Source: an optimization exercise on an open RTL-to-GDS flow (aim: a short achievable clock period and few clock cycles). Production flows keep margins and buffers that such runs may drop. Where RTL was checked, it was by simulation tests only, not by an equivalence proof against the original. Some runs may be left out. An edit can pass the tests and still lose a function that they never use. Only the layout flow was run in runs 2 and 3; the RTL was not checked for function there. Power figures rest on the tool's default switching activity, not on a simulated workload.

**Run 1: placement density heat map**

23 x 23 tiles, from white (low) to dark blue (high), 0 to 100% covered.
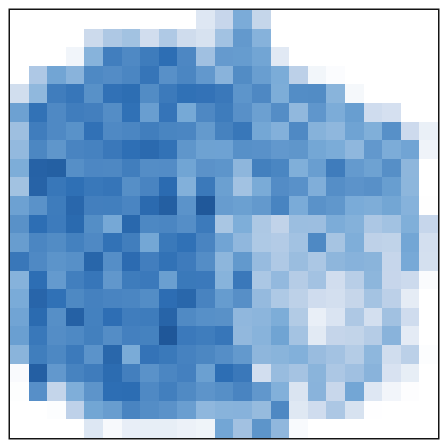
**Run 1: hierarchy map of the flops**

(1 px per µm)
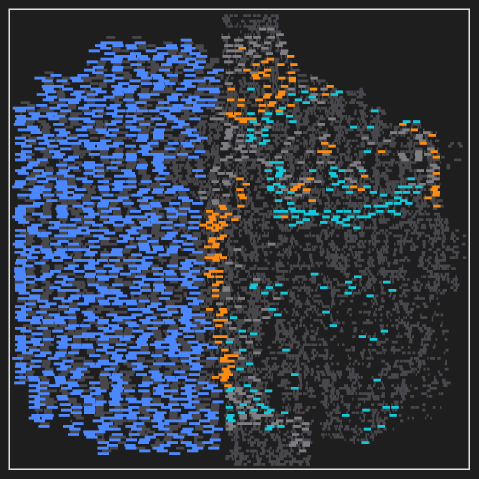
**Run 1: clock tree branches**

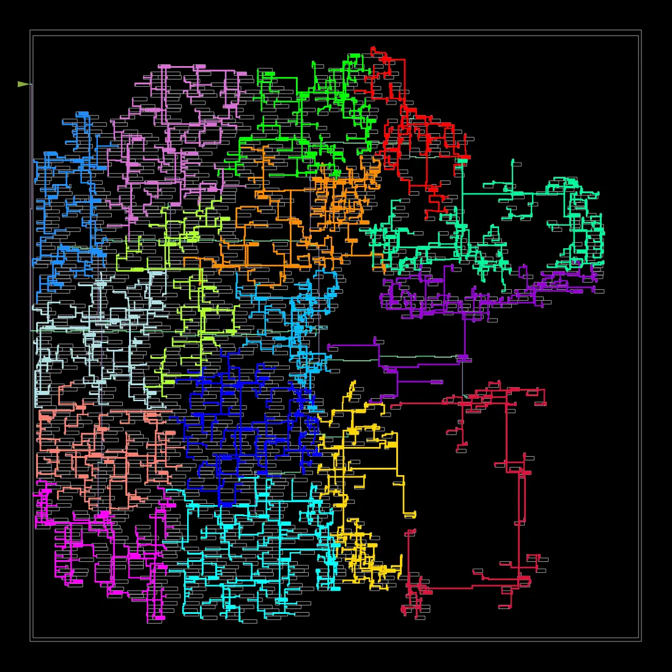
**Run 1: port wiring**

(1 px per µm)
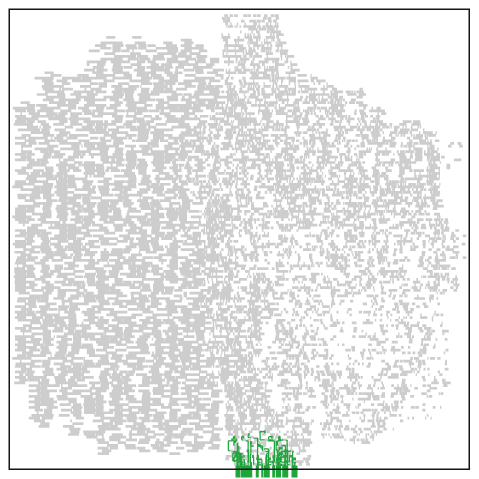
==> design.v <==
module control (
    op,func,rt,
    RegDst,ALUsrc,MemtoReg,RegWr,MemWr,Extop,ExtopM,IsLink,IsByteW,IsByteB,
    ALUctr,Jumpctr,Branchctr,
    MemRead
);
input[5:0] op,func;
input[4:0] rt;
output reg RegDst,ALUsrc,MemtoReg,RegWr,MemWr,Extop,ExtopM,IsLink,IsByteW,IsByteB;
output reg MemRead;
output reg[3:0] ALUctr;
output reg[1:0] Jumpctr;
output reg[2:0] Branchctr;
always @(*) begin
    if(op==6'b000000)begin
        Branchctr=3'b000;
        Jumpctr=2'b00;
        ALUctr=4'b0000;
        RegDst=1;
        ALUsrc=0;
        MemtoReg=0;
        RegWr=1;
        MemWr=0;
        Extop=0;
        ExtopM=0;
        IsLink=0;
        IsByteW=0;
        IsByteB=0;
        MemRead=0;
        if(func==6'b100001)begin
            ALUctr=4'b0000;  
        end
        else if(func==6'b100011)begin
            ALUctr=4'b0001;  
        end
        else if(func==6'b101010)begin
            ALUctr=4'b0010;  
        end
        else if(func==6'b100100)begin
            ALUctr=4'b0011;  
        end
        else if(func==6'b100111)begin
            ALUctr=4'b0100;  
        end
        else if(func==6'b100101)begin
            ALUctr=4'b0101;  
        end
        else if(func==6'b100110)begin
            ALUctr=4'b0110;  
        end
        else if(func==6'b000000)begin
            ALUctr=4'b0111;  
        end
        else if(func==6'b000010)begin
            ALUctr=4'b1000;  
        end
        else if(func==6'b101011)begin
            ALUctr=4'b0010;  
        end
        else if(func==6'b001001)begin
            ALUctr=4'b1001;  
            Jumpctr=2'b10;
        end
        else if(func==6'b001000)begin
            ALUctr=4'b1010;  
            Jumpctr=2'b10;
        end
        else if(func==6'b000100)begin
            ALUctr=4'b1011;  
        end
        else if(func==6'b000011)begin
            ALUctr=4'b1100;  
        end
        else if(func==6'b000111)begin
            ALUctr=4'b1101;  
        end
        else if(func==6'b000110)begin
            ALUctr=4'b1110;  
        end
    end
    else begin
        Branchctr=3'b000;
        Jumpctr=2'b00;
        ALUctr=4'b0000;
        RegDst=0;
        ALUsrc=1;
        MemtoReg=0;
        RegWr=1;
        MemWr=0;
        Extop=0;
        ExtopM=0;
        IsLink=0;
        IsByteW=0;
        IsByteB=0;
        MemRead=0;
        if(op==6'b001001)begin
            ALUctr=4'b0000;
            Extop=1;
        end
        else if(op==6'b000100)begin
            ALUctr=4'b0001;
            Branchctr=3'b001;
            Extop=1;
            ALUsrc=0;
            RegWr=0;
        end
        else if(op==6'b000101)begin
            ALUctr=4'b0001;
            Branchctr=3'b010;
            Extop=1;
            ALUsrc=0;
            RegWr=0;
        end
        else if(op==6'b100011)begin
            ALUctr=4'b0000;
            Extop=1;
            MemtoReg=1;
            MemRead=1;
        end
        else if(op==6'b101011)begin
            ALUctr=4'b0000;
            Extop=1;
            RegWr=0;
            MemWr=1;
        end
        else if(op==6'b001111)begin
            ALUctr=4'b1111;
        end
        else if(op==6'b001010)begin
            ALUctr=4'b0010;
            Extop=1;
        end
        else if(op==6'b001011)begin
            ALUctr=4'b0010;
            Extop=1;
        end
        else if(op==6'b000001)begin
            if(rt==5'b00001)begin
                ALUctr=4'b0001;
                Branchctr=3'b011;
                Extop=1;
                ALUsrc=0;
                RegWr=0;
            end
            else if(rt==5'b00000)begin
                ALUctr=4'b0001;
                Branchctr=3'b100;
                Extop=1;
                ALUsrc=0;
                RegWr=0;          
            end
        end
        else if(op==6'b000111)begin
            ALUctr=4'b0001;
            Branchctr=3'b101;
            Extop=1;
            ALUsrc=0;
            RegWr=0;
        end
        else if(op==6'b000110)begin
            ALUctr=4'b0001;
            Branchctr=3'b110;
            Extop=1;
            ALUsrc=0;
            RegWr=0;
        end
        else if(op==6'b100000)begin
            ALUctr=4'b0000;
            Extop=1;
            ExtopM=1;
            MemtoReg=1;
            IsByteW=1;
            MemRead=1;
        end
        else if(op==6'b100100)begin
            ALUctr=4'b0000;
            Extop=1;
            MemtoReg=1;
            IsByteW=1;
            MemRead=1;
        end
        else if(op==6'b101000)begin
            ALUctr=4'b0000;
            Extop=1;
            RegWr=0;
            MemWr=1;
            IsByteB=1;
            MemtoReg=1;
        end
        else if(op==6'b001100)begin
            ALUctr=4'b0011;
        end
        else if(op==6'b001101)begin
            ALUctr=4'b0101;
        end
        else if(op==6'b001110)begin
            ALUctr=4'b0110;
        end
        else if(op==6'b000010)begin
            Jumpctr=2'b01;
            RegWr=0;
        end
        else if(op==6'b000011)begin
            Jumpctr=2'b01;
            RegWr=0;
            IsLink=1;
        end
    end
end
endmodule
module addr2dm (
    in_addr,addr
);
input[31:0] in_addr;
output[11:2] addr;
assign addr=in_addr[11:2];
endmodule
module alu (
    ALUctr,in1,in2,shf,out_pc,Zero,Sign,Result,RegtoJump
);
input[3:0] ALUctr;
input[31:0] in1,in2;
input[4:0] shf;
input[31:0] out_pc;
output reg Zero,Sign;
output reg[31:0] Result,RegtoJump;
always @(*) begin
    Zero=0;
    Sign=0;
    Result=0;
    RegtoJump=0;
    case(ALUctr)
        4'b0000:begin
            Result=in1+in2;
            Zero=0;
            Sign=0;
        end
        4'b0001:begin
            Result=in1-in2;
            if(Result==0)begin
                Zero=1;
            end
            else begin
                Zero=0;
                if($signed(Result)<0)begin
                    Sign=0;
                end
                else begin
                    Sign=1;
                end
            end
        end
        4'b0010:begin
            if(in1<in2)begin
                Result=1;
            end
            else begin
                Result=0;
            end
        end
        4'b0011:begin
            Result=in1 & in2;
        end
        4'b0100:begin
            Result=~(in1 | in2);
        end
        4'b0101:begin
            Result=in1 | in2;
        end
        4'b0110:begin
            Result=in1 ^ in2;
        end
        4'b0111:begin
            Result=in2 << shf;
        end
        4'b1000:begin
            Result=in2 >> shf;
        end
        4'b1001:begin
            RegtoJump=in1;
            Result=out_pc+4;
        end
        4'b1010:begin
            RegtoJump=in1;
            Result=0;
        end
        4'b1011:begin
            Result=in2 << in1;
        end
        4'b1100:begin
            Result=$signed(in2) >>> shf;
        end
        4'b1101:begin
            Result=$signed(in2) >>> in1;
        end
        4'b1110:begin
            Result=in2 >> in1;
        end
        4'b1111:begin
            Result={in2,16'd0};
        end
    endcase
end
endmodule
module alu_in1_mux (
    busA,Result,mem_result,ALUSrcA,
    in1
);
input[31:0] busA,Result,mem_result;
input[1:0] ALUSrcA;
output reg[31:0] in1;
always @(*) begin
    in1=busA;
    if(ALUSrcA==2'b00)begin
        in1=busA;
    end
    else if(ALUSrcA==2'b01)begin
        in1=Result;
    end
    else if(ALUSrcA==2'b10)begin
        in1=mem_result;
    end
end
endmodule
module alu_in2_mux (
    busB,Result,mem_result,imm32,ALUSrcB,
    in2
);
input[31:0] busB,Result,mem_result,imm32;
input[1:0] ALUSrcB;
output reg[31:0] in2;
always @(*) begin
    in2=busB;
    if(ALUSrcB==2'b00)begin
        in2=busB;
    end
    else if(ALUSrcB==2'b01)begin
        in2=Result;
    end
    else if(ALUSrcB==2'b10)begin
        in2=mem_result;
    end
    else if(ALUSrcB==2'b11)begin
        in2=imm32;
    end
end
endmodule
module branch_fc (
    Branchctr,Zero,Sign,
    Branch_fc
);
input[2:0] Branchctr;
input Zero,Sign;
output reg Branch_fc;
always @(*) begin
    Branch_fc=0;
    if(Branchctr==3'b001)begin
        if(Zero==1)begin
            Branch_fc=1;
        end
    end
    else if(Branchctr==3'b010)begin
        if(Zero!=1)begin
            Branch_fc=1;
        end
    end
    else if(Branchctr==3'b011)begin
        if(Zero==1 || Sign==1)begin
            Branch_fc=1;
        end
    end
    else if(Branchctr==3'b100)begin
        if(Zero!=1 && Sign==0)begin
            Branch_fc=1;
        end
    end
    else if(Branchctr==3'b101)begin
        if(Zero!=1 && Sign==1)begin
            Branch_fc=1;
        end
    end
    else if(Branchctr==3'b110)begin
        if(Zero==1 || Sign==0)begin
            Branch_fc=1;
        end
    end
end
endmodule
module dm_in_mux (
    busB,Result,mem_result,DMSrc,
    dm_write
);
input[31:0] busB,Result,mem_result;
input[1:0] DMSrc;
output reg[31:0] dm_write;
always @(*) begin
    dm_write=busB;
    if(DMSrc==2'b00)begin
        dm_write=busB;
    end
    else if(DMSrc==2'b01)begin
        dm_write=Result;
    end
    else if(DMSrc==2'b10)begin
        dm_write=mem_result;
    end
end
endmodule
module EX_MEMseg (
    clk,reset,pc_in,rt_in,rd_in,target_in,imm32_in,busB_in,
    Zero_in,Sign_in,Result_in,RegtoJump_in,
    RegDst_in,MemtoReg_in,RegWr_in,MemWr_in,ExtopM_in,IsLink_in,IsByteW_in,IsByteB_in,
    Jumpctr_in,Branchctr_in,
    pc_out,rt_out,rd_out,target_out,imm32_out,busB_out,
    Zero_out,Sign_out,Result_out,RegtoJump_out,
    RegDst_out,MemtoReg_out,RegWr_out,MemWr_out,ExtopM_out,IsLink_out,IsByteW_out,IsByteB_out,
    Jumpctr_out,Branchctr_out,
    Branch_fc,Jump_fc
);
input clk,reset,Zero_in,Sign_in;
input RegDst_in,MemtoReg_in,RegWr_in,MemWr_in,ExtopM_in,IsLink_in,IsByteW_in,IsByteB_in;
input[4:0] rt_in,rd_in;
input[31:0] pc_in,imm32_in,busB_in,Result_in,RegtoJump_in;
input[25:0] target_in;
input[1:0] Jumpctr_in;
input[2:0] Branchctr_in;
input Branch_fc,Jump_fc;
output reg Zero_out,Sign_out;
output reg RegDst_out,MemtoReg_out,RegWr_out,MemWr_out,ExtopM_out,IsLink_out,IsByteW_out,IsByteB_out;
output reg[4:0] rt_out,rd_out;
output reg[25:0] target_out;
output reg[31:0] pc_out,imm32_out,busB_out,Result_out,RegtoJump_out;
output reg[1:0] Jumpctr_out;
output reg[2:0] Branchctr_out;
always @(negedge clk) begin
    pc_out<=pc_in;
    rt_out<=rt_in;
    rd_out<=rd_in;
    target_out<=target_in;
    imm32_out<=imm32_in;
    busB_out<=busB_in;
    Zero_out<=Zero_in;
    Sign_out<=Sign_in;
    Result_out<=Result_in;
    RegtoJump_out<=RegtoJump_in;
    RegDst_out<=RegDst_in;
    MemtoReg_out<=MemtoReg_in;
    RegWr_out<=RegWr_in;
    MemWr_out<=MemWr_in;
    ExtopM_out<=ExtopM_in;
    IsLink_out<=IsLink_in;
    IsByteW_out<=IsByteW_in;
    IsByteB_out<=IsByteB_in;
    Jumpctr_out<=Jumpctr_in;
    Branchctr_out<=Branchctr_in;
    if(reset || Branch_fc || Jump_fc)begin
        pc_out<=0;
        rt_out<=0;
        rd_out<=0;
        target_out<=0;
        imm32_out<=0;
        busB_out<=0;
        Zero_out<=0;
        Sign_out<=0;
        Result_out<=0;
        RegtoJump_out<=0;
        RegDst_out<=0;
        MemtoReg_out<=0;
        RegWr_out<=0;
        MemWr_out<=0;
        ExtopM_out<=0;
        IsLink_out<=0;
        IsByteW_out<=0;
        IsByteB_out<=0;
        Jumpctr_out<=0;
        Branchctr_out<=0;
    end
end
endmodule
module extend (
    imm16,imm32,Extop
);
input[15:0] imm16;
input Extop;
output[31:0] imm32;
reg[31:0] temp;
always @(*) begin
    if(Extop==0)
        temp={16'b0,imm16[15:0]};                
    else
        temp={{16{imm16[15]}},imm16[15:0]};      
end
assign imm32=temp;
endmodule
module forward_detect (
    Ex_Mem_RegWr,
    Ex_Mem_rt,Ex_Mem_rd,Ex_Mem_RegDst,
    Mem_Wr_RegWr,
    Mem_Wr_rt,Mem_Wr_rd,Mem_Wr_RegDst,
    ID_Ex_rs,ID_Ex_rt,
    ALUSrc,
    ALUSrcA,ALUSrcB,DMSrc
);
input Ex_Mem_RegWr,Mem_Wr_RegWr;
input Ex_Mem_RegDst,Mem_Wr_RegDst;
input ALUSrc;
input[4:0] Ex_Mem_rt,Ex_Mem_rd,Mem_Wr_rt,Mem_Wr_rd;
input[4:0] ID_Ex_rs,ID_Ex_rt;
output reg[1:0] ALUSrcA,ALUSrcB,DMSrc;
reg[4:0] Ex_Mem_regRd,Mem_Wr_regRd;
always @(*) begin
    if(Ex_Mem_RegDst)begin
        Ex_Mem_regRd=Ex_Mem_rd;
    end
    else begin
        Ex_Mem_regRd=Ex_Mem_rt;
    end
    if(Mem_Wr_RegDst)begin
        Mem_Wr_regRd=Mem_Wr_rd;
    end
    else begin
        Mem_Wr_regRd=Mem_Wr_rt;
    end
    if(Ex_Mem_RegWr && Ex_Mem_regRd!=0 && Ex_Mem_regRd==ID_Ex_rs)begin
        ALUSrcA=2'b01;
    end
    else if(Mem_Wr_RegWr && Mem_Wr_regRd!=0 && (Ex_Mem_RegWr==0 || Ex_Mem_regRd!=ID_Ex_rs) && Mem_Wr_regRd==ID_Ex_rs)begin
        ALUSrcA=2'b10;
    end
    else begin
        ALUSrcA=2'b00;
    end
    if(ALUSrc==1)begin
        ALUSrcB=2'b11;
        if(Ex_Mem_RegWr && Ex_Mem_regRd!=0 && Ex_Mem_regRd==ID_Ex_rt)begin
            DMSrc=2'b01;
        end
        else if(Mem_Wr_RegWr && Mem_Wr_regRd!=0 && (Ex_Mem_RegWr==0 || Ex_Mem_regRd!=ID_Ex_rt) && Mem_Wr_regRd==ID_Ex_rt)begin
            DMSrc=2'b10;
        end
        else begin
            DMSrc=2'b00;
        end
    end
    else begin
        if(Ex_Mem_RegWr && Ex_Mem_regRd!=0 && Ex_Mem_regRd==ID_Ex_rt)begin
            ALUSrcB=2'b01;
            DMSrc=2'b01;
        end
        else if(Mem_Wr_RegWr && Mem_Wr_regRd!=0 && (Ex_Mem_RegWr==0 || Ex_Mem_regRd!=ID_Ex_rt) && Mem_Wr_regRd==ID_Ex_rt)begin
            ALUSrcB=2'b10;
            DMSrc=2'b10;
        end
        else begin
            ALUSrcB=2'b00;
            DMSrc=2'b00;
        end
    end
end
endmodule
module ID_EXseg (
    clk,reset,pc_in,op_in,func_in,rt_in,rd_in,rs_in,shf_in,target_in,imm16_in,busA_in,busB_in,
    rt_out,rd_out,rs_out,pc_out,shf_out,target_out,imm16_out,busA_out,busB_out,
    RegDst,ALUsrc,MemtoReg,RegWr,MemWr,Extop,ExtopM,IsLink,IsByteW,IsByteB,
    ALUctr,Jumpctr,Branchctr,MemRead,
    Load_Use,Branch_fc,Jump_fc
);
input clk,reset;
input[31:0] pc_in;
input[5:0] op_in,func_in;
input[4:0] rt_in,rd_in,rs_in,shf_in;
input[25:0] target_in;
input[15:0] imm16_in;
input[31:0] busA_in,busB_in;
input Load_Use,Branch_fc,Jump_fc;
output reg[31:0] pc_out;
output reg[4:0] rt_out,rd_out,rs_out,shf_out;
output reg[25:0] target_out;
output reg[15:0] imm16_out;
output reg[31:0] busA_out,busB_out;
output reg RegDst,ALUsrc,MemtoReg,RegWr,MemWr,Extop,ExtopM,IsLink,IsByteW,IsByteB;
output reg MemRead;
output reg[3:0] ALUctr;
output reg[1:0] Jumpctr;
output reg[2:0] Branchctr;
wire RegDst_t,ALUsrc_t,MemtoReg_t,RegWr_t,MemWr_t,Extop_t,ExtopM_t,IsLink_t,IsByteW_t,IsByteB_t;
wire MemRead_t;
wire[3:0] ALUctr_t;
wire[1:0] Jumpctr_t;
wire[2:0] Branchctr_t;
control my_control(op_in,func_in,rt_in,RegDst_t,ALUsrc_t,MemtoReg_t,RegWr_t,MemWr_t,
    Extop_t,ExtopM_t,IsLink_t,IsByteW_t,IsByteB_t,ALUctr_t,Jumpctr_t,Branchctr_t,MemRead_t);
always @(negedge clk) begin
    pc_out<=pc_in;
    rt_out<=rt_in;
    rd_out<=rd_in;
    rs_out<=rs_in;
    shf_out<=shf_in;
    target_out<=target_in;
    imm16_out<=imm16_in;
    busA_out<=busA_in;
    busB_out<=busB_in;
    RegDst<=RegDst_t;
    ALUsrc<=ALUsrc_t;
    MemtoReg<=MemtoReg_t;
    RegWr<=RegWr_t;
    MemWr<=MemWr_t;
    Extop<=Extop_t;
    ExtopM<=ExtopM_t;
    IsLink<=IsLink_t;
    IsByteW<=IsByteW_t;
    IsByteB<=IsByteB_t;
    ALUctr<=ALUctr_t;
    Jumpctr<=Jumpctr_t;
    Branchctr<=Branchctr_t;
    MemRead<=MemRead_t;
    if(reset || Load_Use || Branch_fc || Jump_fc)begin
        pc_out<=0;
        rt_out<=0;
        rd_out<=0;
        rs_out<=0;
        shf_out<=0;
        target_out<=0;
        imm16_out<=0;
        busA_out<=0;
        busB_out<=0;
        RegDst<=0;
        ALUsrc<=0;
        MemtoReg<=0;
        RegWr<=0;
        MemWr<=0;
        Extop<=0;
        ExtopM<=0;
        IsLink<=0;
        IsByteW<=0;
        IsByteB<=0;
        ALUctr<=0;
        Jumpctr<=0;
        Branchctr<=0;
        MemRead<=0;
    end
end
endmodule
module IF_IDseg (
    clk,reset,pc_in,ins,
    pc_out,op,rs,rt,rd,shf,func,imm16,target,
    Load_Use
);
input clk,reset;
input[31:0] pc_in,ins;
input Load_Use;
output reg[31:0] pc_out;
output reg[5:0] op;
output reg[4:0] rs,rt,rd;
output reg[4:0] shf;
output reg[5:0] func;
output reg[15:0] imm16;
output reg[25:0] target;
always @(negedge clk) begin
    if(reset)begin
        pc_out<=0;
        op<=0;
        rs<=0;
        rt<=0;
        rd<=0;
        shf<=0;
        func<=0;
        imm16<=0;
        target<=0;
    end
    else if(Load_Use!=1)begin
        pc_out<=pc_in;
        op<=ins[31:26];
        rs<=ins[25:21];
        rt<=ins[20:16];
        rd<=ins[15:11];
        shf<=ins[10:6];
        func<=ins[5:0];
        imm16<=ins[15:0];
        target<=ins[25:0];
    end
end
endmodule
module jump_fc (
    Jumpctr,
    Jump_fc
);
input[1:0] Jumpctr;
output reg Jump_fc;
always @(*) begin
    if(Jumpctr==2'b00)begin
        Jump_fc=0;
    end
    else begin
        Jump_fc=1;
    end
end
endmodule
module loaduse_detect (
    ID_Ex_MemRead,ID_Ex_rt,IF_ID_rs,IF_ID_rt,Branch_fc,Jump_fc,
    Load_Use
);
input ID_Ex_MemRead;
input Branch_fc,Jump_fc;
input[4:0] ID_Ex_rt,IF_ID_rs,IF_ID_rt;
output reg Load_Use;
always @(*) begin
    if(ID_Ex_MemRead && (ID_Ex_rt==IF_ID_rs || ID_Ex_rt==IF_ID_rt) && Branch_fc==0 && Jump_fc==0)begin
        Load_Use<=1;
    end
    else begin
        Load_Use<=0;
    end 
end
endmodule
module MEM_WRseg (
    clk,reset,pc_in,Result_in,rt_in,rd_in,
    RegDst_in,MemtoReg_in,RegWr_in,ExtopM_in,IsLink_in,IsByteW_in,
    dm_read_in,
    pc_out,Result_out,rt_out,rd_out,
    RegDst_out,MemtoReg_out,RegWr_out,ExtopM_out,IsLink_out,IsByteW_out,
    dm_read_out
);
input clk,reset;
input RegDst_in,MemtoReg_in,RegWr_in,ExtopM_in,IsLink_in,IsByteW_in;
input[4:0] rt_in,rd_in;
input[31:0] pc_in,Result_in;
input[31:0] dm_read_in;
output reg RegDst_out,MemtoReg_out,RegWr_out,ExtopM_out,IsLink_out,IsByteW_out;
output reg[4:0] rt_out,rd_out;
output reg[31:0] pc_out,Result_out;
output reg[31:0] dm_read_out;
always @(negedge clk) begin
    pc_out<=pc_in;
    rt_out<=rt_in;
    rd_out<=rd_in;
    Result_out<=Result_in;
    RegDst_out<=RegDst_in;
    MemtoReg_out<=MemtoReg_in;
    RegWr_out<=RegWr_in;
    ExtopM_out<=ExtopM_in;
    IsLink_out<=IsLink_in;
    IsByteW_out<=IsByteW_in;
    dm_read_out<= dm_read_in;
    if(reset)begin
        pc_out<=0;
        rt_out<=0;
        rd_out<=0;
        Result_out<=0;
        RegDst_out<=0;
        MemtoReg_out<=0;
        RegWr_out<=0;
        ExtopM_out<=0;
        IsLink_out<=0;
        IsByteW_out<=0;
        dm_read_out<=0;
    end
end
endmodule
module mux_memtoreg (
    ALU_out,datamem_out,MemtoReg,memtoreg_out
);
input[31:0] ALU_out;
input[31:0] datamem_out;
input MemtoReg;
output reg[31:0] memtoreg_out;
always @(*) begin
    if(MemtoReg==1)
        memtoreg_out<=datamem_out;
    else
        memtoreg_out<=ALU_out;
end
endmodule
module mux_alusrc (
    regs_busB,ext_imm32,ALUsrc,ALU_Bin
);
input[31:0] regs_busB;
input[31:0] ext_imm32;
input ALUsrc;
output reg[31:0] ALU_Bin;
always @(*) begin
    if(ALUsrc==1)
        ALU_Bin<=ext_imm32;
    else
        ALU_Bin<=regs_busB;
end
endmodule
module npc (
    pc_add,out_pc,imm32,target,RegtoJump,Jumpctr,Branchctr,Zero,Sign,in_pc
);
input[31:0] pc_add,out_pc;
input[31:0] imm32;
input[25:0] target;
input[31:0] RegtoJump;
input[1:0] Jumpctr;
input[2:0] Branchctr;
input Zero,Sign;
output reg[31:0] in_pc;
always @(*) begin
    in_pc<=pc_add+4;
    if(Jumpctr!=0)begin
        if(Jumpctr==2'b01)begin
            in_pc<=32'h00003000+(target<<2);
        end
        else if(Jumpctr==2'b10)begin
            in_pc<=32'h00003000+RegtoJump;
        end
    end
    else if(Branchctr!=0)begin
        if(Branchctr==3'b001)begin
            if(Zero==1)begin
                in_pc<=out_pc+(imm32<<2);
            end
        end
        else if(Branchctr==3'b010)begin
            if(Zero!=1)begin
                in_pc<=out_pc+(imm32<<2);
            end
        end
        else if(Branchctr==3'b011)begin
            if(Zero==1 || Sign==1)begin
                in_pc<=out_pc+(imm32<<2);
            end
        end
        else if(Branchctr==3'b100)begin
            if(Zero!=1 && Sign==0)begin
                in_pc<=out_pc+(imm32<<2);
            end
        end
        else if(Branchctr==3'b101)begin
            if(Zero!=1 && Sign==1)begin
                in_pc<=out_pc+(imm32<<2);
            end
        end
        else if(Branchctr==3'b110)begin
            if(Zero==1 || Sign==0)begin
                in_pc<=out_pc+(imm32<<2);
            end
        end
    end
end
endmodule
module pc (
    in_pc,clk,reset,out_pc,
    Load_Use
);
input[31:0] in_pc;
input clk,reset;
input Load_Use;
output reg[31:0] out_pc;
always @(posedge clk) begin
    if(reset)
        out_pc<=32'h00003000;    
    else if(Load_Use!=1)begin
        out_pc<=in_pc;
    end
end
endmodule
module pc2addr (
    out_pc,addr
);
input[31:0] out_pc;
output[11:2] addr;
wire[31:0] temp_pc;
assign temp_pc=out_pc-32'h00003000;
assign addr=temp_pc[11:2];
endmodule
module registers (
    clk,rs,rt,w_rt,w_rd,
    RegDst,RegWr,IsLink,out_pc,IsByteW,ExtopM,
    busA,busB,busW
);
input clk,RegDst,RegWr,IsLink,IsByteW,ExtopM;
input[4:0] rs,rt,w_rt,w_rd;
input[31:0] out_pc;
input[31:0] busW;
output reg[31:0] busA,busB;
reg[31:0] regs[0:31];
always @(posedge clk) begin
    if(RegWr)begin
        if(IsLink)begin
            regs[31]<=out_pc+4;
        end
        if(RegDst)begin
            if(IsByteW)begin
                if(ExtopM)begin
                    regs[w_rd]<={{24{busW[7]}},busW[7:0]};
                end
                else begin
                    regs[w_rd]<={24'b0,busW[7:0]};
                end
            end
            else begin
                regs[w_rd]<=busW;
            end
        end
        else begin
            if(IsByteW)begin
                if(ExtopM)begin
                    regs[w_rt]<={{24{busW[7]}},busW[7:0]};
                end
                else begin
                    regs[w_rt]<={24'b0,busW[7:0]};
                end
            end
            else begin
                regs[w_rt]<=busW;
            end
        end
    end
end
always @(*) begin
    busA<=(rs==0)?32'b0:regs[rs];
    busB<=(rt==0)?32'b0:regs[rt];
end
endmodule
module sb (
    dm_addr,busB,dm_read,dm_write,
    IsByteB
);
input IsByteB;
input[31:0] dm_addr;
input[31:0] busB,dm_read;
output reg[31:0] dm_write;
reg[1:0] j;
always @(*) begin
    j=dm_addr[1:0];
    if(IsByteB)begin
        if(j==0)begin
            dm_write<={dm_read[31:8],busB[7:0]};
        end
        else if(j==1)begin
            dm_write<={dm_read[31:16],busB[7:0],dm_read[7:0]};
        end
        else if(j==2)begin
            dm_write<={dm_read[31:24],busB[7:0],dm_read[15:0]};
        end
        else begin
            dm_write<={busB[7:0],dm_read[23:0]};
        end
    end
    else begin
        dm_write<=busB;
    end
end
endmodule
module mips (
    clk,reset,
    imem_addr,imem_rdata,
    dmem_addr,dmem_wdata,dmem_we,dmem_rdata
);
input clk,reset;
output[11:2] imem_addr;
input[31:0] imem_rdata;
output[11:2] dmem_addr;
output[31:0] dmem_wdata;
output dmem_we;
input[31:0] dmem_rdata;
wire[31:0] in_pc,out_pc,out_pc1,out_pc2,out_pc3,out_pc4;
wire[11:2] im_addr;
wire[31:0] ins;
wire[5:0] op,op1;
wire[4:0] rs,rt,rd,rt1,rd1,rs1,rt2,rd2,rt3,rd3;
wire[4:0] shf,shf1;
wire[5:0] func;
wire[15:0] imm16,imm161;
wire[25:0] target,target1,target2;
wire[31:0] imm32,imm321;
wire RegDst,ALUsrc,MemtoReg,RegWr,MemWr,Extop,ExtopM,IsLink,IsByteW,IsByteB,MemRead;
wire RegDst1,MemtoReg1,RegWr1,MemWr1,Extop1,ExtopM1,IsLink1,IsByteW1,IsByteB1;
wire RegDst2,MemtoReg2,RegWr2,ExtopM2,IsLink2,IsByteW2;
wire[3:0] ALUctr;
wire[1:0] Jumpctr,Jumpctr1;
wire[2:0] Branchctr,Branchctr1;
wire[31:0] busA,busB,busW,busA1,busB1,busB2,busB_t;
wire[31:0] Result,RegtoJump,Result1,RegtoJump1,Result2;
wire[31:0] in1,in2;
wire Zero,Sign,Zero1,Sign1;
wire[11:2] dm_addr;
wire[31:0] dm_dout,dm_wr,dm_dout1,dm_wrpre;
wire[1:0] ALUSrcA,ALUSrcB,DMSrc;
wire Load_Use,Branch_fc,Jump_fc;
pc my_pc(in_pc,clk,reset,out_pc,Load_Use);
pc2addr my_pc2addr(out_pc,im_addr);
assign imem_addr=im_addr;
assign ins=imem_rdata;
IF_IDseg my_IF_IDseg(clk,reset,out_pc,ins,out_pc1,op,rs,rt,rd,shf,func,imm16,target,
    Load_Use);
registers my_registers(clk,rs,rt,rt3,rd3,RegDst2,RegWr2,IsLink2,out_pc4,IsByteW2,ExtopM2,busA,busB,busW);
ID_EXseg my_ID_EXseg(clk,reset,out_pc1,op,func,rt,rd,rs,shf,target,imm16,busA,busB,
    rt1,rd1,rs1,out_pc2,shf1,target1,imm161,busA1,busB1,
    RegDst,ALUsrc,MemtoReg,RegWr,MemWr,Extop,ExtopM,IsLink,IsByteW,IsByteB,
    ALUctr,Jumpctr,Branchctr,MemRead,
    Load_Use,Branch_fc,Jump_fc
    );
extend my_extend(imm161,imm32,Extop);
alu_in1_mux my_alu_in1_mux(busA1,Result1,busW,ALUSrcA,
    in1);
alu_in2_mux my_alu_in2_mux(busB1,Result1,busW,imm32,ALUSrcB,
    in2);
alu my_alu(ALUctr,in1,in2,shf1,out_pc2,Zero,Sign,Result,RegtoJump);
dm_in_mux my_dm_in_mux(busB1,Result1,busW,DMSrc,busB_t);
loaduse_detect my_loaduse_detect(MemRead,rt1,rs,rt,Branch_fc,Jump_fc,Load_Use);
EX_MEMseg my_EX_MEMseg(clk,reset,out_pc2,rt1,rd1,target1,imm32,busB_t,
    Zero,Sign,Result,RegtoJump,
    RegDst,MemtoReg,RegWr,MemWr,ExtopM,IsLink,IsByteW,IsByteB,
    Jumpctr,Branchctr,
    out_pc3,rt2,rd2,target2,imm321,busB2,
    Zero1,Sign1,Result1,RegtoJump1,
    RegDst1,MemtoReg1,RegWr1,MemWr1,ExtopM1,IsLink1,IsByteW1,IsByteB1,
    Jumpctr1,Branchctr1,
    Branch_fc,Jump_fc);
npc my_npc(out_pc,out_pc3,imm321,target2,RegtoJump1,Jumpctr1,Branchctr1,Zero1,Sign1,in_pc);
addr2dm my_addr2dm(Result1,dm_addr);
assign dmem_addr=dm_addr;
assign dmem_wdata=dm_wr;
assign dmem_we=MemWr1;
assign dm_dout=dmem_rdata;
sb my_sb(Result1,busB2,dm_dout,dm_wr,IsByteB1);
forward_detect my_forward_detect(RegWr1,
    rt2,rd2,RegDst1,
    RegWr2,
    rt3,rd3,RegDst2,
    rs1,rt1,
    ALUsrc,
    ALUSrcA,ALUSrcB,DMSrc);
branch_fc my_branch_fc(Branchctr1,Zero1,Sign1,Branch_fc);
jump_fc my_jump_fc(Jumpctr1,Jump_fc);
MEM_WRseg my_MEM_WRseg(clk,reset,out_pc3,Result1,rt2,rd2,
    RegDst1,MemtoReg1,RegWr1,ExtopM1,IsLink1,IsByteW1,
    dm_dout,
    out_pc4,Result2,rt3,rd3,
    RegDst2,MemtoReg2,RegWr2,ExtopM2,IsLink2,IsByteW2,
    dm_dout1);
mux_memtoreg my_mux_memtoreg(Result2,dm_dout1,MemtoReg2,busW);
endmodule 
==> run.sh <==
#!/bin/bash
# synth_recipe.tcl (not shown) runs the flow's synth.tcl, then flattens the netlist and writes it again
# the make line also repeats each setting of config.mk as NAME=value (left out here)
make -C /OpenROAD-flow-scripts/flow DESIGN_CONFIG=/design/flow/config.mk WORK_HOME=/design/flow/orfs CLKGATE_MAP_FILE= SYNTH_SCRIPT=/design/flow/synth_recipe.tcl finish
==> config.mk <==
export PLATFORM = sky130hd
export DESIGN_NAME = mips
export DESIGN_NICKNAME = mips
export VERILOG_FILES = /design/flow/design.v
export SDC_FILE = /design/flow/constraint.sdc
export NUM_CORES = 4
export LEC_CHECK = 0
export CAP_MARGIN = 20
export CORE_MARGIN = 2
export CORE_UTILIZATION = 40
export SLEW_MARGIN = 20
==> constraint.sdc <==
create_clock -name core_clock -period 12.5 [get_ports {clk}]
set_input_delay 2.5000 -clock core_clock [delete_from_list [all_inputs] [get_ports {clk}]]
set_output_delay 2.5000 -clock core_clock [all_outputs]
set_load 0.01 [all_outputs]
==> run_results.csv, run 1 <==
group,metric,value,unit
outcome,outcome,"no timing/DRC/antenna violations",
critical_path,regToRegEndpoint,"my_pc.out_pc[3]",
power,worst_ir_drop_vdd,119,µV
synthesis,synth-seq-area-share,49.8,%
clocking,postCtsResizedCells,0,
hold_path,min_from,"my_ID_EXseg.MemtoReg",
critical_path,cp_cell_sequence,"nor2b_1 -> mux2i_1 -> a21oi_1 -> clkdlybuf4s50_1",
critical_path,worstPathMaxFanout,11,
routing,routed_wire_length_per_instance,33.5,µm
routing,firstDrtPassIters,9,
synthesis,synthesized_cell_area,0.0826,mm²
die,placeableCoreArea,0.205,mm²
synthesis,synth.top_cells.by_area,"sky130_fd_sc_hd__edfxtp_1 37%, sky130_fd_sc_hd__mux4_2 18%, sky130_fd_sc_hd__dfxtp_1 13%",
clocking,cts.reportedPaths.clkPinSlew,0.04,ns
sta,final_sum_of_negative_setup_slack,0,ns
global_routing,grt_remaining_overflow,0,
synthesis,synthMuxAreaShare,22.4,%
critical_path,cpPeakStageDelay,0.80,ns
routing,drt_drc_violations_left,0,
layout,fin_area,0.0950,mm²
die,boundaryPins,119,
synthesis,ys_seq_elements,1544,
global_routing,initial_antenna_violation_count,20,
power,power_leakage,34.1,nW
sta,hold_violations,0,
synthesis,synthXorXnorAreaFrac,2.28,%
sta,rsz0062_at_grt,"false",
synthesis,synth_fa_ha_area_share,2.09,%
global_routing,gr-usage-all-layers,30.9,%
global_routing,grt_max_degree,176,
critical_path,timing.critical_path.depth,4,
critical_path,critical-path-top-delay-family,"simple AND/OR/NAND/NOR gates",
critical_path,worstRegToRegCells,10,
layout,drive_gt1_share,19.3,%
critical_path,worst-path-buf-inv,1,
critical_path,start_kind,"flip-flop",
die,core.rowCount,166,
synthesis,synth_top_area_share,37.2,%
hold_path,worst_hold_path.num_cells,1,
place,placedInstanceArea,0.0876,mm²
place,globalplace.congestion,1.02,
critical_path,timing.critical_path.to,"dmem_wdata[19]",
synthesis,synth_cell_types,117,
routing,detail-route-antenna-nets,0,
power,power_per_cell_area,146,mW/mm²
global_routing,number_of_global_route_vias_before_repair,62100,
die,dieArea,0.210,mm²
routing,drt-initial-drc-count,8609,
global_routing,global_route_wire_length_before_repair,463000,µm
hold_path,worstHoldPathType,"flip-flop to flip-flop",
hold_path,hold-path-endpoint,"my_EX_MEMseg.MemtoReg_out",
critical_path,crit_slowest_cell,"sky130_fd_sc_hd__nor2b_1",
synthesis,synth_area_in_compound_gates,10.1,%
synthesis,synthesis.yosys.warnings,19,
clocking,clk_path_buf_depth,3,
critical_path,critical_path_class,"flip-flop to output pin",
critical_path,crit_path_start,"my_EX_MEMseg.Result_out[1]",
synthesis,ys_dominant_reg_cell,"sky130_fd_sc_hd__edfxtp_1",
synthesis,yosysMostFrequentCell,"sky130_fd_sc_hd__edfxtp_1",
sta,timing.final.setup_violations,0,
clocking,total_of_hold_buffers_inserted_after_clock_tree_synthesis,0,
critical_path,rrSetupSlack,2.19,ns
synthesis,post_synth_most_frequent_cells,"1024 x sky130_fd_sc_hd__edfxtp_1, 643 x sky130_fd_sc_hd__mux4_2, 520 x sky130_fd_sc_hd__dfxtp_1, 517 x sky130_fd_sc_hd__nor2_1, 488 x sky130_fd_sc_hd__nand2_1",
layout,syn2layout_area_growth,15.0,%
synthesis,yosys.area_share.simple,10.2,%
synthesis,synth_edf_count,1024,
routing,route.vias.total,63400,
job,drv.max_cap_violation_count,0,
clocking,clk-insertion-delay-late,0.85,ns
critical_path,r2r_start,"my_EX_MEMseg.Zero_out",
sta,slew-limit-headroom,17.9,%
synthesis,synthArstFlopShare,0,%
layout,post_layout_nonfiller_instances,9902,
routing,total_routed_wirelength,332000,µm
synthesis,largest_family_of_logic_cells_by_synthesized_area,"multiplexers",
critical_path,worst_ep_required_time,10.00,ns
sta,worst_hold_slack,0.405,ns
synthesis,syn_avg_cell_area,12.7,µm²
place,hpwl,225000,µm
die,die_w,459,µm
sta,skew,0.0857,ns
sta,final_max_slew_viol_count,0,
clocking,tritoncts,"built",
layout,num-nets-final,7264,
routing,vias_per_cell,6.40,
critical_path,cp_data_arrival_time,9.46,ns
die,die_h,459,µm
critical_path,end_kind,"output pin",
synthesis,library_cell_occupying_the_most_area_in_the_post_synthesis_netlist,"sky130_fd_sc_hd__edfxtp_1",
place,placement.io_buffers,118,
synthesis,post_synth_inst_count,6527,
sta,worst_slew_pin_slew,1.22,ns
clocking,cts_setup_buffers,0,
place,dp_cells,9091,
Testbench counts for the RTL of run 1, summed over its fixed seeds: cycles 51,913.
Notes on 'placement density heat map' above:
densest ninth of the die	west
emptiest ninth of the die	north-east
tiles over 75% full	5.3%
mean over tiles	44%
nearly empty tiles	16%
fullest tile	84%
effective utilization at floorplan: 40.3%
Final Core Density: 46.4%

Notes on 'hierarchy map of the flops' above:
color	scope	sequential cells
orange	my_ID_EXseg	142
cyan	my_EX_MEMseg	170
blue	my_registers	1024
not colored	208

Notes on 'clock tree branches' above:
total number of clock tree sinks: 1544
Root Buffer: sky130_fd_sc_hd__clkbuf_16
# H-tree levels: 4
number of sequential cells in the layout: 1544
CTS Buf Count: 169

Notes on 'port wiring' above:
color	port	bits	direction	edge	end cells	buffers	wire
green	dmem_wdata	32	output	south	32	32	804 µm

[run 1: worst reg2reg max path: stages, from the launching register on]
cell	delay (ns)
sky130_fd_sc_hd__dfxtp_1	0.68
sky130_fd_sc_hd__inv_1	0.23
sky130_fd_sc_hd__o21ai_0	0.54
sky130_fd_sc_hd__o21ai_1	0.28
sky130_fd_sc_hd__or2_2	0.46
sky130_fd_sc_hd__nand2b_1	0.18
sky130_fd_sc_hd__buf_4	0.30
sky130_fd_sc_hd__and3_2	0.77
sky130_fd_sc_hd__buf_4	0.39
sky130_fd_sc_hd__nand2_1	0.08
sky130_fd_sc_hd__a21oi_1	0.15
[run 1: where the power goes]
part / total [W] / leakage [nW] / internal, W / switching, W
Combinational: 0.00243 / 14.9 / 0.000841 / 0.00158
Sequential: 0.00578 / 13.8 / 0.00558 / 0.000208
Clock: 0.00570 / 5.34 / 0.00300 / 0.00270
[run 1: cell type report]
cell class              instances  area (µm²)
well taps                    2688        3360
flip-flops and latches       1544       41200
clock buffers                 201        4500
multi-input cells            4356       39400
clock inverters               601        2920
fillers                     18300      110000
inverters                     147         552
diodes                          9        22.5
repair buffers                356        3030
[run 1: cells by family (layout without fill, tap and decap cells)]
kind of cell | Yosys count | in the layout
AND/OR/NAND/NOR | 1773 | 1773
flip-flops | 1544 | 1544
AO/OA/AOI/OAI | 1201 | 1201
multiplexers | 1031 | 1031
buffers and inverters | 627 | 1305
XOR/XNOR | 215 | 215
adder cells (fa/ha/maj) | 136 | 136
other | 0 | 9
[run 1: state kept, by name, indices dropped and copies added, names as in the netlist, 15 cells and up]
| name | flops |
|---|---|
| my_EX_MEMseg.pc_out | 32 |
| my_IF_IDseg.target | 26 |
| my_EX_MEMseg.imm32_out | 17 |
| my_pc.out_pc | 32 |
| my_IF_IDseg.pc_out | 32 |
| my_ID_EXseg.busA_out | 32 |
| my_registers.regs | 1024 |
| my_MEM_WRseg.pc_out | 32 |
| my_MEM_WRseg.dm_read_out | 32 |
| my_EX_MEMseg.RegtoJump_out | 32 |
| my_MEM_WRseg.Result_out | 32 |
| my_EX_MEMseg.busB_out | 32 |
| my_ID_EXseg.pc_out | 32 |
| my_ID_EXseg.busB_out | 32 |
| my_ID_EXseg.imm16_out | 15 |
| my_EX_MEMseg.Result_out | 32 |
[run 1: layer usage]
layer | global-route usage [%] | routed length (µm) | vias up
li1 | - | - | 26400
met5 | 0 | 128 | -
met3 | 7.89 | 33000 | 952
met1 | 38.8 | 124000 | 32200
met2 | 47.7 | 151000 | 3814
met4 | 19.4 | 23500 | 18
[run 1: metrics by stage]
| step | utilization (%) | total power, W | setup slack, ns |
|---|---|---|---|
| after CTS | 46.3 | 0.0139 | 0.602 |
| after floorplan | - | 0.00741 | 2.29 |
| final | 46.4 | 0.0139 | 0.544 |
| after global routing | 46.3 | 0.0144 | 0.468 |
| after global placement | 42.7 | 0.00844 | 1.28 |
| after detailed placement | 42.7 | 0.00843 | 1.25 |
[run 1: layout by cell type, fill, tap and decap left out, types with 55 or more instances in the layout]
| master | instances |
|---|---|
| sky130_fd_sc_hd__edfxtp_1 | 1024 |
| sky130_fd_sc_hd__clkbuf_16 | 175 |
| sky130_fd_sc_hd__dfxtp_1 | 507 |
| sky130_fd_sc_hd__a22oi_1 | 61 |
| sky130_fd_sc_hd__mux4_2 | 643 |
| sky130_fd_sc_hd__mux2i_1 | 319 |
| sky130_fd_sc_hd__a211oi_1 | 58 |
| sky130_fd_sc_hd__a21oi_1 | 286 |
| sky130_fd_sc_hd__buf_4 | 233 |
| sky130_fd_sc_hd__xor2_1 | 108 |
| sky130_fd_sc_hd__nor2_1 | 482 |
| sky130_fd_sc_hd__a221oi_1 | 81 |
| sky130_fd_sc_hd__o21ai_0 | 185 |
| sky130_fd_sc_hd__inv_1 | 641 |
| sky130_fd_sc_hd__o22ai_1 | 66 |
| sky130_fd_sc_hd__nand3_1 | 116 |
| sky130_fd_sc_hd__clkdlybuf4s50_1 | 117 |
| sky130_fd_sc_hd__and2_1 | 145 |
| sky130_fd_sc_hd__mux2_2 | 63 |
| sky130_fd_sc_hd__xnor2_1 | 106 |
| sky130_fd_sc_hd__nor3_1 | 113 |
| sky130_fd_sc_hd__ha_1 | 132 |
| sky130_fd_sc_hd__o211ai_1 | 55 |
| sky130_fd_sc_hd__nor2b_1 | 132 |
| sky130_fd_sc_hd__nand2_1 | 488 |
**Run 1: close-up of the layout**

Window x 214 to 244, y 123 to 153 µm. Cells in gray, sequential cells in the stronger gray; small squares are vias.
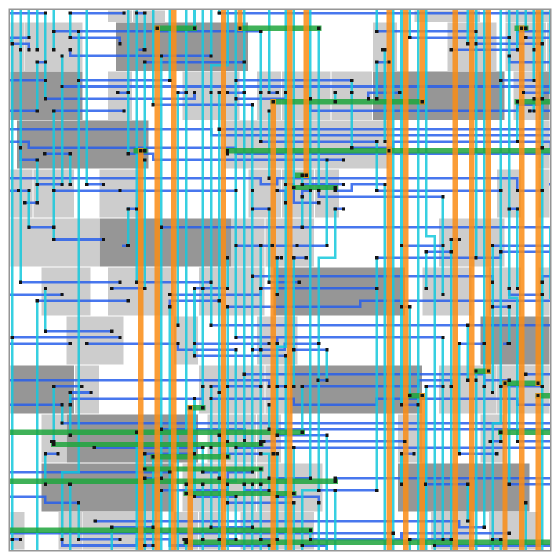

==> run 2: a larger rewrite; changed files in full <==
==> design.v <==
module mips (
    clk,reset,
    imem_addr,imem_rdata,
    dmem_addr,dmem_wdata,dmem_we,dmem_rdata
);
input clk,reset;
output[11:2] imem_addr;
input[31:0] imem_rdata;
output[11:2] dmem_addr;
output[31:0] dmem_wdata;
output dmem_we;
input[31:0] dmem_rdata;
reg [31:0] pcF;
reg [31:0] instrD, pcD;
reg        validD;
reg [31:0] aE, opbE, rtE, immE, corrTgtE;
reg [4:0]  dstE, shamtE;
reg        fAM, fAW, fBM, fBW, fRM, fRW;
reg        sAdd, sSub, sSlt, sAnd, sOr, sXor, sNor, sSh, sPass;
reg        shRightE, shArithE, shVarE;
reg        loadE, swE, sbE, brE, jrE, predE;
reg [1:0]  brTypeE;    
reg [31:0] resM;
reg [4:0]  dstM;
reg        loadM, sbM;
reg [7:0]  sbByteM;
reg [1:0]  sbOffM;
reg [11:2] daddr_q;
reg [31:0] dwdata_q;
reg        dwe_q;
reg [31:0] valW;
reg [4:0]  dstW;
reg [31:0] rf [0:31];
assign imem_addr  = pcF[11:2];
assign dmem_addr  = daddr_q;
assign dmem_wdata = dwdata_q;
assign dmem_we    = dwe_q;
wire [5:0]  opD  = instrD[31:26];
wire [4:0]  rsD  = instrD[25:21];
wire [4:0]  rtD  = instrD[20:16];
wire [4:0]  rdD  = instrD[15:11];
wire [4:0]  shD  = instrD[10:6];
wire [5:0]  fnD  = instrD[5:0];
wire [15:0] immD = instrD[15:0];
wire rtype  = (opD == 6'h00);
wire f_addu = rtype & (fnD == 6'h21);
wire f_subu = rtype & (fnD == 6'h23);
wire f_slt  = rtype & ((fnD == 6'h2a) | (fnD == 6'h2b));
wire f_and  = rtype & (fnD == 6'h24);
wire f_or   = rtype & (fnD == 6'h25);
wire f_xor  = rtype & (fnD == 6'h26);
wire f_nor  = rtype & (fnD == 6'h27);
wire f_sll  = rtype & (fnD == 6'h00);
wire f_srl  = rtype & (fnD == 6'h02);
wire f_sra  = rtype & (fnD == 6'h03);
wire f_sllv = rtype & (fnD == 6'h04);
wire f_srlv = rtype & (fnD == 6'h06);
wire f_srav = rtype & (fnD == 6'h07);
wire f_jr   = rtype & (fnD == 6'h08);
wire f_jalr = rtype & (fnD == 6'h09);
wire i_addiu = (opD == 6'h09);
wire i_andi  = (opD == 6'h0c);
wire i_ori   = (opD == 6'h0d);
wire i_xori  = (opD == 6'h0e);
wire i_lui   = (opD == 6'h0f);
wire i_slti  = (opD == 6'h0a) | (opD == 6'h0b);
wire i_lw    = (opD == 6'h23);
wire i_sw    = (opD == 6'h2b);
wire i_sb    = (opD == 6'h28);
wire i_beq   = (opD == 6'h04);
wire i_bne   = (opD == 6'h05);
wire i_blez  = (opD == 6'h06);
wire i_bgtz  = (opD == 6'h07);
wire i_j     = (opD == 6'h02);
wire shiftD  = f_sll | f_srl | f_sra | f_sllv | f_srlv | f_srav;
wire rAluD   = f_addu | f_subu | f_slt | f_and | f_or | f_xor | f_nor;
wire iAluD   = i_addiu | i_andi | i_ori | i_xori | i_lui | i_slti;
wire memD    = i_lw | i_sw | i_sb;
wire brD     = i_beq | i_bne | i_blez | i_bgtz;
wire jrD     = f_jr | f_jalr;
wire usesRs  = rAluD | f_sllv | f_srlv | f_srav | jrD | (iAluD & ~i_lui) | memD | brD;
wire usesRt  = rAluD | shiftD | i_sw | i_sb | i_beq | i_bne;
wire useImm  = iAluD | memD | f_jalr;
wire [4:0] dstRaw = (rAluD | shiftD | f_jalr) ? rdD : ((iAluD | i_lw) ? rtD : 5'd0);
wire [4:0] dstD   = validD ? dstRaw : 5'd0;
wire [31:0] sextD = {{16{immD[15]}}, immD};
wire [31:0] zextD = {16'd0, immD};
wire [31:0] pcp4D = pcD + 32'd4;
wire [31:0] linkD = pcD + 32'h00003004;
wire [31:0] brTgtD = pcD + {sextD[29:0], 2'b00};
wire [31:0] jTgtD  = {4'd0, instrD[25:0], 2'b00};
wire [31:0] immValD = i_lui ? {immD, 16'd0} :
                      f_jalr ? linkD :
                      (i_andi | i_ori | i_xori) ? zextD : sextD;
wire predTD = brD & immD[15];
wire redirD_raw = validD & (i_j | predTD);
wire [31:0] rfA = rf[rsD];
wire [31:0] rfB = rf[rtD];
wire [31:0] rvA = (rsD == 5'd0) ? 32'd0 : ((dstW == rsD) ? valW : rfA);
wire [31:0] rvB = (rtD == 5'd0) ? 32'd0 : ((dstW == rtD) ? valW : rfB);
wire luHaz = loadE & (dstE != 5'd0) & ((usesRs & (dstE == rsD)) | (usesRt & (dstE == rtD)));
wire sbHaz = sbE & memD;
wire stallD = validD & (luHaz | sbHaz);
wire [31:0] fa  = fAM ? resM : (fAW ? valW : aE);
wire [31:0] fb  = fBM ? resM : (fBW ? valW : opbE);
wire [31:0] frt = fRM ? resM : (fRW ? valW : rtE);
wire [31:0] sum  = fa + fb;
wire [31:0] diff = fa - fb;
wire        ltu  = fa < fb;
wire [4:0]  amt  = shVarE ? fa[4:0] : shamtE;
wire        big  = shVarE & (|fa[31:5]);
wire        fill = shArithE & fb[31];
wire [31:0] shl  = fb << amt;
wire [63:0] shr64 = {{32{fill}}, fb} >> amt;
wire [31:0] shr  = shr64[31:0];
wire [31:0] shres = big ? {32{fill}} : (shRightE ? shr : shl);
wire [31:0] aluRes = ({32{sAdd}} & sum)
                   | ({32{sSub}} & diff)
                   | ({32{sSlt}} & {31'd0, ltu})
                   | ({32{sAnd}} & (fa & fb))
                   | ({32{sOr}}  & (fa | fb))
                   | ({32{sXor}} & (fa ^ fb))
                   | ({32{sNor}} & ~(fa | fb))
                   | ({32{sSh}}  & shres)
                   | ({32{sPass}} & fb);
wire eqE  = (fa == frt);
wire gtzE = ~fa[31] & (|fa);
reg  condE;
always @(*) begin
    case (brTypeE)
        2'd0: condE = eqE;
        2'd1: condE = ~eqE;
        2'd2: condE = ~gtzE;
        default: condE = gtzE;
    endcase
end
wire redirE = (brE & (condE ^ predE)) | jrE;
wire [31:0] tgtE = jrE ? fa : corrTgtE;
always @(posedge clk) begin
    if (reset)
        pcF <= 32'd0;
    else if (redirE)
        pcF <= tgtE;
    else if (stallD)
        pcF <= pcF;
    else if (redirD_raw)
        pcF <= i_j ? jTgtD : brTgtD;
    else
        pcF <= pcF + 32'd4;
    if (reset | redirE) begin
        validD <= 1'b0;
    end else if (!stallD) begin
        validD <= ~redirD_raw;
        instrD <= imem_rdata;
        pcD    <= pcF;
    end
    aE    <= i_lui ? 32'd0 : rvA;
    opbE  <= useImm ? immValD : rvB;
    rtE   <= rvB;
    immE  <= immValD;
    shamtE <= shD;
    corrTgtE <= predTD ? pcp4D : brTgtD;
    fAM <= ~i_lui & (dstE != 5'd0) & (dstE == rsD);
    fAW <= ~i_lui & ~((dstE != 5'd0) & (dstE == rsD)) & (dstM != 5'd0) & (dstM == rsD);
    fBM <= ~useImm & (dstE != 5'd0) & (dstE == rtD);
    fBW <= ~useImm & ~((dstE != 5'd0) & (dstE == rtD)) & (dstM != 5'd0) & (dstM == rtD);
    fRM <= (dstE != 5'd0) & (dstE == rtD);
    fRW <= ~((dstE != 5'd0) & (dstE == rtD)) & (dstM != 5'd0) & (dstM == rtD);
    sAdd <= f_addu | i_addiu | i_lui | memD;
    sSub <= f_subu;
    sSlt <= f_slt | i_slti;
    sAnd <= f_and | i_andi;
    sOr  <= f_or | i_ori;
    sXor <= f_xor | i_xori;
    sNor <= f_nor;
    sSh  <= shiftD;
    sPass <= f_jalr;
    shRightE <= f_srl | f_sra | f_srlv | f_srav;
    shArithE <= f_sra | f_srav;
    shVarE   <= f_sllv | f_srlv | f_srav;
    brTypeE  <= i_beq ? 2'd0 : i_bne ? 2'd1 : i_blez ? 2'd2 : 2'd3;
    predE    <= predTD;
    if (reset | redirE | stallD | ~validD) begin
        dstE <= 5'd0; loadE <= 1'b0; swE <= 1'b0; sbE <= 1'b0;
        brE <= 1'b0; jrE <= 1'b0;
    end else begin
        dstE <= dstRaw; loadE <= i_lw; swE <= i_sw; sbE <= i_sb;
        brE <= brD; jrE <= jrD;
    end
    resM    <= aluRes;
    sbByteM <= frt[7:0];
    sbOffM  <= sum[1:0];
    if (reset) begin
        dstM <= 5'd0; loadM <= 1'b0; sbM <= 1'b0; dwe_q <= 1'b0;
    end else begin
        dstM  <= dstE; loadM <= loadE; sbM <= sbE;
        if (sbM) begin
            dwe_q <= 1'b1;
        end else begin
            dwe_q   <= swE;
            daddr_q <= sum[11:2];
        end
    end
    if (sbM) begin
        dwdata_q[7:0]   <= (sbOffM == 2'd0) ? sbByteM : dmem_rdata[7:0];
        dwdata_q[15:8]  <= (sbOffM == 2'd1) ? sbByteM : dmem_rdata[15:8];
        dwdata_q[23:16] <= (sbOffM == 2'd2) ? sbByteM : dmem_rdata[23:16];
        dwdata_q[31:24] <= (sbOffM == 2'd3) ? sbByteM : dmem_rdata[31:24];
    end else begin
        dwdata_q <= frt;
    end
    valW <= loadM ? dmem_rdata : resM;
    if (reset)
        dstW <= 5'd0;
    else
        dstW <= dstM;
    if (dstW != 5'd0)
        rf[dstW] <= valW;
end
endmodule
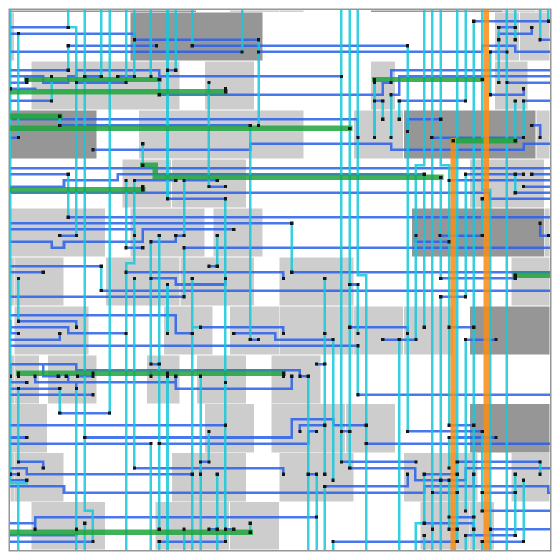
**Above:** run 2 (close-up of the layout).
Window x 204 to 234, y 117 to 147 µm. Cells in gray, sequential cells in the stronger gray; small squares are vias.
color	layer
green	M3
cyan	M2
blue	M1
orange	M4
netlist names of flops here include	aE (4), valW (2)
most frequent	buf_4 (14), nor2_4 (12), dfxtp_1 (6)
cells with their middle in the window	49
sequential cells in the window	6

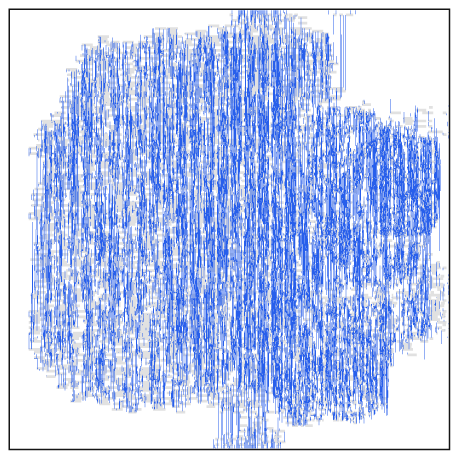
**Above:** run 2 (the metal 2 layer).
(1 px per µm)
nets with wire on the layer	4895
longest straight run	159 µm
wire length on this layer	123 mm

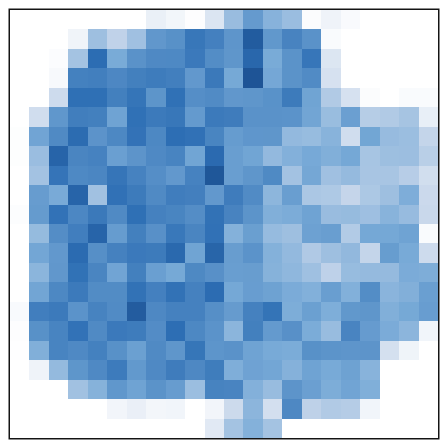
**Above:** run 2 (placement density heat map).
22 x 22 tiles, from white (low) to dark blue (high), 0 to 100% covered.
nearly empty tiles	19%
fullest tile	85%
mean over tiles	43%
emptiest ninth of the die	north-east
tiles over 75% full	3.5%

==> run 2 against run 1 <==
Against the previous run:
- first-iteration DRC count down 17%
- global-route usage is 3.4 points lower
- setup slack gained 6.3 ns
- die area down 8.4%
- flip-flop and latch count decreased by 125
- register-to-register slack gained 4.7 ns
==> run_results.csv, run 2 <==
group,metric,value,unit
outcome,outcome,"no timing/DRC/antenna violations",
clocking,cts_setup_buffers,0,
synthesis,post_synth_most_frequent_cells,"1098 x sky130_fd_sc_hd__edfxtp_1, 648 x sky130_fd_sc_hd__mux4_2, 348 x sky130_fd_sc_hd__nand2_1, 324 x sky130_fd_sc_hd__nor2_1, 321 x sky130_fd_sc_hd__dfxtp_1",
layout,syn2layout_area_growth,12.6,%
routing,firstDrtPassIters,23,
routing,routed_wire_length_per_instance,33.2,µm
clocking,cts.reportedPaths.clkPinSlew,0.06,ns
synthesis,library_cell_occupying_the_most_area_in_the_post_synthesis_netlist,"sky130_fd_sc_hd__edfxtp_1",
sta,rsz0062_at_grt,"false",
critical_path,cp_cell_sequence,"buf_4 -> mux2i_1 -> o21ai_0 -> inv_1 -> ha_1 -> nor2b_1 -> or4_1 -> o22ai_1 -> nor3_1 -> nor3_2 -> o221ai_1 -> a221o_1 -> and3_1 -> or4_1",
place,placement.io_buffers,118,
sta,slew-limit-headroom,28.2,%
global_routing,gr-usage-all-layers,27.5,%
synthesis,synth_top_area_share,43.6,%
place,hpwl,173000,µm
die,dieArea,0.193,mm²
layout,num-nets-final,5673,
hold_path,worst_hold_path.num_cells,0,
die,start_util,40.3,%
synthesis,synth.top_cells.by_area,"sky130_fd_sc_hd__edfxtp_1 44%, sky130_fd_sc_hd__mux4_2 19%, sky130_fd_sc_hd__dfxtp_1 8.5%",
synthesis,synthesized_cell_area,0.0756,mm²
power,power_per_cell_area,155,mW/mm²
sta,hold_violations,0,
die,die_h,439,µm
routing,total_routed_wirelength,269000,µm
die,boundaryPins,119,
clocking,tritoncts.num_buffers,156,
clocking,clk-insertion-delay-late,0.82,ns
place,globalplace.congestion,0.988,
clocking,total_of_hold_buffers_inserted_after_clock_tree_synthesis,0,
die,placeableCoreArea,0.188,mm²
place,dp_cells,7814,
layout,drive_gt1_share,22.8,%
synthesis,synthArstFlopShare,0,%
sta,timing.final.crit_share,45.0,%
hold_path,worstHoldPathType,"flip-flop to flip-flop",
layout,largest_register,"rf",
global_routing,number_of_global_route_vias_before_repair,50700,
layout,final_common_cell,"sky130_fd_sc_hd__edfxtp_1",
global_routing,grt_max_degree,113,
critical_path,worstRegToRegCells,14,
global_routing,initial_antenna_violation_count,8,
routing,vias_per_cell,6.42,
critical_path,cp_data_arrival_time,6.30,ns
clocking,postCtsResizedCells,0,
routing,drt_drc_violations_left,0,
critical_path,start_kind,"flip-flop",
clocking,clkSinkCount,1419,
layout,largest_register_ffs,1024,
critical_path,crit_top_cell,"sky130_fd_sc_hd__or4_1",
global_routing,grt_remaining_overflow,0,
routing,drt-initial-drc-count,7165,
critical_path,end_kind,"flip-flop",
synthesis,synth-seq-area-share,52.1,%
sta,final_period_minus_worst_setup_slack,5.62,ns
die,core.rowCount,159,
clocking,clk_path_buf_depth,3,
power,power_leakage,29.0,nW
critical_path,worstPathMaxFanout,32,
routing,detail-route-antenna-nets,0,
sta,final_max_slew_viol_count,0,
clocking,tritoncts,"built",
job,drv.max_cap_violation_count,0,
sta,skew,0.0695,ns
power,worst_ir_drop_vdd,150,µV
sta,timing.final.setup_violations,0,
layout,layout.core_utilization,45.3,%
critical_path,crit_slowest_cell,"sky130_fd_sc_hd__o21ai_0",
die,die_w,439,µm
synthesis,synth_edf_count,1098,
synthesis,yosysMostFrequentCell,"sky130_fd_sc_hd__edfxtp_1",
sta,worst_slew_pin_slew,1.07,ns
critical_path,critical_path_class,"flip-flop to flip-flop",
synthesis,synth_cell_types,98,
sta,final_sum_of_negative_setup_slack,0,ns
layout,post_layout_nonfiller_instances,8100,
synthesis,ys_dominant_reg_cell,"sky130_fd_sc_hd__edfxtp_1",
critical_path,worst_ep_required_time,13.17,ns
critical_path,cpPeakStageDelay,0.85,ns
synthesis,post_synth_inst_count,5443,
synthesis,synthesis.yosys.warnings,1,
sta,achievable-frequency,178,MHz
clocking,cts-htree-levels,4,
synthesis,syn_avg_cell_area,13.9,µm²
global_routing,global_route_wire_length_before_repair,379000,µm
routing,route.vias.total,52000,
layout,layout.cells.most_common_list,"1098 x sky130_fd_sc_hd__edfxtp_1, 648 x sky130_fd_sc_hd__mux4_2, 348 x sky130_fd_sc_hd__nand2_1",
synthesis,ys_seq_elements,1419,
clocking,cts_root_buffer,"sky130_fd_sc_hd__clkbuf_16",
[run 2: metal layers]
layer  vias to the layer above  track usage [%]  wire [µm]
met3                       615             5.45      25400
met4                         4             14.6      16300
met1                     26700             36.6     104000
met5                         -                0         25
li1                      21700                -          -
met2                      2960             42.7     123000
[run 2: layout make-up]
class | count | area, µm²
antenna | 1 | 2.50
clock buffer | 201 | 4260
clock inverter | 84 | 1020
fill | 16600 | 103000
inverter | 129 | 484
multi-input combinational | 3509 | 34500
sequential | 1419 | 39400
tap | 2495 | 3120
timing repair buffer | 262 | 2340
[run 2: where the power goes]
group	switching, W	internal, W
Combinational	0.00167	0.00102
Sequential	0.000298	0.00547
Clock	0.00202	0.00273
Total	0.00399	0.00921
[run 2: kinds of logic after synthesis]
| family | Yosys count | synth area share [%] |
|---|---|---|
| multiplexers | 1041 | 25.0 |
| buffers and inverters | 546 | 2.94 |
| flip-flops | 1419 | 52.1 |
| other | 1 | 0.00496 |
| AND/OR/NAND/NOR | 1069 | 6.52 |
| AO/OA/AOI/OAI | 1054 | 9.13 |
| adder cells (fa/ha/maj) | 130 | 2.18 |
| XOR/XNOR | 183 | 2.12 |
[run 2: stage by stage]
stage	worst slack, ns	total power [W]	hold WS [ns]	area (µm²)
4_1_cts	6.73	0.0132	0.432	85100
6_report	6.88	0.0132	0.433	85100
2_1_floorplan	8.17	0.00739	0.370	75700
3_5_place_dp	6.76	0.00847	0.413	79800
3_3_place_gp	6.72	0.00846	0.404	79800
5_1_grt	6.67	0.0136	0.454	85100
[run 2: final timing paths]
| kind | start | end | slack [ns] |
|---|---|---|---|
| min | pcF[0] | pcD[0] | 0.43 |
| max | fBW | resM[30] | 6.88 |
| min reg2reg | pcF[0] | pcD[0] | 0.43 |
| max reg2reg | fBW | resM[30] | 6.88 |
[run 2: critical path: cells and delay by family, from the launching register on]
kind | cells | cell delay (ns)
adders and majority gates | 1 | 0.33
and+or+nand+nor | 6 | 1.88
AOI/OAI and AO/OA | 4 | 2.05
muxes | 1 | 0.16
buffers and inverters | 2 | 0.73
DFF | 1 | 0.31
**Run 2: port wiring**

(1 px per µm)
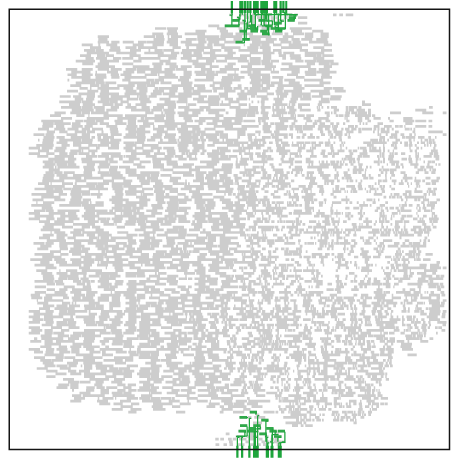

==> run 3: a larger rewrite; changed files in full <==
removed: run.sh
==> design.v <==
module mips (
    clk,reset,
    imem_addr,imem_rdata,
    dmem_addr,dmem_wdata,dmem_we,dmem_rdata
);
input clk,reset;
output[11:2] imem_addr;
input[31:0] imem_rdata;
output[11:2] dmem_addr;
output[31:0] dmem_wdata;
output dmem_we;
input[31:0] dmem_rdata;
reg [31:0] pcF;
reg        bV   [0:7];
reg [31:5] bTag [0:7];
reg [31:0] bTgt [0:7];
reg [31:0] bFt  [0:7];
reg        bFtV [0:7];
reg [31:0] instrD, pcD, ftWordD;
reg        validD, btbHitD, ftValidD;
reg [31:0] aE, opbE, rtE, corrTgtE, altTgtE, bTgtE, pcE, ftWordE;
reg [4:0]  dstE, shamtE;
reg        fAM, fBM, fRM;
reg        sAdd, sSub, sSlt, sAnd, sOr, sXor, sNor, sSh, sPass;
reg        shRightE, shArithE, shVarE;
reg        loadE, swE, sbE, jrE, predE, btbHitE, insE, recovE;
reg        brEqE, brGzE, xE;
reg        updIns, updDel;
reg [31:0] updPc, updTgt, updFt;
reg        updFtV;
reg [31:0] resM;
reg [4:0]  dstM;
reg        loadM, sbM;
reg [7:0]  sbByteM;
reg [1:0]  sbOffM;
reg [11:2] daddr_q;
reg [31:0] dwdata_q;
reg        dwe_q;
reg [31:0] valW;
reg [4:0]  dstW;
reg [31:0] rf [0:31];
assign imem_addr  = pcF[11:2];
assign dmem_addr  = daddr_q;
assign dmem_wdata = dwdata_q;
assign dmem_we    = dwe_q;
wire [2:0] idxF = pcF[4:2];
wire       hitF = bV[idxF] & (bTag[idxF] == pcF[31:5]);
wire [5:0]  opD  = instrD[31:26];
wire [4:0]  rsD  = instrD[25:21];
wire [4:0]  rtD  = instrD[20:16];
wire [4:0]  rdD  = instrD[15:11];
wire [4:0]  shD  = instrD[10:6];
wire [5:0]  fnD  = instrD[5:0];
wire [15:0] immD = instrD[15:0];
wire rtype  = (opD == 6'h00);
wire f_addu = rtype & (fnD == 6'h21);
wire f_subu = rtype & (fnD == 6'h23);
wire f_slt  = rtype & ((fnD == 6'h2a) | (fnD == 6'h2b));
wire f_and  = rtype & (fnD == 6'h24);
wire f_or   = rtype & (fnD == 6'h25);
wire f_xor  = rtype & (fnD == 6'h26);
wire f_nor  = rtype & (fnD == 6'h27);
wire f_sll  = rtype & (fnD == 6'h00);
wire f_srl  = rtype & (fnD == 6'h02);
wire f_sra  = rtype & (fnD == 6'h03);
wire f_sllv = rtype & (fnD == 6'h04);
wire f_srlv = rtype & (fnD == 6'h06);
wire f_srav = rtype & (fnD == 6'h07);
wire f_jr   = rtype & (fnD == 6'h08);
wire f_jalr = rtype & (fnD == 6'h09);
wire i_addiu = (opD == 6'h09);
wire i_andi  = (opD == 6'h0c);
wire i_ori   = (opD == 6'h0d);
wire i_xori  = (opD == 6'h0e);
wire i_lui   = (opD == 6'h0f);
wire i_slti  = (opD == 6'h0a) | (opD == 6'h0b);
wire i_lw    = (opD == 6'h23);
wire i_sw    = (opD == 6'h2b);
wire i_sb    = (opD == 6'h28);
wire i_beq   = (opD == 6'h04);
wire i_bne   = (opD == 6'h05);
wire i_blez  = (opD == 6'h06);
wire i_bgtz  = (opD == 6'h07);
wire i_j     = (opD == 6'h02);
wire shiftD  = f_sll | f_srl | f_sra | f_sllv | f_srlv | f_srav;
wire rAluD   = f_addu | f_subu | f_slt | f_and | f_or | f_xor | f_nor;
wire iAluD   = i_addiu | i_andi | i_ori | i_xori | i_lui | i_slti;
wire memD    = i_lw | i_sw | i_sb;
wire brD     = i_beq | i_bne | i_blez | i_bgtz;
wire jrD     = f_jr | f_jalr;
wire usesRs  = rAluD | f_sllv | f_srlv | f_srav | jrD | (iAluD & ~i_lui) | memD | brD;
wire usesRt  = rAluD | shiftD | i_sw | i_sb | i_beq | i_bne;
wire useImm  = iAluD | memD | f_jalr;
wire [4:0] dstRaw = (rAluD | shiftD | f_jalr) ? rdD : ((iAluD | i_lw) ? rtD : 5'd0);
wire [31:0] sextD  = {{16{immD[15]}}, immD};
wire [31:0] zextD  = {16'd0, immD};
wire [31:0] pcp4D  = pcD + 32'd4;
wire [31:0] pcp8D  = pcD + 32'd8;
wire [31:0] linkD  = pcD + 32'h00003004;
wire [31:0] brTgtD = pcD + {sextD[29:0], 2'b00};
wire [31:0] jTgtD  = {4'd0, instrD[25:0], 2'b00};
wire [31:0] immValD = i_lui ? {immD, 16'd0} :
                      f_jalr ? linkD :
                      (i_andi | i_ori | i_xori) ? zextD : sextD;
wire statTD  = brD & (immD[15] | i_bne);
wire predTD  = brD & (btbHitD | statTD);
wire btbBad  = btbHitD & ~(i_j | brD);
wire redirD_raw = validD & ((~btbHitD & (i_j | statTD)) | btbBad);
wire [31:0] tgtD = btbBad ? pcp4D : (i_j ? jTgtD : brTgtD);
wire        ftValidNext = brD & (btbHitD ? ftValidD : statTD);
wire [31:0] rfA = rf[rsD];
wire [31:0] rfB = rf[rtD];
wire [31:0] rvA = (rsD == 5'd0) ? 32'd0 : ((dstW == rsD) ? valW : rfA);
wire [31:0] rvB = (rtD == 5'd0) ? 32'd0 : ((dstW == rtD) ? valW : rfB);
wire mA = (dstM != 5'd0) & (dstM == rsD);
wire mB = (dstM != 5'd0) & (dstM == rtD);
wire [31:0] rvA2 = (mA & loadM) ? dmem_rdata : (mA ? resM : rvA);
wire [31:0] rvB2 = (mB & loadM) ? dmem_rdata : (mB ? resM : rvB);
wire eA = (dstE != 5'd0) & (dstE == rsD);
wire eB = (dstE != 5'd0) & (dstE == rtD);
wire luHaz = loadE & ((usesRs & eA) | (usesRt & eB));
wire sbHaz = sbE & memD;
wire stallD = validD & (luHaz | sbHaz);
wire [31:0] fa  = fAM ? resM : aE;
wire [31:0] fb  = fBM ? resM : opbE;
wire [31:0] frt = fRM ? resM : rtE;
wire [31:0] sum  = fa + fb;
wire [31:0] diff = fa - fb;
wire        ltu  = fa < fb;
wire [4:0]  amt  = shVarE ? fa[4:0] : shamtE;
wire        big  = shVarE & (|fa[31:5]);
wire        fill = shArithE & fb[31];
wire [31:0] shl  = fb << amt;
wire [63:0] shr64 = {{32{fill}}, fb} >> amt;
wire [31:0] shr  = shr64[31:0];
wire [31:0] shres = big ? {32{fill}} : (shRightE ? shr : shl);
wire [31:0] aluRes = ({32{sAdd}} & sum)
                   | ({32{sSub}} & diff)
                   | ({32{sSlt}} & {31'd0, ltu})
                   | ({32{sAnd}} & (fa & fb))
                   | ({32{sOr}}  & (fa | fb))
                   | ({32{sXor}} & (fa ^ fb))
                   | ({32{sNor}} & ~(fa | fb))
                   | ({32{sSh}}  & shres)
                   | ({32{sPass}} & fb);
wire eqE   = (fa == frt);
wire gtzE  = ~fa[31] & (|fa);
wire mispE = (brEqE & (eqE ^ xE)) | (brGzE & (gtzE ^ xE));
wire redirE = mispE | jrE;
wire [31:0] tgtE = jrE ? fa : altTgtE;
wire recov = recovE & ~jrE;
integer i;
always @(posedge clk) begin
    if (reset)
        pcF <= 32'd0;
    else if (redirE)
        pcF <= tgtE;
    else if (stallD)
        pcF <= pcF;
    else if (redirD_raw)
        pcF <= tgtD;
    else if (hitF)
        pcF <= bTgt[idxF];
    else
        pcF <= pcF + 32'd4;
    for (i = 0; i < 8; i = i + 1) begin
        if (reset) begin
            bV[i] <= 1'b0;
        end else if ((updIns | updDel) & (updPc[4:2] == i)) begin
            bV[i]   <= updIns;
            bTag[i] <= updPc[31:5];
            bTgt[i] <= updTgt;
            bFt[i]  <= updFt;
            bFtV[i] <= updFtV;
        end else if (insE & (pcE[4:2] == i)) begin
            bV[i]   <= 1'b1;
            bTag[i] <= pcE[31:5];
            bTgt[i] <= bTgtE;
            bFt[i]  <= ftWordE;
            bFtV[i] <= recovE;
        end
    end
    updIns <= ~reset & mispE & ~predE;
    updDel <= ~reset & mispE & predE & btbHitE;
    updPc  <= pcE;
    updTgt <= bTgtE;
    updFt  <= instrD;
    updFtV <= validD;
    if (reset) begin
        validD <= 1'b0;
    end else if (redirE) begin
        validD  <= recov;
        btbHitD <= 1'b0;
        instrD  <= ftWordE;
        pcD     <= corrTgtE;
    end else if (!stallD) begin
        validD   <= ~redirD_raw;
        btbHitD  <= hitF & ~redirD_raw;
        ftWordD  <= bFt[idxF];
        ftValidD <= bFtV[idxF];
        instrD   <= imem_rdata;
        pcD      <= pcF;
    end
    aE    <= i_lui ? 32'd0 : rvA2;
    opbE  <= useImm ? immValD : rvB2;
    rtE   <= rvB2;
    shamtE <= shD;
    pcE    <= pcD;
    bTgtE  <= tgtD;
    corrTgtE <= predTD ? pcp4D : brTgtD;
    altTgtE  <= predTD ? (ftValidNext ? pcp8D : pcp4D) : brTgtD;
    ftWordE  <= btbHitD ? ftWordD : imem_rdata;
    fAM <= ~i_lui & eA;
    fBM <= ~useImm & eB;
    fRM <= eB;
    sAdd <= f_addu | i_addiu | i_lui | memD;
    sSub <= f_subu;
    sSlt <= f_slt | i_slti;
    sAnd <= f_and | i_andi;
    sOr  <= f_or | i_ori;
    sXor <= f_xor | i_xori;
    sNor <= f_nor;
    sSh  <= shiftD;
    sPass <= f_jalr;
    shRightE <= f_srl | f_sra | f_srlv | f_srav;
    shArithE <= f_sra | f_srav;
    shVarE   <= f_sllv | f_srlv | f_srav;
    predE    <= predTD;
    btbHitE  <= btbHitD;
    xE       <= (i_bne | i_blez) ^ predTD;
    if (reset | redirE | stallD | ~validD) begin
        dstE <= 5'd0; loadE <= 1'b0; swE <= 1'b0; sbE <= 1'b0;
        brEqE <= 1'b0; brGzE <= 1'b0; jrE <= 1'b0; insE <= 1'b0; recovE <= 1'b0;
    end else begin
        dstE <= dstRaw; loadE <= i_lw; swE <= i_sw; sbE <= i_sb;
        brEqE <= i_beq | i_bne; brGzE <= i_blez | i_bgtz; jrE <= jrD;
        insE <= ~btbHitD & (i_j | statTD);
        recovE <= predTD & ftValidNext;
    end
    resM    <= aluRes;
    sbByteM <= frt[7:0];
    sbOffM  <= sum[1:0];
    if (reset) begin
        dstM <= 5'd0; loadM <= 1'b0; sbM <= 1'b0; dwe_q <= 1'b0;
    end else begin
        dstM  <= dstE; loadM <= loadE; sbM <= sbE;
        if (sbM) begin
            dwe_q <= 1'b1;
        end else begin
            dwe_q   <= swE;
            daddr_q <= sum[11:2];
        end
    end
    if (sbM) begin
        dwdata_q[7:0]   <= (sbOffM == 2'd0) ? sbByteM : dmem_rdata[7:0];
        dwdata_q[15:8]  <= (sbOffM == 2'd1) ? sbByteM : dmem_rdata[15:8];
        dwdata_q[23:16] <= (sbOffM == 2'd2) ? sbByteM : dmem_rdata[23:16];
        dwdata_q[31:24] <= (sbOffM == 2'd3) ? sbByteM : dmem_rdata[31:24];
    end else begin
        dwdata_q <= frt;
    end
    valW <= loadM ? dmem_rdata : resM;
    if (reset)
        dstW <= 5'd0;
    else
        dstW <= dstM;
    if (dstW != 5'd0)
        rf[dstW] <= valW;
end
endmodule
==> flow/run.sh <==
#!/bin/bash
set -euo pipefail
bash standard.sh SETUP_SLACK_MARGIN=9 finish > standard_flow.log 2>&1
==> standard.sh <==
#!/bin/bash
# synth_recipe.tcl (not shown) runs the flow's synth.tcl, then flattens the netlist and writes it again
# the make line also repeats each setting of config.mk as NAME=value (left out here)
make -C /OpenROAD-flow-scripts/flow DESIGN_CONFIG=/design/flow/config.mk WORK_HOME=/design/flow/orfs CLKGATE_MAP_FILE= SYNTH_SCRIPT=/design/flow/synth_recipe.tcl "${@:-finish}"
==> config.mk <==
export PLATFORM = sky130hd
export DESIGN_NAME = mips
export DESIGN_NICKNAME = mips
export VERILOG_FILES = /design/flow/design.v
export SDC_FILE = /design/flow/constraint.sdc
export NUM_CORES = 4
export LEC_CHECK = 0
export CAP_MARGIN = 20
export CORE_MARGIN = 2
export CORE_UTILIZATION = 40
export SLEW_MARGIN = 20
export TNS_END_PERCENT = 5
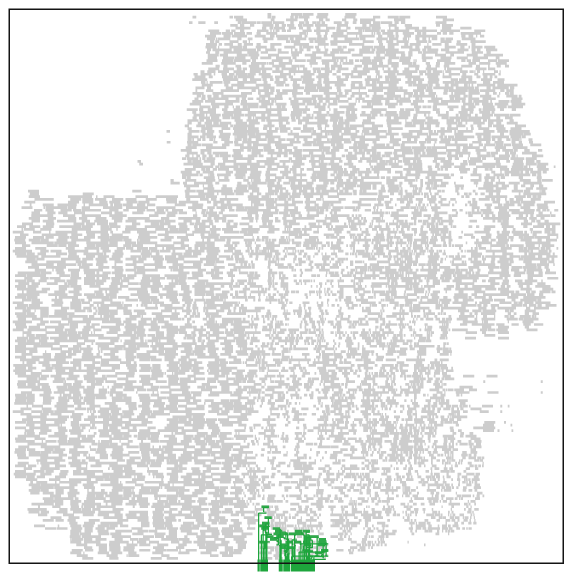
**Above:** run 3 (port wiring).
(1 px per µm)
color	port	bits	direction	edge	end cells	buffers	wire
green	dmem_wdata	32	output	south	32	32	1080 µm
number of port buffers: 118
number of ports placed on the die boundary: 119

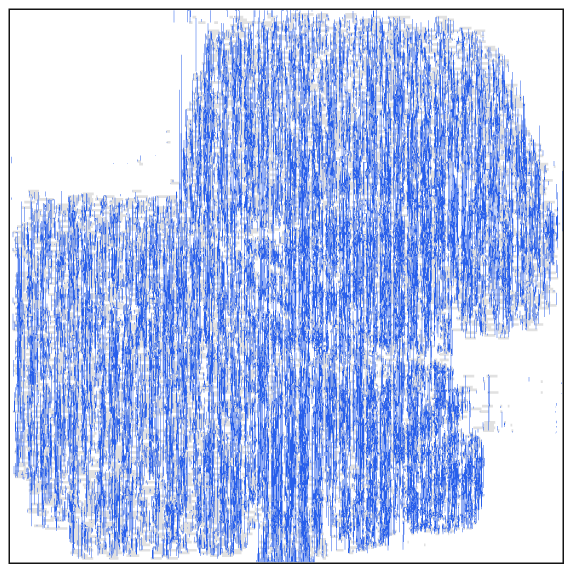
**Above:** run 3 (the metal 2 layer).
(1 px per µm)
main direction	vertical
nets with wire on the layer	8014
share of all routed wire	46%

==> run 3 against run 2 <==
Against the previous run:
- die area is 59% higher
- flip-flop and latch count is 999 higher
- via count is 59% higher
==> run_results.csv, run 3 <==
group,metric,value,unit
die,die_h,553,µm
hold_path,worstHoldPathType,"flip-flop to flip-flop",
synthesis,library_cell_occupying_the_most_area_in_the_post_synthesis_netlist,"sky130_fd_sc_hd__edfxtp_1",
sta,achievable-frequency,246,MHz
synthesis,post_synth_inst_count,8566,
layout,layout.cells.most_common_list,"1868 x sky130_fd_sc_hd__edfxtp_1, 950 x sky130_fd_sc_hd__mux2_2, 643 x sky130_fd_sc_hd__mux4_2",
synthesis,synthesis.yosys.warnings,6,
routing,routed_wire_length_per_instance,34.4,µm
layout,largestRegisters,"rf x1024, bFt x256, bTgt x256",
place,globalplace.congestion,0.962,
global_routing,global_route_wire_length_before_repair,622000,µm
synthesis,ys_seq_elements,2418,
global_routing,grt_max_degree,121,
synthesis,synthesized_cell_area,0.120,mm²
synthesis,post_synth_most_frequent_cells,"1868 x sky130_fd_sc_hd__edfxtp_1, 953 x sky130_fd_sc_hd__mux2_2, 643 x sky130_fd_sc_hd__mux4_2, 550 x sky130_fd_sc_hd__dfxtp_1, 466 x sky130_fd_sc_hd__nor2_1",
synthesis,synthXorXnorAreaFrac,1.81,%
layout,num-nets-final,9064,
global_routing,number_of_global_route_vias_before_repair,81200,
synthesis,largest_family_of_logic_cells_by_synthesized_area,"multiplexers",
sta,final_period_minus_worst_setup_slack,4.07,ns
synthesis,synth_cell_types,100,
clocking,tritoncts,"built",
critical_path,cp_data_arrival_time,4.74,ns
critical_path,worst_ep_required_time,13.17,ns
synthesis,synth_top_area_share,46.6,%
synthesis,synthMuxAreaShare,24.3,%
critical_path,end_kind,"flip-flop",
layout,final_common_cell,"sky130_fd_sc_hd__edfxtp_1",
synthesis,synth_area_in_compound_gates,8.50,%
die,dieArea,0.305,mm²
routing,total_routed_wirelength,450000,µm
clocking,cts-htree-levels,5,
sta,rsz0062_at_grt,"true",
sta,worst_slew_pin_slew,1.43,ns
critical_path,critical_path_class,"flip-flop to flip-flop",
die,start_util,40.2,%
outcome,outcome,"no timing/DRC/antenna violations",
synthesis,yosysMostFrequentCell,"sky130_fd_sc_hd__edfxtp_1",
synthesis,synth-seq-area-share,55.8,%
global_routing,gr-usage-all-layers,28.2,%
sta,hold_violations,0,
power,p_total,0.0232,W
routing,vias_per_cell,6.33,
critical_path,start_kind,"flip-flop",
synthesis,yosys.area_share.simple,5.41,%
die,die_w,553,µm
synthesis,syn_avg_cell_area,14.0,µm²
sta,final_sum_of_negative_setup_slack,0,ns
layout,largest_register_ffs,1024,
sta,timing.final.setup_violations,0,
clocking,clk_path_buf_depth,4,
layout,syn2layout_area_growth,17.5,%
synthesis,synth_edf_count,1868,
place,hpwl,274000,µm
clocking,clk-insertion-delay-late,0.92,ns
synthesis,synth_fa_ha_area_share,1.43,%
synthesis,ys_dominant_reg_cell,"sky130_fd_sc_hd__edfxtp_1",
clocking,cts.reportedPaths.clkPinSlew,0.06,ns
sta,timing.final.crit_share,32.6,%
job,drv.max_cap_violation_count,0,
routing,firstDrtPassIters,8,
synthesis,synthArstFlopShare,0,%
critical_path,worstPathMaxFanout,20,
global_routing,grt_remaining_overflow,0,
power,power_per_cell_area,164,mW/mm²
routing,drt-initial-drc-count,10300,
power,worst_ir_drop_vdd,117,µV
routing,drt_drc_violations_left,0,
layout,largest_register,"rf",
synthesis,synth.top_cells.by_area,"sky130_fd_sc_hd__edfxtp_1 47%, sky130_fd_sc_hd__mux4_2 12%, sky130_fd_sc_hd__dfxtp_1 9.1%",
clocking,tritoncts.num_buffers,275,
sta,skew,0.0723,ns
die,placeableCoreArea,0.300,mm²
sta,final_max_slew_viol_count,0,
clocking,cts_root_buffer,"sky130_fd_sc_hd__clkbuf_16",
clocking,clkSinkCount,2418,
layout,drive_gt1_share,33.1,%
routing,route.vias.total,82700,
sta,slew-limit-headroom,3.79,%
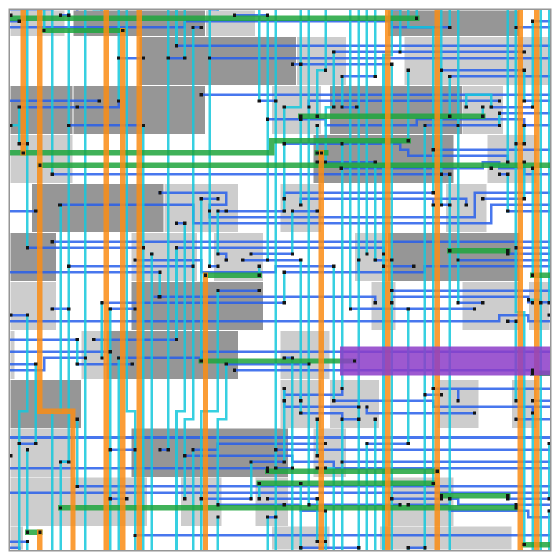
**Above:** run 3 (close-up of the layout).
Window x 261 to 291, y 151 to 181 µm. Cells in gray, sequential cells in the stronger gray; small squares are vias.
color	layer
cyan	M2
purple	M5
blue	M1
orange	M4
green	M3
netlist names of flops here include	aE (4), rtE (4)
sequential cells in the window	12
cells with their middle in the window	41
most frequent	dfxtp_1 (9), nor2b_1 (6), mux2i_1 (5)

## run 3: cell count changes after synthesis, moves of 79 or more
cell | previous run | this run
sky130_fd_sc_hd__a21oi_1 | 231 | 344
sky130_fd_sc_hd__mux2_2 | 110 | 953
sky130_fd_sc_hd__a222oi_1 | 0 | 79
sky130_fd_sc_hd__mux2i_1 | 251 | 375
sky130_fd_sc_hd__nor2_1 | 324 | 466
sky130_fd_sc_hd__nand2_1 | 348 | 452
sky130_fd_sc_hd__dfxtp_1 | 321 | 550
sky130_fd_sc_hd__edfxtp_1 | 1098 | 1868
sky130_fd_sc_hd__clkbuf_1 | 277 | 453
## run 3: power by group
| group | total [W] | internal, W | switching [W] |
|---|---|---|---|
| clock | 0.00825 | 0.00484 | 0.00341 |
| sequential | 0.0100 | 0.00928 | 0.000720 |
| combinational | 0.00493 | 0.00206 | 0.00287 |
## run 3: repair_timing
item	in CTS	in global routing
gates cloned	26	24
buffers inserted	78	163
hold buffers	0	0
setup endpoints to repair	925	870
pin swaps	23	100
gates resized for setup	351	357
## run 3: per-layer routing
metal	vias up	GRT usage, %	wire, µm
met5	-	0	136
met2	4455	44.6	208000
met4	18	13.7	25700
met3	953	4.81	39600
met1	42900	37.5	176000
li1	34400	-	-
## run 3: per-stage QoR
stage               instances  area, µm²  hold WS (ns)  worst slack (ns)  util, %
finish                  13100     141000         0.411              8.43     47.2
global route            13100     141000         0.418              8.40     47.2
CTS                     12900     138000         0.412              8.45     46.0
detailed placement      12300     126000         0.411              6.38     42.2
global placement        12300     126000         0.409              6.34     42.2
floorplan                8597     121000         0.346              7.80        -
## run 3: path summary, 6_finish.rpt
kind	start	to	slack [ns]	cells after the start
hold / removal	predE	updIns	0.41	1
hold reg to reg	predE	updIns	0.41	1
setup reg to reg	fAM	resM[22]	8.43	11
setup / recovery	fAM	resM[22]	8.43	11
## run 3: cells by family after synthesis
family	Yosys count
multiplexers	1987
AND/OR/NAND/NOR	1422
adder cells (fa/ha/maj)	136
AO/OA/AOI/OAI	1503
XOR/XNOR	249
flip-flops	2418
other	1
buffers and inverters	850
## run 3: cell type report
type	instances	area (µm²)
fill	25900	158000
inverter	194	749
clock inverter	141	1550
timing repair buffer	637	7020
antenna	17	42.5
timing repair inverter	1	5.00
clock buffer	362	7580
tap	3958	4950
multi-input combinational	5335	52300
sequential	2418	67200
## run 3: worst max-delay path, stage by stage (launching register included)
cell and delay, ns:
sky130_fd_sc_hd__dfxtp_4 0.45, sky130_fd_sc_hd__buf_4 0.16, sky130_fd_sc_hd__buf_16 0.19, sky130_fd_sc_hd__mux2i_2 0.45
sky130_fd_sc_hd__nand4_1 0.18, sky130_fd_sc_hd__nor3_1 0.24, sky130_fd_sc_hd__o21ai_0 0.33, sky130_fd_sc_hd__and2_1 0.63
sky130_fd_sc_hd__nor2_1 0.40, sky130_fd_sc_hd__o211ai_1 0.27, sky130_fd_sc_hd__a31oi_1 0.34, sky130_fd_sc_hd__o221ai_1 0.20
==> run 4, diff against run 3 <==
--- a/design.v
+++ b/design.v
@@ -12,2 +12,3 @@
 input[31:0] dmem_rdata;
+reg        reset_q;
 reg [31:0] pcF;
@@ -22,3 +23,2 @@
 reg [4:0]  dstE, shamtE;
-reg        fAM, fBM, fRM;
 reg        sAdd, sSub, sSlt, sAnd, sOr, sXor, sNor, sSh, sPass;
@@ -107,3 +107,4 @@
 wire btbBad  = btbHitD & ~(i_j | brD);
-wire redirD_raw = validD & ((~btbHitD & (i_j | statTD)) | btbBad);
+wire validDe = validD & ~reset_q;
+wire redirD_raw = validDe & ((~btbHitD & (i_j | statTD)) | btbBad);
 wire [31:0] tgtD = btbBad ? pcp4D : (i_j ? jTgtD : brTgtD);
@@ -116,12 +117,22 @@
 wire mB = (dstM != 5'd0) & (dstM == rtD);
-wire [31:0] rvA2 = (mA & loadM) ? dmem_rdata : (mA ? resM : rvA);
-wire [31:0] rvB2 = (mB & loadM) ? dmem_rdata : (mB ? resM : rvB);
+wire [31:0] rvA2 = mA ? resM : rvA;
+wire [31:0] rvB2 = mB ? resM : rvB;
 wire eA = (dstE != 5'd0) & (dstE == rsD);
 wire eB = (dstE != 5'd0) & (dstE == rtD);
+wire selAE = ~i_lui & eA;
+wire selAL = ~i_lui & ~eA & mA & loadM;
+wire selAR = ~i_lui & ~eA & ~(mA & loadM);
+wire selBI = useImm;
+wire selBE = ~useImm & eB;
+wire selBL = ~useImm & ~eB & mB & loadM;
+wire selBR = ~useImm & ~eB & ~(mB & loadM);
+wire selRE = eB;
+wire selRL = ~eB & mB & loadM;
+wire selRR = ~eB & ~(mB & loadM);
 wire luHaz = loadE & ((usesRs & eA) | (usesRt & eB));
 wire sbHaz = sbE & memD;
-wire stallD = validD & (luHaz | sbHaz);
-wire [31:0] fa  = fAM ? resM : aE;
-wire [31:0] fb  = fBM ? resM : opbE;
-wire [31:0] frt = fRM ? resM : rtE;
+wire stallD = validDe & (luHaz | sbHaz);
+wire [31:0] fa  = aE;
+wire [31:0] fb  = opbE;
+wire [31:0] frt = rtE;
 wire [31:0] sum  = fa + fb;
@@ -153,2 +164,3 @@
 always @(posedge clk) begin
+    reset_q <= reset;
     if (reset)
@@ -166,6 +178,9 @@
     for (i = 0; i < 8; i = i + 1) begin
-        if (reset) begin
+        if (reset_q)
             bV[i] <= 1'b0;
-        end else if ((updIns | updDel) & (updPc[4:2] == i)) begin
-            bV[i]   <= updIns;
+        else if ((updIns | updDel) & (updPc[4:2] == i))
+            bV[i] <= updIns;
+        else if (insE & (pcE[4:2] == i))
+            bV[i] <= 1'b1;
+        if ((updIns | updDel) & (updPc[4:2] == i)) begin
             bTag[i] <= updPc[31:5];
@@ -175,3 +190,2 @@
         end else if (insE & (pcE[4:2] == i)) begin
-            bV[i]   <= 1'b1;
             bTag[i] <= pcE[31:5];
@@ -182,4 +196,4 @@
     end
-    updIns <= ~reset & mispE & ~predE;
-    updDel <= ~reset & mispE & predE & btbHitE;
+    updIns <= ~reset_q & mispE & ~predE;
+    updDel <= ~reset_q & mispE & predE & btbHitE;
     updPc  <= pcE;
@@ -188,5 +202,3 @@
     updFtV <= validD;
-    if (reset) begin
-        validD <= 1'b0;
-    end else if (redirE) begin
+    if (redirE) begin
         validD  <= recov;
@@ -198,10 +210,13 @@
         btbHitD  <= hitF & ~redirD_raw;
+        instrD   <= imem_rdata;
+        pcD      <= pcF;
+    end
+    if (!stallD) begin
         ftWordD  <= bFt[idxF];
         ftValidD <= bFtV[idxF];
-        instrD   <= imem_rdata;
-        pcD      <= pcF;
-    end
-    aE    <= i_lui ? 32'd0 : rvA2;
-    opbE  <= useImm ? immValD : rvB2;
-    rtE   <= rvB2;
+    end
+    aE    <= ({32{selAE}} & aluRes) | ({32{selAL}} & dmem_rdata) | ({32{selAR}} & rvA2);
+    opbE  <= ({32{selBE}} & aluRes) | ({32{selBL}} & dmem_rdata) | ({32{selBR}} & rvB2)
+           | ({32{selBI}} & immValD);
+    rtE   <= ({32{selRE}} & aluRes) | ({32{selRL}} & dmem_rdata) | ({32{selRR}} & rvB2);
     shamtE <= shD;
@@ -212,5 +227,2 @@
     ftWordE  <= btbHitD ? ftWordD : imem_rdata;
-    fAM <= ~i_lui & eA;
-    fBM <= ~useImm & eB;
-    fRM <= eB;
     sAdd <= f_addu | i_addiu | i_lui | memD;
@@ -230,3 +242,3 @@
     xE       <= (i_bne | i_blez) ^ predTD;
-    if (reset | redirE | stallD | ~validD) begin
+    if (reset_q | redirE | stallD | ~validD) begin
         dstE <= 5'd0; loadE <= 1'b0; swE <= 1'b0; sbE <= 1'b0;
@@ -242,3 +254,3 @@
     sbOffM  <= sum[1:0];
-    if (reset) begin
+    if (reset_q) begin
         dstM <= 5'd0; loadM <= 1'b0; sbM <= 1'b0; dwe_q <= 1'b0;
@@ -262,3 +274,3 @@
     valW <= loadM ? dmem_rdata : resM;
-    if (reset)
+    if (reset_q)
         dstW <= 5'd0;
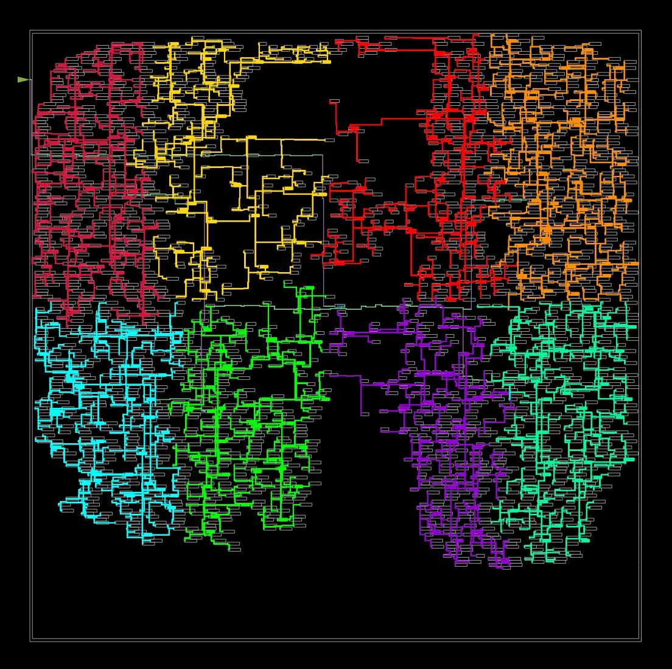
**Above:** run 4 (clock tree branches).
CTS Buf Count: 268
total number of clock tree sinks: 2416
number of sequential cells in the layout: 2416

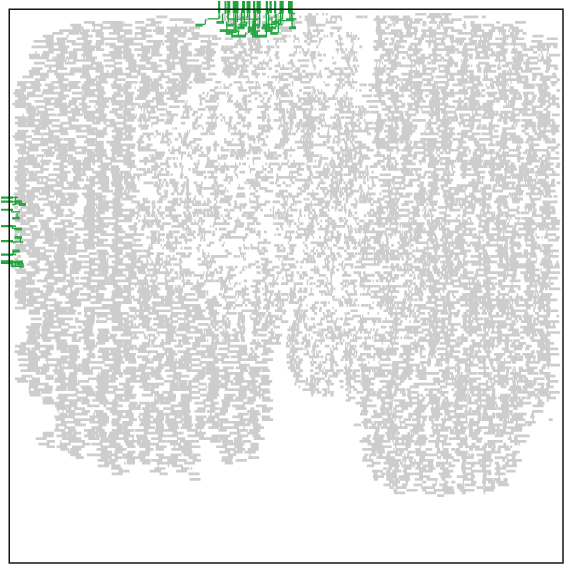
**Above:** run 4 (port wiring).
(1 px per µm)
color	port	bits	direction	edge	end cells	buffers	wire
green	dmem_wdata	32	output	24 north, 8 west	32	32	743 µm

==> run 4 against run 3 <==
Against the previous run:
- routed wire length increased by 4.6%
- critical path depth decreased by 6
- fmax decreased by 5.3%
- final cell count increased by 1.5%
- register-to-register slack got worse by 0.03 ns
- clock skew decreased by 0.021 ns
- synthesized cell count increased by 2.6%
- still clean
- highest routed layer unchanged
- critical path type is now input pin to flip-flop
- sequential share of layout area increased by 0.30 points
- clock power decreased by 4.1%
==> run_results.csv, run 4 <==
group,metric,value,unit
outcome,outcome,"no timing/DRC/antenna violations",
synthesis,post_synth_inst_count,8789,
layout,syn2layout_area_growth,17.0,%
synthesis,ys_seq_elements,2416,
die,dieArea,0.305,mm²
sta,slew-limit-headroom,8.84,%
layout,fill_cells,26100,
critical_path,cp_cell_sequence,"clkdlybuf4s50_1 -> mux2i_1 -> o21ai_0 -> o21ai_0 -> nor2_1",
layout,final_common_cell,"sky130_fd_sc_hd__edfxtp_1",
routing,total_routed_wirelength,470000,µm
routing,routed_wire_length_per_instance,35.5,µm
layout,ff_latch_area,0.0673,mm²
routing,drt_drc_violations_left,0,
sta,worst_slew_pin_slew,1.35,ns
power,netSwitchingFraction,28.9,%
global_routing,grt_remaining_overflow,0,
job,drv.max_cap_violation_count,0,
clocking,total_of_hold_buffers_inserted_after_clock_tree_synthesis,0,
routing,vias_per_cell,6.49,
synthesis,syn_avg_cell_area,13.7,µm²
synthesis,library_cell_occupying_the_most_area_in_the_post_synthesis_netlist,"sky130_fd_sc_hd__edfxtp_1",
sta,final_period_minus_worst_setup_slack,4.30,ns
critical_path,worstPathMaxFanout,3,
critical_path,worst_ep_required_time,13.21,ns
die,start_util,40.2,%
clocking,tritoncts,"built",
critical_path,critical_path_class,"input pin to flip-flop",
clocking,cts.reportedPaths.clkPinSlew,0.06,ns
global_routing,global_route_wire_length_before_repair,648000,µm
critical_path,crit_top_cell,"sky130_fd_sc_hd__o21ai_0",
sta,hold_violations,0,
die,die_h,552,µm
critical_path,cp_data_arrival_time,5.01,ns
sta,worst_hold_slack,0.373,ns
layout,largestRegisters,"rf x1024, bFt x256, bTgt x256",
critical_path,critical-path-top-delay-family,"compound AO/OA/AOI/OAI gates",
power,power.share.sequential,45.0,%
global_routing,number_of_global_route_vias_before_repair,82700,
sta,timing.final.setup_violations,0,
power,worst_ir_drop_vdd,128,µV
die,placeableCoreArea,0.300,mm²
synthesis,synth_cell_types,103,
layout,largest_register,"rf",
synthesis,synth_top_area_share,46.6,%
synthesis,synth-seq-area-share,55.8,%
clocking,cts_root_buffer,"sky130_fd_sc_hd__clkbuf_16",
global_routing,initial_antenna_violation_count,39,
critical_path,start_kind,"input pin",
hold_path,worstHoldPathType,"flip-flop to flip-flop",
power,power_leakage,49.1,nW
layout,layout.cells.most_common_list,"1868 x sky130_fd_sc_hd__edfxtp_1, 858 x sky130_fd_sc_hd__nand2_1, 803 x sky130_fd_sc_hd__mux2_2",
synthesis,ys_dominant_reg_cell,"sky130_fd_sc_hd__edfxtp_1",
power,power_per_cell_area,154,mW/mm²
synthesis,synth.top_cells.by_area,"sky130_fd_sc_hd__edfxtp_1 47%, sky130_fd_sc_hd__mux4_2 13%, sky130_fd_sc_hd__dfxtp_1 9.1%",
place,hpwl,285000,µm
sta,final_max_slew_viol_count,0,
routing,drt-initial-drc-count,13300,
place,placement.io_buffers,118,
synthesis,yosysMostFrequentCell,"sky130_fd_sc_hd__edfxtp_1",
routing,firstDrtPassIters,9,
clocking,clk-insertion-delay-late,0.88,ns
die,die_w,552,µm
layout,multiInputGateArea,0.0522,mm²
place,globalplace.congestion,1.03,
Testbench counts for the RTL of run 4, summed over its fixed seeds: cycles 47,797.
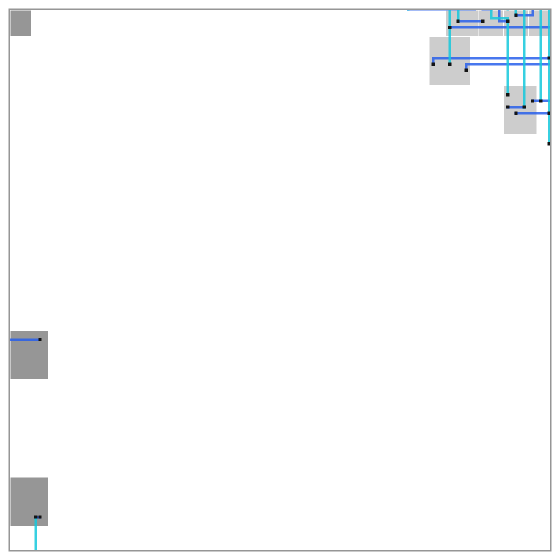
**Above:** run 4 (close-up of the layout).
Window x 261 to 291, y 151 to 181 µm. Cells in gray, sequential cells in the stronger gray; small squares are vias.
color	layer
blue	M1
cyan	M2
sequential cells in the window	0
cells with their middle in the window	5
most frequent	nor2_1 (2)

[run 4: stage by stage]
stage,worst slack [ns],util [%],cells,power [W],area [µm²]
2_1_floorplan,8.78,-,8820,0.0117,120000
3_3_place_gp,6.51,42.1,12500,0.0131,126000
3_5_place_dp,6.50,42.2,12500,0.0132,126000
4_1_cts,8.51,46.0,13100,0.0212,138000
5_1_grt,8.37,47.0,13200,0.0221,141000
6_report,8.20,47.0,13300,0.0216,141000
[run 4: worst paths after layout]
kind | depth (start not counted) | slack (ns) | endpoint | from
worst min-delay path | 0 | 0.37 | updFtV | validD
worst max register to register | 17 | 8.40 | pcF[31] | pcF[3]
worst max-delay path | 5 | 8.20 | aE[4] | dmem_rdata[4]
worst min register to register | 0 | 0.37 | updFtV | validD
[run 4: worst reg2reg max path, stage by stage (launching register included)]
cell and delay, ns:
sky130_fd_sc_hd__dfxtp_2 0.34, sky130_fd_sc_hd__buf_12 0.11, sky130_fd_sc_hd__clkinvlp_4 0.13, sky130_fd_sc_hd__ha_4 0.20, sky130_fd_sc_hd__buf_12 0.14, sky130_fd_sc_hd__buf_12 0.15, sky130_fd_sc_hd__and2_4 0.18, sky130_fd_sc_hd__buf_4 0.16
sky130_fd_sc_hd__a221o_1 0.30, sky130_fd_sc_hd__a311oi_2 0.26, sky130_fd_sc_hd__mux2_4 0.35, sky130_fd_sc_hd__nor4_4 0.27, sky130_fd_sc_hd__buf_4 0.19, sky130_fd_sc_hd__nand3b_4 0.13, sky130_fd_sc_hd__or3_4 0.46, sky130_fd_sc_hd__mux2i_1 0.16
sky130_fd_sc_hd__mux2_4 0.31, sky130_fd_sc_hd__o21ba_2 0.19
[run 4: kinds of logic (layout without fill, tap and decap cells)]
group,Yosys count,in the layout,share of synthesized area [%]
DFF,2416,2416,55.8
and+or+nand+nor,1854,1865,6.75
muxes,1764,1764,22.7
AOI/OAI and AO/OA,1509,1510,8.66
buffers and inverters,883,1332,3.01
xor gates and xnor gates,226,226,1.65
adders and majority gates,136,136,1.43
other,1,46,0.00312
[run 4: final cells by class]
type | instances | area share, %
Multi-Input combinational cell | 5533 | 37.1
Inverter | 189 | 0.544
Timing Repair inverter | 1 | 0.00534
Sequential cell | 2416 | 47.8
Tap cell | 3958 | 3.52
Clock buffer | 371 | 5.36
Clock inverter | 104 | 0.751
Antenna cell | 14 | 0.0249
Timing Repair Buffer | 667 | 4.85
[run 4: per-layer routing]
layer	GRT usage, %	vias to the layer above	wire length (µm)
met5	0	-	150
met4	15.6	24	30200
met3	5.86	1220	48900
met2	45.4	5420	210000
met1	39.8	44300	181000
li1	-	35000	-
[run 4: power groups by stage]
stage / combinational, W / clock [W] / sequential [W]
finish: 0.00397 / 0.00791 / 0.00973
global route: 0.00410 / 0.00828 / 0.00977
CTS: 0.00348 / 0.00798 / 0.00973
detailed placement: 0.00324 / 0 / 0.00991
global placement: 0.00324 / 0 / 0.00989
floorplan: 0.00204 / 0 / 0.00961
[run 4: what timing repair did]
action,4_1_cts,5_1_grt
resized for setup,426,341
buffers inserted,123,142
setup endpoints to repair,677,651
pin swaps,57,78
cloned,26,13
==> run 5, diff against run 4 <==
--- a/design.v
+++ b/design.v
@@ -22,4 +22,5 @@
 reg [31:0] aE, opbE, rtE, corrTgtE, altTgtE, bTgtE, pcE, ftWordE;
-reg [4:0]  dstE, shamtE;
-reg        sAdd, sSub, sSlt, sAnd, sOr, sXor, sNor, sSh, sPass;
+reg [4:0]  dstE, amtE;
+reg        sAdd, sSub, sSlt, sLog, sSh;
+reg [3:0]  lutE;       
 reg        shRightE, shArithE, shVarE;
@@ -131,2 +132,4 @@
 wire selRR = ~eB & ~(mB & loadM);
+wire shVarD = f_sllv | f_srlv | f_srav;
+wire [31:0] aNext = ({32{selAE}} & aluRes) | ({32{selAL}} & dmem_rdata) | ({32{selAR}} & rvA2);
 wire luHaz = loadE & ((usesRs & eA) | (usesRt & eB));
@@ -140,3 +143,3 @@
 wire        ltu  = fa < fb;
-wire [4:0]  amt  = shVarE ? fa[4:0] : shamtE;
+wire [4:0]  amt  = amtE;
 wire        big  = shVarE & (|fa[31:5]);
@@ -147,2 +150,4 @@
 wire [31:0] shres = big ? {32{fill}} : (shRightE ? shr : shl);
+wire [31:0] logres = ({32{lutE[0]}} & ~fa & ~fb) | ({32{lutE[1]}} & ~fa & fb)
+                   | ({32{lutE[2]}} & fa & ~fb)  | ({32{lutE[3]}} & fa & fb);
 wire [31:0] aluRes = ({32{sAdd}} & sum)
@@ -150,8 +155,4 @@
                    | ({32{sSlt}} & {31'd0, ltu})
-                   | ({32{sAnd}} & (fa & fb))
-                   | ({32{sOr}}  & (fa | fb))
-                   | ({32{sXor}} & (fa ^ fb))
-                   | ({32{sNor}} & ~(fa | fb))
-                   | ({32{sSh}}  & shres)
-                   | ({32{sPass}} & fb);
+                   | ({32{sLog}} & logres)
+                   | ({32{sSh}}  & shres);
 wire eqE   = (fa == frt);
@@ -217,3 +218,4 @@
     end
-    aE    <= ({32{selAE}} & aluRes) | ({32{selAL}} & dmem_rdata) | ({32{selAR}} & rvA2);
+    aE    <= aNext;
+    amtE  <= shVarD ? aNext[4:0] : shD;
     opbE  <= ({32{selBE}} & aluRes) | ({32{selBL}} & dmem_rdata) | ({32{selBR}} & rvB2)
@@ -221,3 +223,2 @@
     rtE   <= ({32{selRE}} & aluRes) | ({32{selRL}} & dmem_rdata) | ({32{selRR}} & rvB2);
-    shamtE <= shD;
     pcE    <= pcD;
@@ -230,11 +231,11 @@
     sSlt <= f_slt | i_slti;
-    sAnd <= f_and | i_andi;
-    sOr  <= f_or | i_ori;
-    sXor <= f_xor | i_xori;
-    sNor <= f_nor;
+    sLog <= f_and | i_andi | f_or | i_ori | f_xor | i_xori | f_nor | f_jalr;
+    lutE <= (f_and | i_andi) ? 4'b1000 :
+            (f_or | i_ori)   ? 4'b1110 :
+            (f_xor | i_xori) ? 4'b0110 :
+            f_nor            ? 4'b0001 : 4'b1010;    
     sSh  <= shiftD;
-    sPass <= f_jalr;
     shRightE <= f_srl | f_sra | f_srlv | f_srav;
     shArithE <= f_sra | f_srav;
-    shVarE   <= f_sllv | f_srlv | f_srav;
+    shVarE   <= shVarD;
     predE    <= predTD;
==> run 5 against run 4 <==
Against the previous run:
- routed wire length shrank 4.7%
- design area shrank 0.42%
- die area shrank 0.31%
- largest cell class unchanged
- largest power group unchanged
- total power grew 3.4%
- hold slack lost 0.0042 ns
- clock-buffer cell count grew 11
- first-iteration DRC count shrank 9.0%
- still clean
- sequential power grew 5%
==> run_results.csv, run 5 <==
group,metric,value,unit
job,drv.max_cap_violation_count,0,
place,placedInstanceArea,0.126,mm²
place,hpwl,262000,µm
sta,final_max_slew_viol_count,0,
critical_path,end_kind,"flip-flop",
synthesis,library_cell_occupying_the_most_area_in_the_post_synthesis_netlist,"sky130_fd_sc_hd__edfxtp_1",
layout,syn2layout_area_growth,16.8,%
synthesis,ys_seq_elements,2421,
layout,final_common_cell,"sky130_fd_sc_hd__edfxtp_1",
routing,detail-route-antenna-nets,0,
outcome,outcome,"no timing/DRC/antenna violations",
clocking,clk_path_buf_depth,4,
global_routing,global_route_wire_length_before_repair,624000,µm
synthesis,synthesized_cell_area,0.120,mm²
synthesis,post_synth_inst_count,8782,
global_routing,gr-usage-all-layers,28.6,%
sta,final_critical_path_setup_slack,8.32,ns
die,core.rowCount,201,
sta,rsz0062_at_grt,"true",
global_routing,grt_max_degree,95,
critical_path,worst_ep_required_time,13.01,ns
critical_path,crit_top_cell,"sky130_fd_sc_hd__buf_6",
synthesis,synth_top_area_share,46.8,%
place,dp_worst_setup_slack,5.94,ns
place,placement.io_buffers,118,
sta,hold_violations,0,
power,power_per_cell_area,160,mW/mm²
synthesis,syn_avg_cell_area,13.7,µm²
clocking,total_of_hold_buffers_inserted_after_clock_tree_synthesis,0,
critical_path,worstPathMaxFanout,39,
sta,timing.final.setup_violations,0,
clocking,tritoncts.num_buffers,269,
global_routing,number_of_global_route_vias_before_repair,82000,
routing,vias_per_cell,6.37,
synthesis,synth_edf_count,1868,
layout,fin_area,0.140,mm²
synthesis,synth-seq-area-share,56.0,%
die,die_h,551,µm
critical_path,start_kind,"flip-flop",
routing,routed_wire_length_per_instance,33.9,µm
sta,skew,0.0781,ns
power,power_leakage,48.6,nW
sta,slew-limit-headroom,16.7,%
layout,drive_gt1_share,31.0,%
routing,firstDrtPassIters,7,
critical_path,crit_slowest_cell,"sky130_fd_sc_hd__dfxtp_1",
global_routing,grt_remaining_overflow,0,
critical_path,cp_cell_sequence,"nor2_1 -> nor2_2 -> nand3_4 -> o21ai_4 -> buf_6 -> buf_6",
routing,drt_drc_violations_left,0,
routing,drt-initial-drc-count,12100,
die,die_w,551,µm
global_routing,initial_antenna_violation_count,49,
sta,worst_slew_pin_slew,1.25,ns
sta,achievable-frequency,239,MHz
critical_path,critical_path_class,"flip-flop to flip-flop",
clocking,cts.reportedPaths.clkPinSlew,0.07,ns
global_routing,globalRoute.busiestLayer,"met2",
hold_path,worstHoldPathType,"flip-flop to flip-flop",
sta,final_sum_of_negative_setup_slack,0,ns
die,start_util,40.1,%
sta,timing.final.crit_share,33.4,%
die,placeableCoreArea,0.299,mm²
clocking,cts-htree-levels,5,
layout,largest_register,"rf",
global_routing,gr-usage-met3,5.51,%
critical_path,cp_data_arrival_time,4.69,ns
place,globalplace.congestion,0.964,
layout,largestRegisters,"rf x1024, bFt x256, bTgt x256",
power,worst_ir_drop_vdd,116,µV
layout,num-nets-final,9180,
synthesis,synth_cell_types,103,
layout,layout.cells.most_common_list,"1868 x sky130_fd_sc_hd__edfxtp_1, 933 x sky130_fd_sc_hd__nand2_1, 775 x sky130_fd_sc_hd__mux2_2",
synthesis,synth.top_cells.by_area,"sky130_fd_sc_hd__edfxtp_1 47%, sky130_fd_sc_hd__mux4_2 14%, sky130_fd_sc_hd__dfxtp_1 9.2%",
synthesis,post_synth_most_frequent_cells,"1868 x sky130_fd_sc_hd__edfxtp_1, 940 x sky130_fd_sc_hd__nand2_1, 775 x sky130_fd_sc_hd__mux2_2, 736 x sky130_fd_sc_hd__mux4_2, 578 x sky130_fd_sc_hd__nor2_1",
die,boundaryPins,119,
synthesis,ys_dominant_reg_cell,"sky130_fd_sc_hd__edfxtp_1",
clocking,clk-insertion-delay-late,0.93,ns
layout,layout.core_utilization,46.8,%
synthesis,synthArstFlopShare,0,%
critical_path,cpPeakStageDelay,0.71,ns
layout,largest_register_ffs,1024,
synthesis,synthesis.yosys.warnings,6,
global_routing,met1_routing_resource_usage_after_global_routing,36.9,%
synthesis,yosysMostFrequentCell,"sky130_fd_sc_hd__edfxtp_1",
die,dieArea,0.304,mm²
clocking,cts_root_buffer,"sky130_fd_sc_hd__clkbuf_16",
sta,final_period_minus_worst_setup_slack,4.18,ns
clocking,tritoncts,"built",
Testbench counts for the RTL of run 5, summed over its fixed seeds: cycles 47,797.
-- run 5: cell types whose count changed after synthesis, moves of 29 or more --
cell	previous run	this run
sky130_fd_sc_hd__nand2_1	863	940
sky130_fd_sc_hd__mux2i_1	256	187
sky130_fd_sc_hd__o21ai_0	305	238
sky130_fd_sc_hd__nor2_1	512	578
sky130_fd_sc_hd__xor2_1	119	72
sky130_fd_sc_hd__mux4_2	693	736
sky130_fd_sc_hd__mux2_2	812	775
sky130_fd_sc_hd__xnor2_1	107	141
sky130_fd_sc_hd__ha_1	133	100
sky130_fd_sc_hd__nor3_1	70	100
sky130_fd_sc_hd__a22oi_1	83	112
-- run 5: kinds of logic (layout without fill, tap and decap cells) --
logic type / Yosys count / in the layout / share of synthesized area [%]
fa+ha+maj: 103 / 103 / 1.09
xor+xnor: 213 / 213 / 1.56
compound gates: 1468 / 1469 / 8.54
other cells: 1 / 82 / 0.00313
buf+inv: 872 / 1277 / 2.91
flops: 2421 / 2421 / 56.0
simple gates: 2006 / 2013 / 7.22
mux: 1698 / 1698 / 22.7
-- run 5: path summary, 6_finish.rpt --
path / startpoint / endpoint / slack, ns / cells after the start
setup / recovery: updIns / bTgt[6][15] / 8.32 / 6
hold / removal: pcE[4] / updPc[4] / 0.37 / 0
hold reg to reg: pcE[4] / updPc[4] / 0.37 / 0
setup reg to reg: updIns / bTgt[6][15] / 8.32 / 6
-- run 5: metrics by stage --
step | hold WS [ns] | total power, W | instances
2_1_floorplan | 0.340 | 0.0123 | 8813
3_3_place_gp | 0.357 | 0.0139 | 12400
3_5_place_dp | 0.367 | 0.0139 | 12400
4_1_cts | 0.369 | 0.0220 | 13000
5_1_grt | 0.368 | 0.0230 | 13200
6_report | 0.369 | 0.0223 | 13200
-- run 5: layer usage --
metal,routed length (µm),part of all wire [%],vias up
met5,172,0.038,-
li1,-,-,34800
met3,43700,9.8,1079
met2,208000,46,5120
met1,168000,37,43300
met4,28200,6.3,26
-- run 5: layout make-up --
type	instances	area, µm²
clock inverters	104	1040
diodes	50	125
repair buffers	617	6960
clock buffers	382	7610
inverters	173	682
multi-input cells	5528	51300
well taps	3958	4950
repair inverters	1	5.00
fillers	26000	159000
flip-flops and latches	2421	67400
-- run 5: worst max-delay path: cells and delay by family (launching register included) --
family / cells / cell delay, ns
buffers and inverters: 2 / 1.13
AND/OR/NAND/NOR: 3 / 1.37
flip-flops: 1 / 0.71
AO/OA/AOI/OAI: 1 / 0.48
-- run 5: power by group --
group / internal, W / switching [W]
sequential: 0.00936 / 0.000797
combinational: 0.00182 / 0.00247
clock: 0.00454 / 0.00336
-- run 5: what timing repair did --
item,4_1_cts,5_1_grt
gates cloned,32,9
pin swaps,86,55
setup buffers,122,126
gates resized for setup,461,249
endpoints found under the setup margin,1022,894
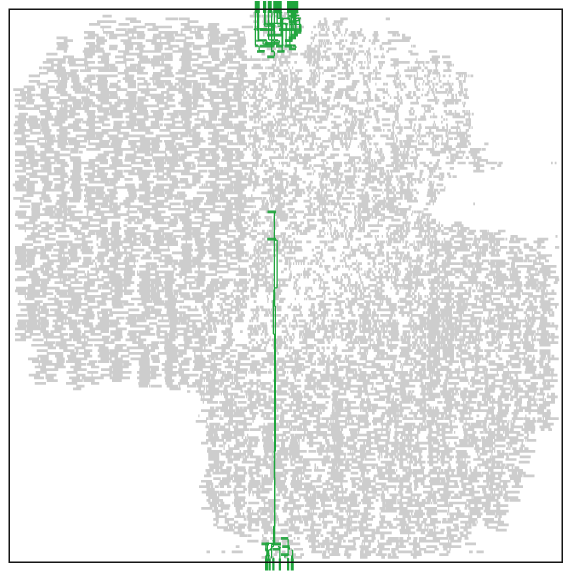
**Above:** run 5 (port wiring).
(1 px per µm)
color	port	bits	direction	edge	end cells	buffers	wire
green	dmem_wdata	32	output	24 north, 8 south	32	32	1680 µm

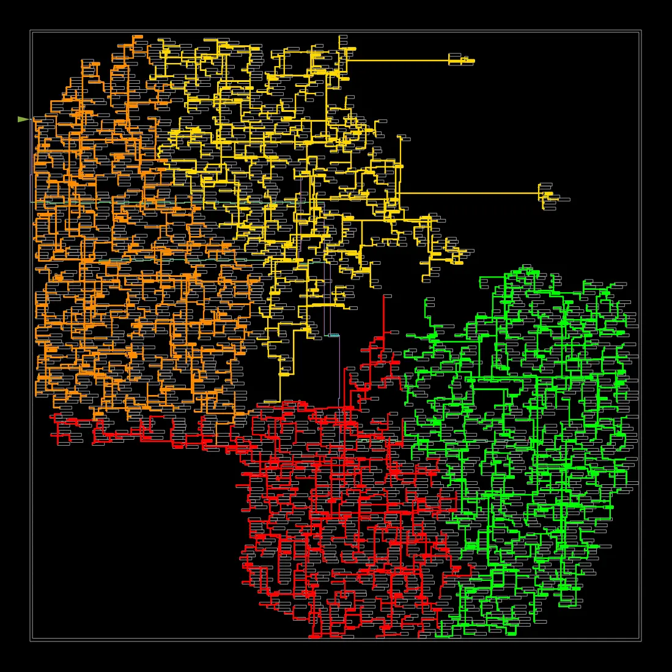
**Above:** run 5 (clock tree branches).
number of sequential cells in the layout: 2421
total number of clock tree sinks: 2421

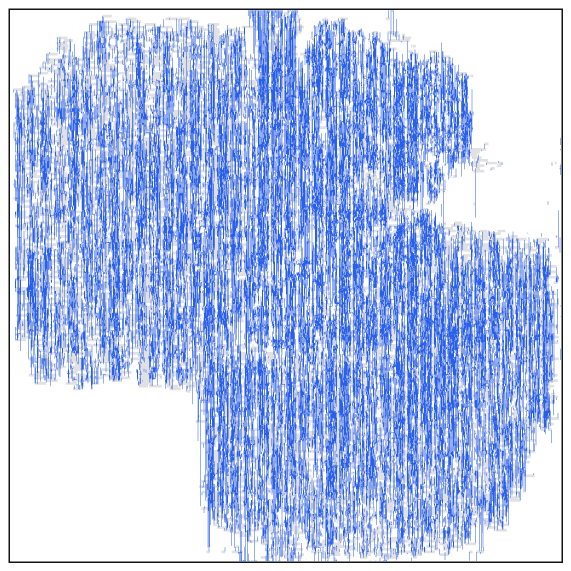
**Above:** run 5 (the metal 2 layer).
(1 px per µm)
nets with wire on the layer	7954
longest straight run	158 µm
main direction	vertical
total routed wirelength: 448000 µm
DR vias: 84.4k
global-route track usage on met2: 45.4%

--- run 6: outline of the changes from run 5 ---
design.v: 283 -> 319 lines; modules unchanged: 0
  mips: edited, 283 -> 319 lines
==> flow/run.sh (replaced) <==
#!/bin/bash
set -euo pipefail
bash standard.sh SETUP_SLACK_MARGIN=9.5 finish > standard_flow.log 2>&1
==> run 6 against run 5 <==
Against the previous run:
- still clean on timing, DRC and antenna
- non-clock buffer count up 9
- register-to-register slack better by 0.14 ns
- hold slack improved by 0.014 ns
- design area decreased by 2.9%
- first-iteration DRC count increased by 45%
- die area decreased by 3.0%
==> run_results.csv, run 6 <==
group,metric,value,unit
outcome,outcome,"no timing/DRC/antenna violations",
clocking,clk_path_buf_depth,4,
routing,firstDrtPassIters,10,
sta,slew-limit-headroom,13.9,%
clocking,clk-insertion-delay-late,0.93,ns
hold_path,hold-path-endpoint,"sbByteM[5]",
clocking,cts_root_buffer,"sky130_fd_sc_hd__clkbuf_16",
critical_path,critical_path_class,"flip-flop to output pin",
routing,routed_wire_length_per_instance,38.8,µm
routing,drt-initial-drc-count,17600,
synthesis,post_synth_most_frequent_cells,"1898 x sky130_fd_sc_hd__edfxtp_1, 899 x sky130_fd_sc_hd__mux2_2, 598 x sky130_fd_sc_hd__nand2_1, 554 x sky130_fd_sc_hd__dfxtp_1, 497 x sky130_fd_sc_hd__nor2_1",
sta,skew,0.0866,ns
sta,hold_violations,0,
critical_path,rrSetupSlack,8.46,ns
critical_path,cpPeakStageDelay,0.35,ns
clocking,tritoncts,"built",
global_routing,initial_antenna_violation_count,30,
layout,post_layout_nonfiller_instances,13400,
hold_path,worstHoldPathType,"flip-flop to flip-flop",
power,power_leakage,47.1,nW
power,power_per_cell_area,159,mW/mm²
critical_path,cp_data_arrival_time,1.54,ns
sta,final_critical_path_setup_slack,8.46,ns
layout,largest_register,"rf",
layout,layout.cells.most_common_list,"1898 x sky130_fd_sc_hd__edfxtp_1, 897 x sky130_fd_sc_hd__mux2_2, 587 x sky130_fd_sc_hd__nand2_1",
synthesis,synthArstFlopShare,0,%
layout,num-nets-final,9506,
place,dp_cells,12700,
synthesis,ys_seq_elements,2452,
clocking,tritoncts.num_buffers,274,
global_routing,number_of_global_route_vias_before_repair,86700,
global_routing,gr-usage-all-layers,33.7,%
critical_path,worstPathMaxFanout,1,
synthesis,synth_cell_types,103,
hold_path,worst_hold_path.num_cells,0,
global_routing,met1_routing_resource_usage_after_global_routing,43.6,%
global_routing,global_route_wire_length_before_repair,703000,µm
Testbench counts for the RTL of run 6, summed over its fixed seeds: cycles 47,797.
==> run 6: changes by cell type after synthesis, sizes merged, moves of 67 or more <==
cell | before | now
mux2i | 187 | 118
xor2 | 72 | 288
a22oi | 112 | 403
a22o | 23 | 282
a221oi | 54 | 299
nand2 | 947 | 598
nor2 | 580 | 498
o211ai | 49 | 116
mux2 | 775 | 899
nand4 | 57 | 198
mux4 | 736 | 105
nor4 | 32 | 122
==> run 6: repair_timing <==
item                       4_1_cts  5_1_grt
setup buffers                  100      114
hold buffers                     0        0
cloned                          12        9
pin swaps                       32       98
setup endpoints to repair      803      712
resized for setup              323      416
==> run 6: cell type report <==
type / instances / area, µm²
Fill cell: 25400 / 153000
Sequential cell: 2452 / 68300
Multi-Input combinational cell: 5822 / 47200
Clock buffer: 366 / 7470
Timing Repair Buffer: 626 / 5810
Tap cell: 3880 / 4850
Clock inverter: 133 / 1610
Inverter: 152 / 629
Timing Repair inverter: 4 / 33.8
Antenna cell: 9 / 22.5
==> run 6: routing by layer <==
| metal | vias to the layer above | wire length, µm |
|---|---|---|
| met5 | - | 378 |
| met4 | 34 | 40700 |
| met3 | 2110 | 73000 |
| met2 | 8037 | 219000 |
| met1 | 46300 | 188000 |
| li1 | 36500 | - |
==> run 6: stage by stage <==
step           total power [W]  util, %  cell area (µm²)  hold slack (ns)
3_5_place_dp            0.0130     42.3           122000            0.372
2_1_floorplan           0.0116        -           116000            0.346
6_report                0.0217     47.1           136000            0.382
4_1_cts                 0.0212     46.1           133000            0.380
5_1_grt                 0.0221     47.1           136000            0.392
3_3_place_gp            0.0129     42.3           122000            0.372
==> run 6: cell families (layout without fill, tap and decap cells) <==
kind of cell    after synthesis  after routing  share of synthesized area [%]
flops                      2452           2452                           58.5
simple gates               1948           1949                           7.96
other cells                   0              9                              0
mux                        1122           1122                           11.8
fa+ha+maj                   108            108                           1.18
compound gates             2220           2220                           14.4
xor+xnor                    423            423                           3.19
buf+inv                     853           1281                           2.95
==> run 6: power breakdown <==
part / switching (W) / total [W] / internal (W)
clock: 0.00355 / 0.00827 / 0.00472
combinational: 0.00214 / 0.00346 / 0.00132
sequential: 0.000574 / 0.00995 / 0.00938
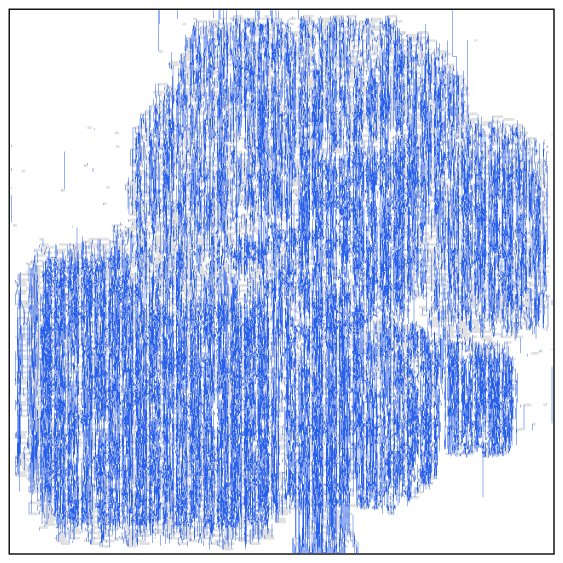
**Above:** run 6 (the metal 2 layer).
(1 px per µm)
main direction	vertical
wire length on this layer	219 mm
share of all routed wire	42%
longest straight run	168 µm
nets with wire on the layer	8317
total routed wirelength: 521000 µm
DR vias: 92.9k
global-route track usage on met2: 49.5%

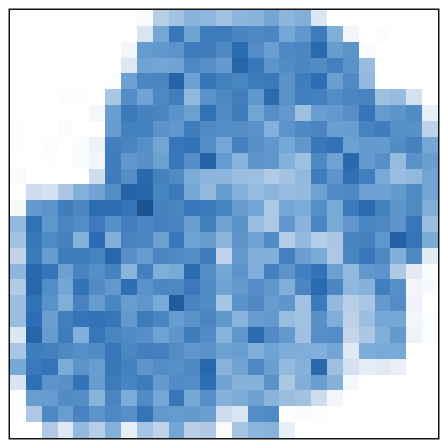
**Above:** run 6 (placement density heat map).
27 x 27 tiles, from white (low) to dark blue (high), 0 to 100% covered.
nearly empty tiles	18%
tiles over 75% full	3.7%
fullest tile	87%
mean over tiles	44%
densest ninth of the die	north

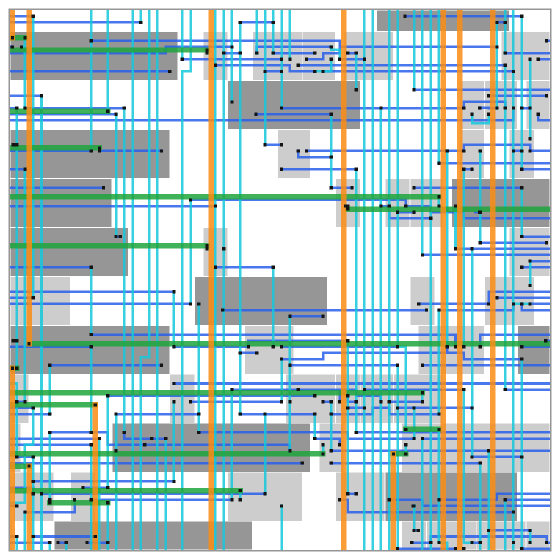
**Above:** run 6 (close-up of the layout).
Window x 257 to 287, y 148 to 178 µm. Cells in gray, sequential cells in the stronger gray; small squares are vias.
color	layer
orange	M4
blue	M1
green	M3
cyan	M2
netlist names of flops here include	rf (7), valW (4)
most frequent	edfxtp_1 (7), nand2_1 (6), o211ai_1 (6)
cells with their middle in the window	45
sequential cells in the window	11


==> layout pictures side by side <==
Clock tree branches.
shot_01.png
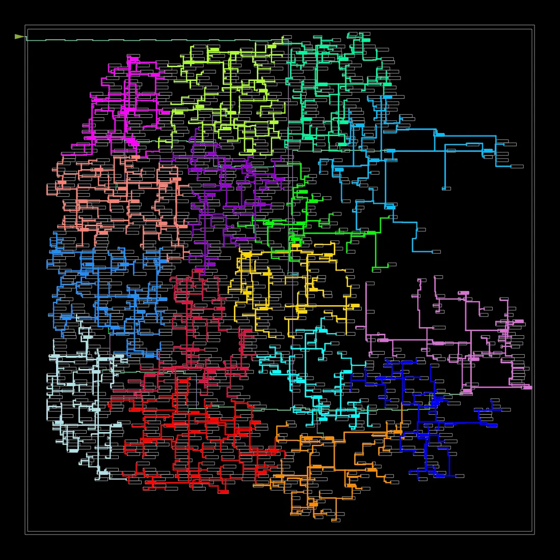
shot_02.png
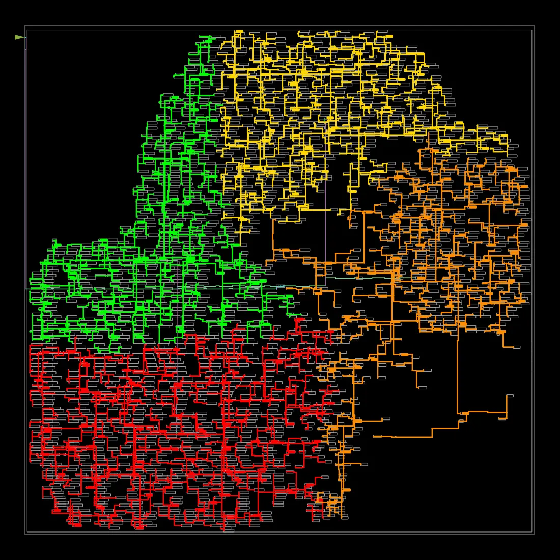
shot_03.png
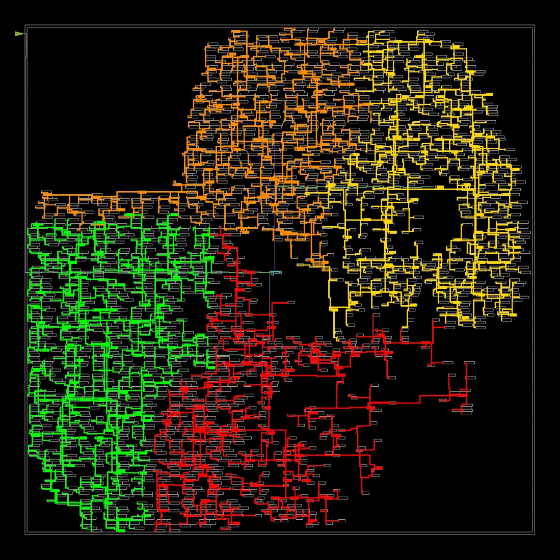
The one with the fewest sequential cells is shot_01.png.
shot_02.png is run 6.
shot_03.png is run 3.
shot_01.png is run 2.


==> screenshots <==
Placement density heat map.
28 x 28 tiles, from white (low) to dark blue (high), 0 to 100% covered.
Plate I
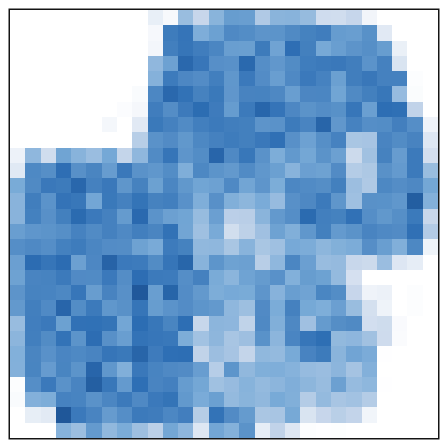
Plate II
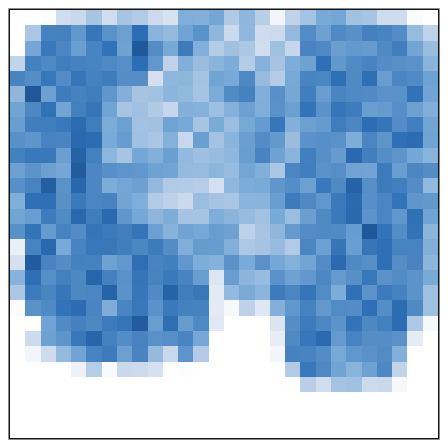
Plate III
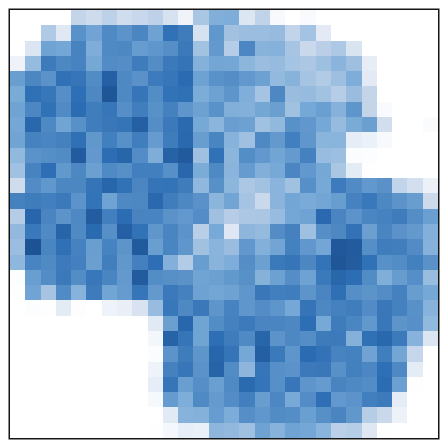
Plate I is run 3.
Plate II is run 4.
Plate III is run 5.

Key to Plate II:
emptiest ninth of the die	south
fullest tile	84%
mean over tiles	45%
nearly empty tiles	18%

[re-timing with driven ports]
The flow's constraints put no driver on any port. The routed layouts listed below were extracted and timed again, unchanged, in two steps.
Step 1 (the two cells are an assumption about what drives the block):
set clk [get_ports {clk}]
set_driving_cell -lib_cell sky130_fd_sc_hd__clkbuf_16 $clk
set_driving_cell -lib_cell sky130_fd_sc_hd__buf_2 [delete_from_list [all_inputs] $clk]
Step 2, shift: input delay + t, output delay - t, t = (earliest + latest rising clock arrival at the registers) / 2. This alone moves slack from input paths to output paths.
Three values: ideal, step 1, step 2; two values: the first two.
| run | t, ns | slack for setup (ns) | slew at the worst register clock pin (ns) | worst data-port slew with drivers (ns) | pins driven straight from the clock port |
|---|---|---|---|---|---|
| run 2 | 0.881 | 6.876 / 6.876 / 6.876 | 0.07 / 0.07 | 0.06 | 1 |
| run 3 | 0.976 | 8.428 / 8.344 / 7.411 | 0.07 / 0.07 | 0.25 | 1 |
| run 4 | 0.962 | 8.200 / 8.276 / 7.314 | 0.07 / 0.07 | 0.11 | 1 |
| run 5 | 0.993 | 8.321 / 8.321 / 7.816 | 0.07 / 0.07 | 0.35 | 1 |
| run 6 | 0.996 | 8.457 / 8.354 / 7.611 | 0.08 / 0.08 | 0.14 | 1 |
After both steps every run listed still meets setup and hold. For run 3, which loses most, drivers alone change the setup slack by -0.084 ns; drivers and shift together by -1.017 ns.
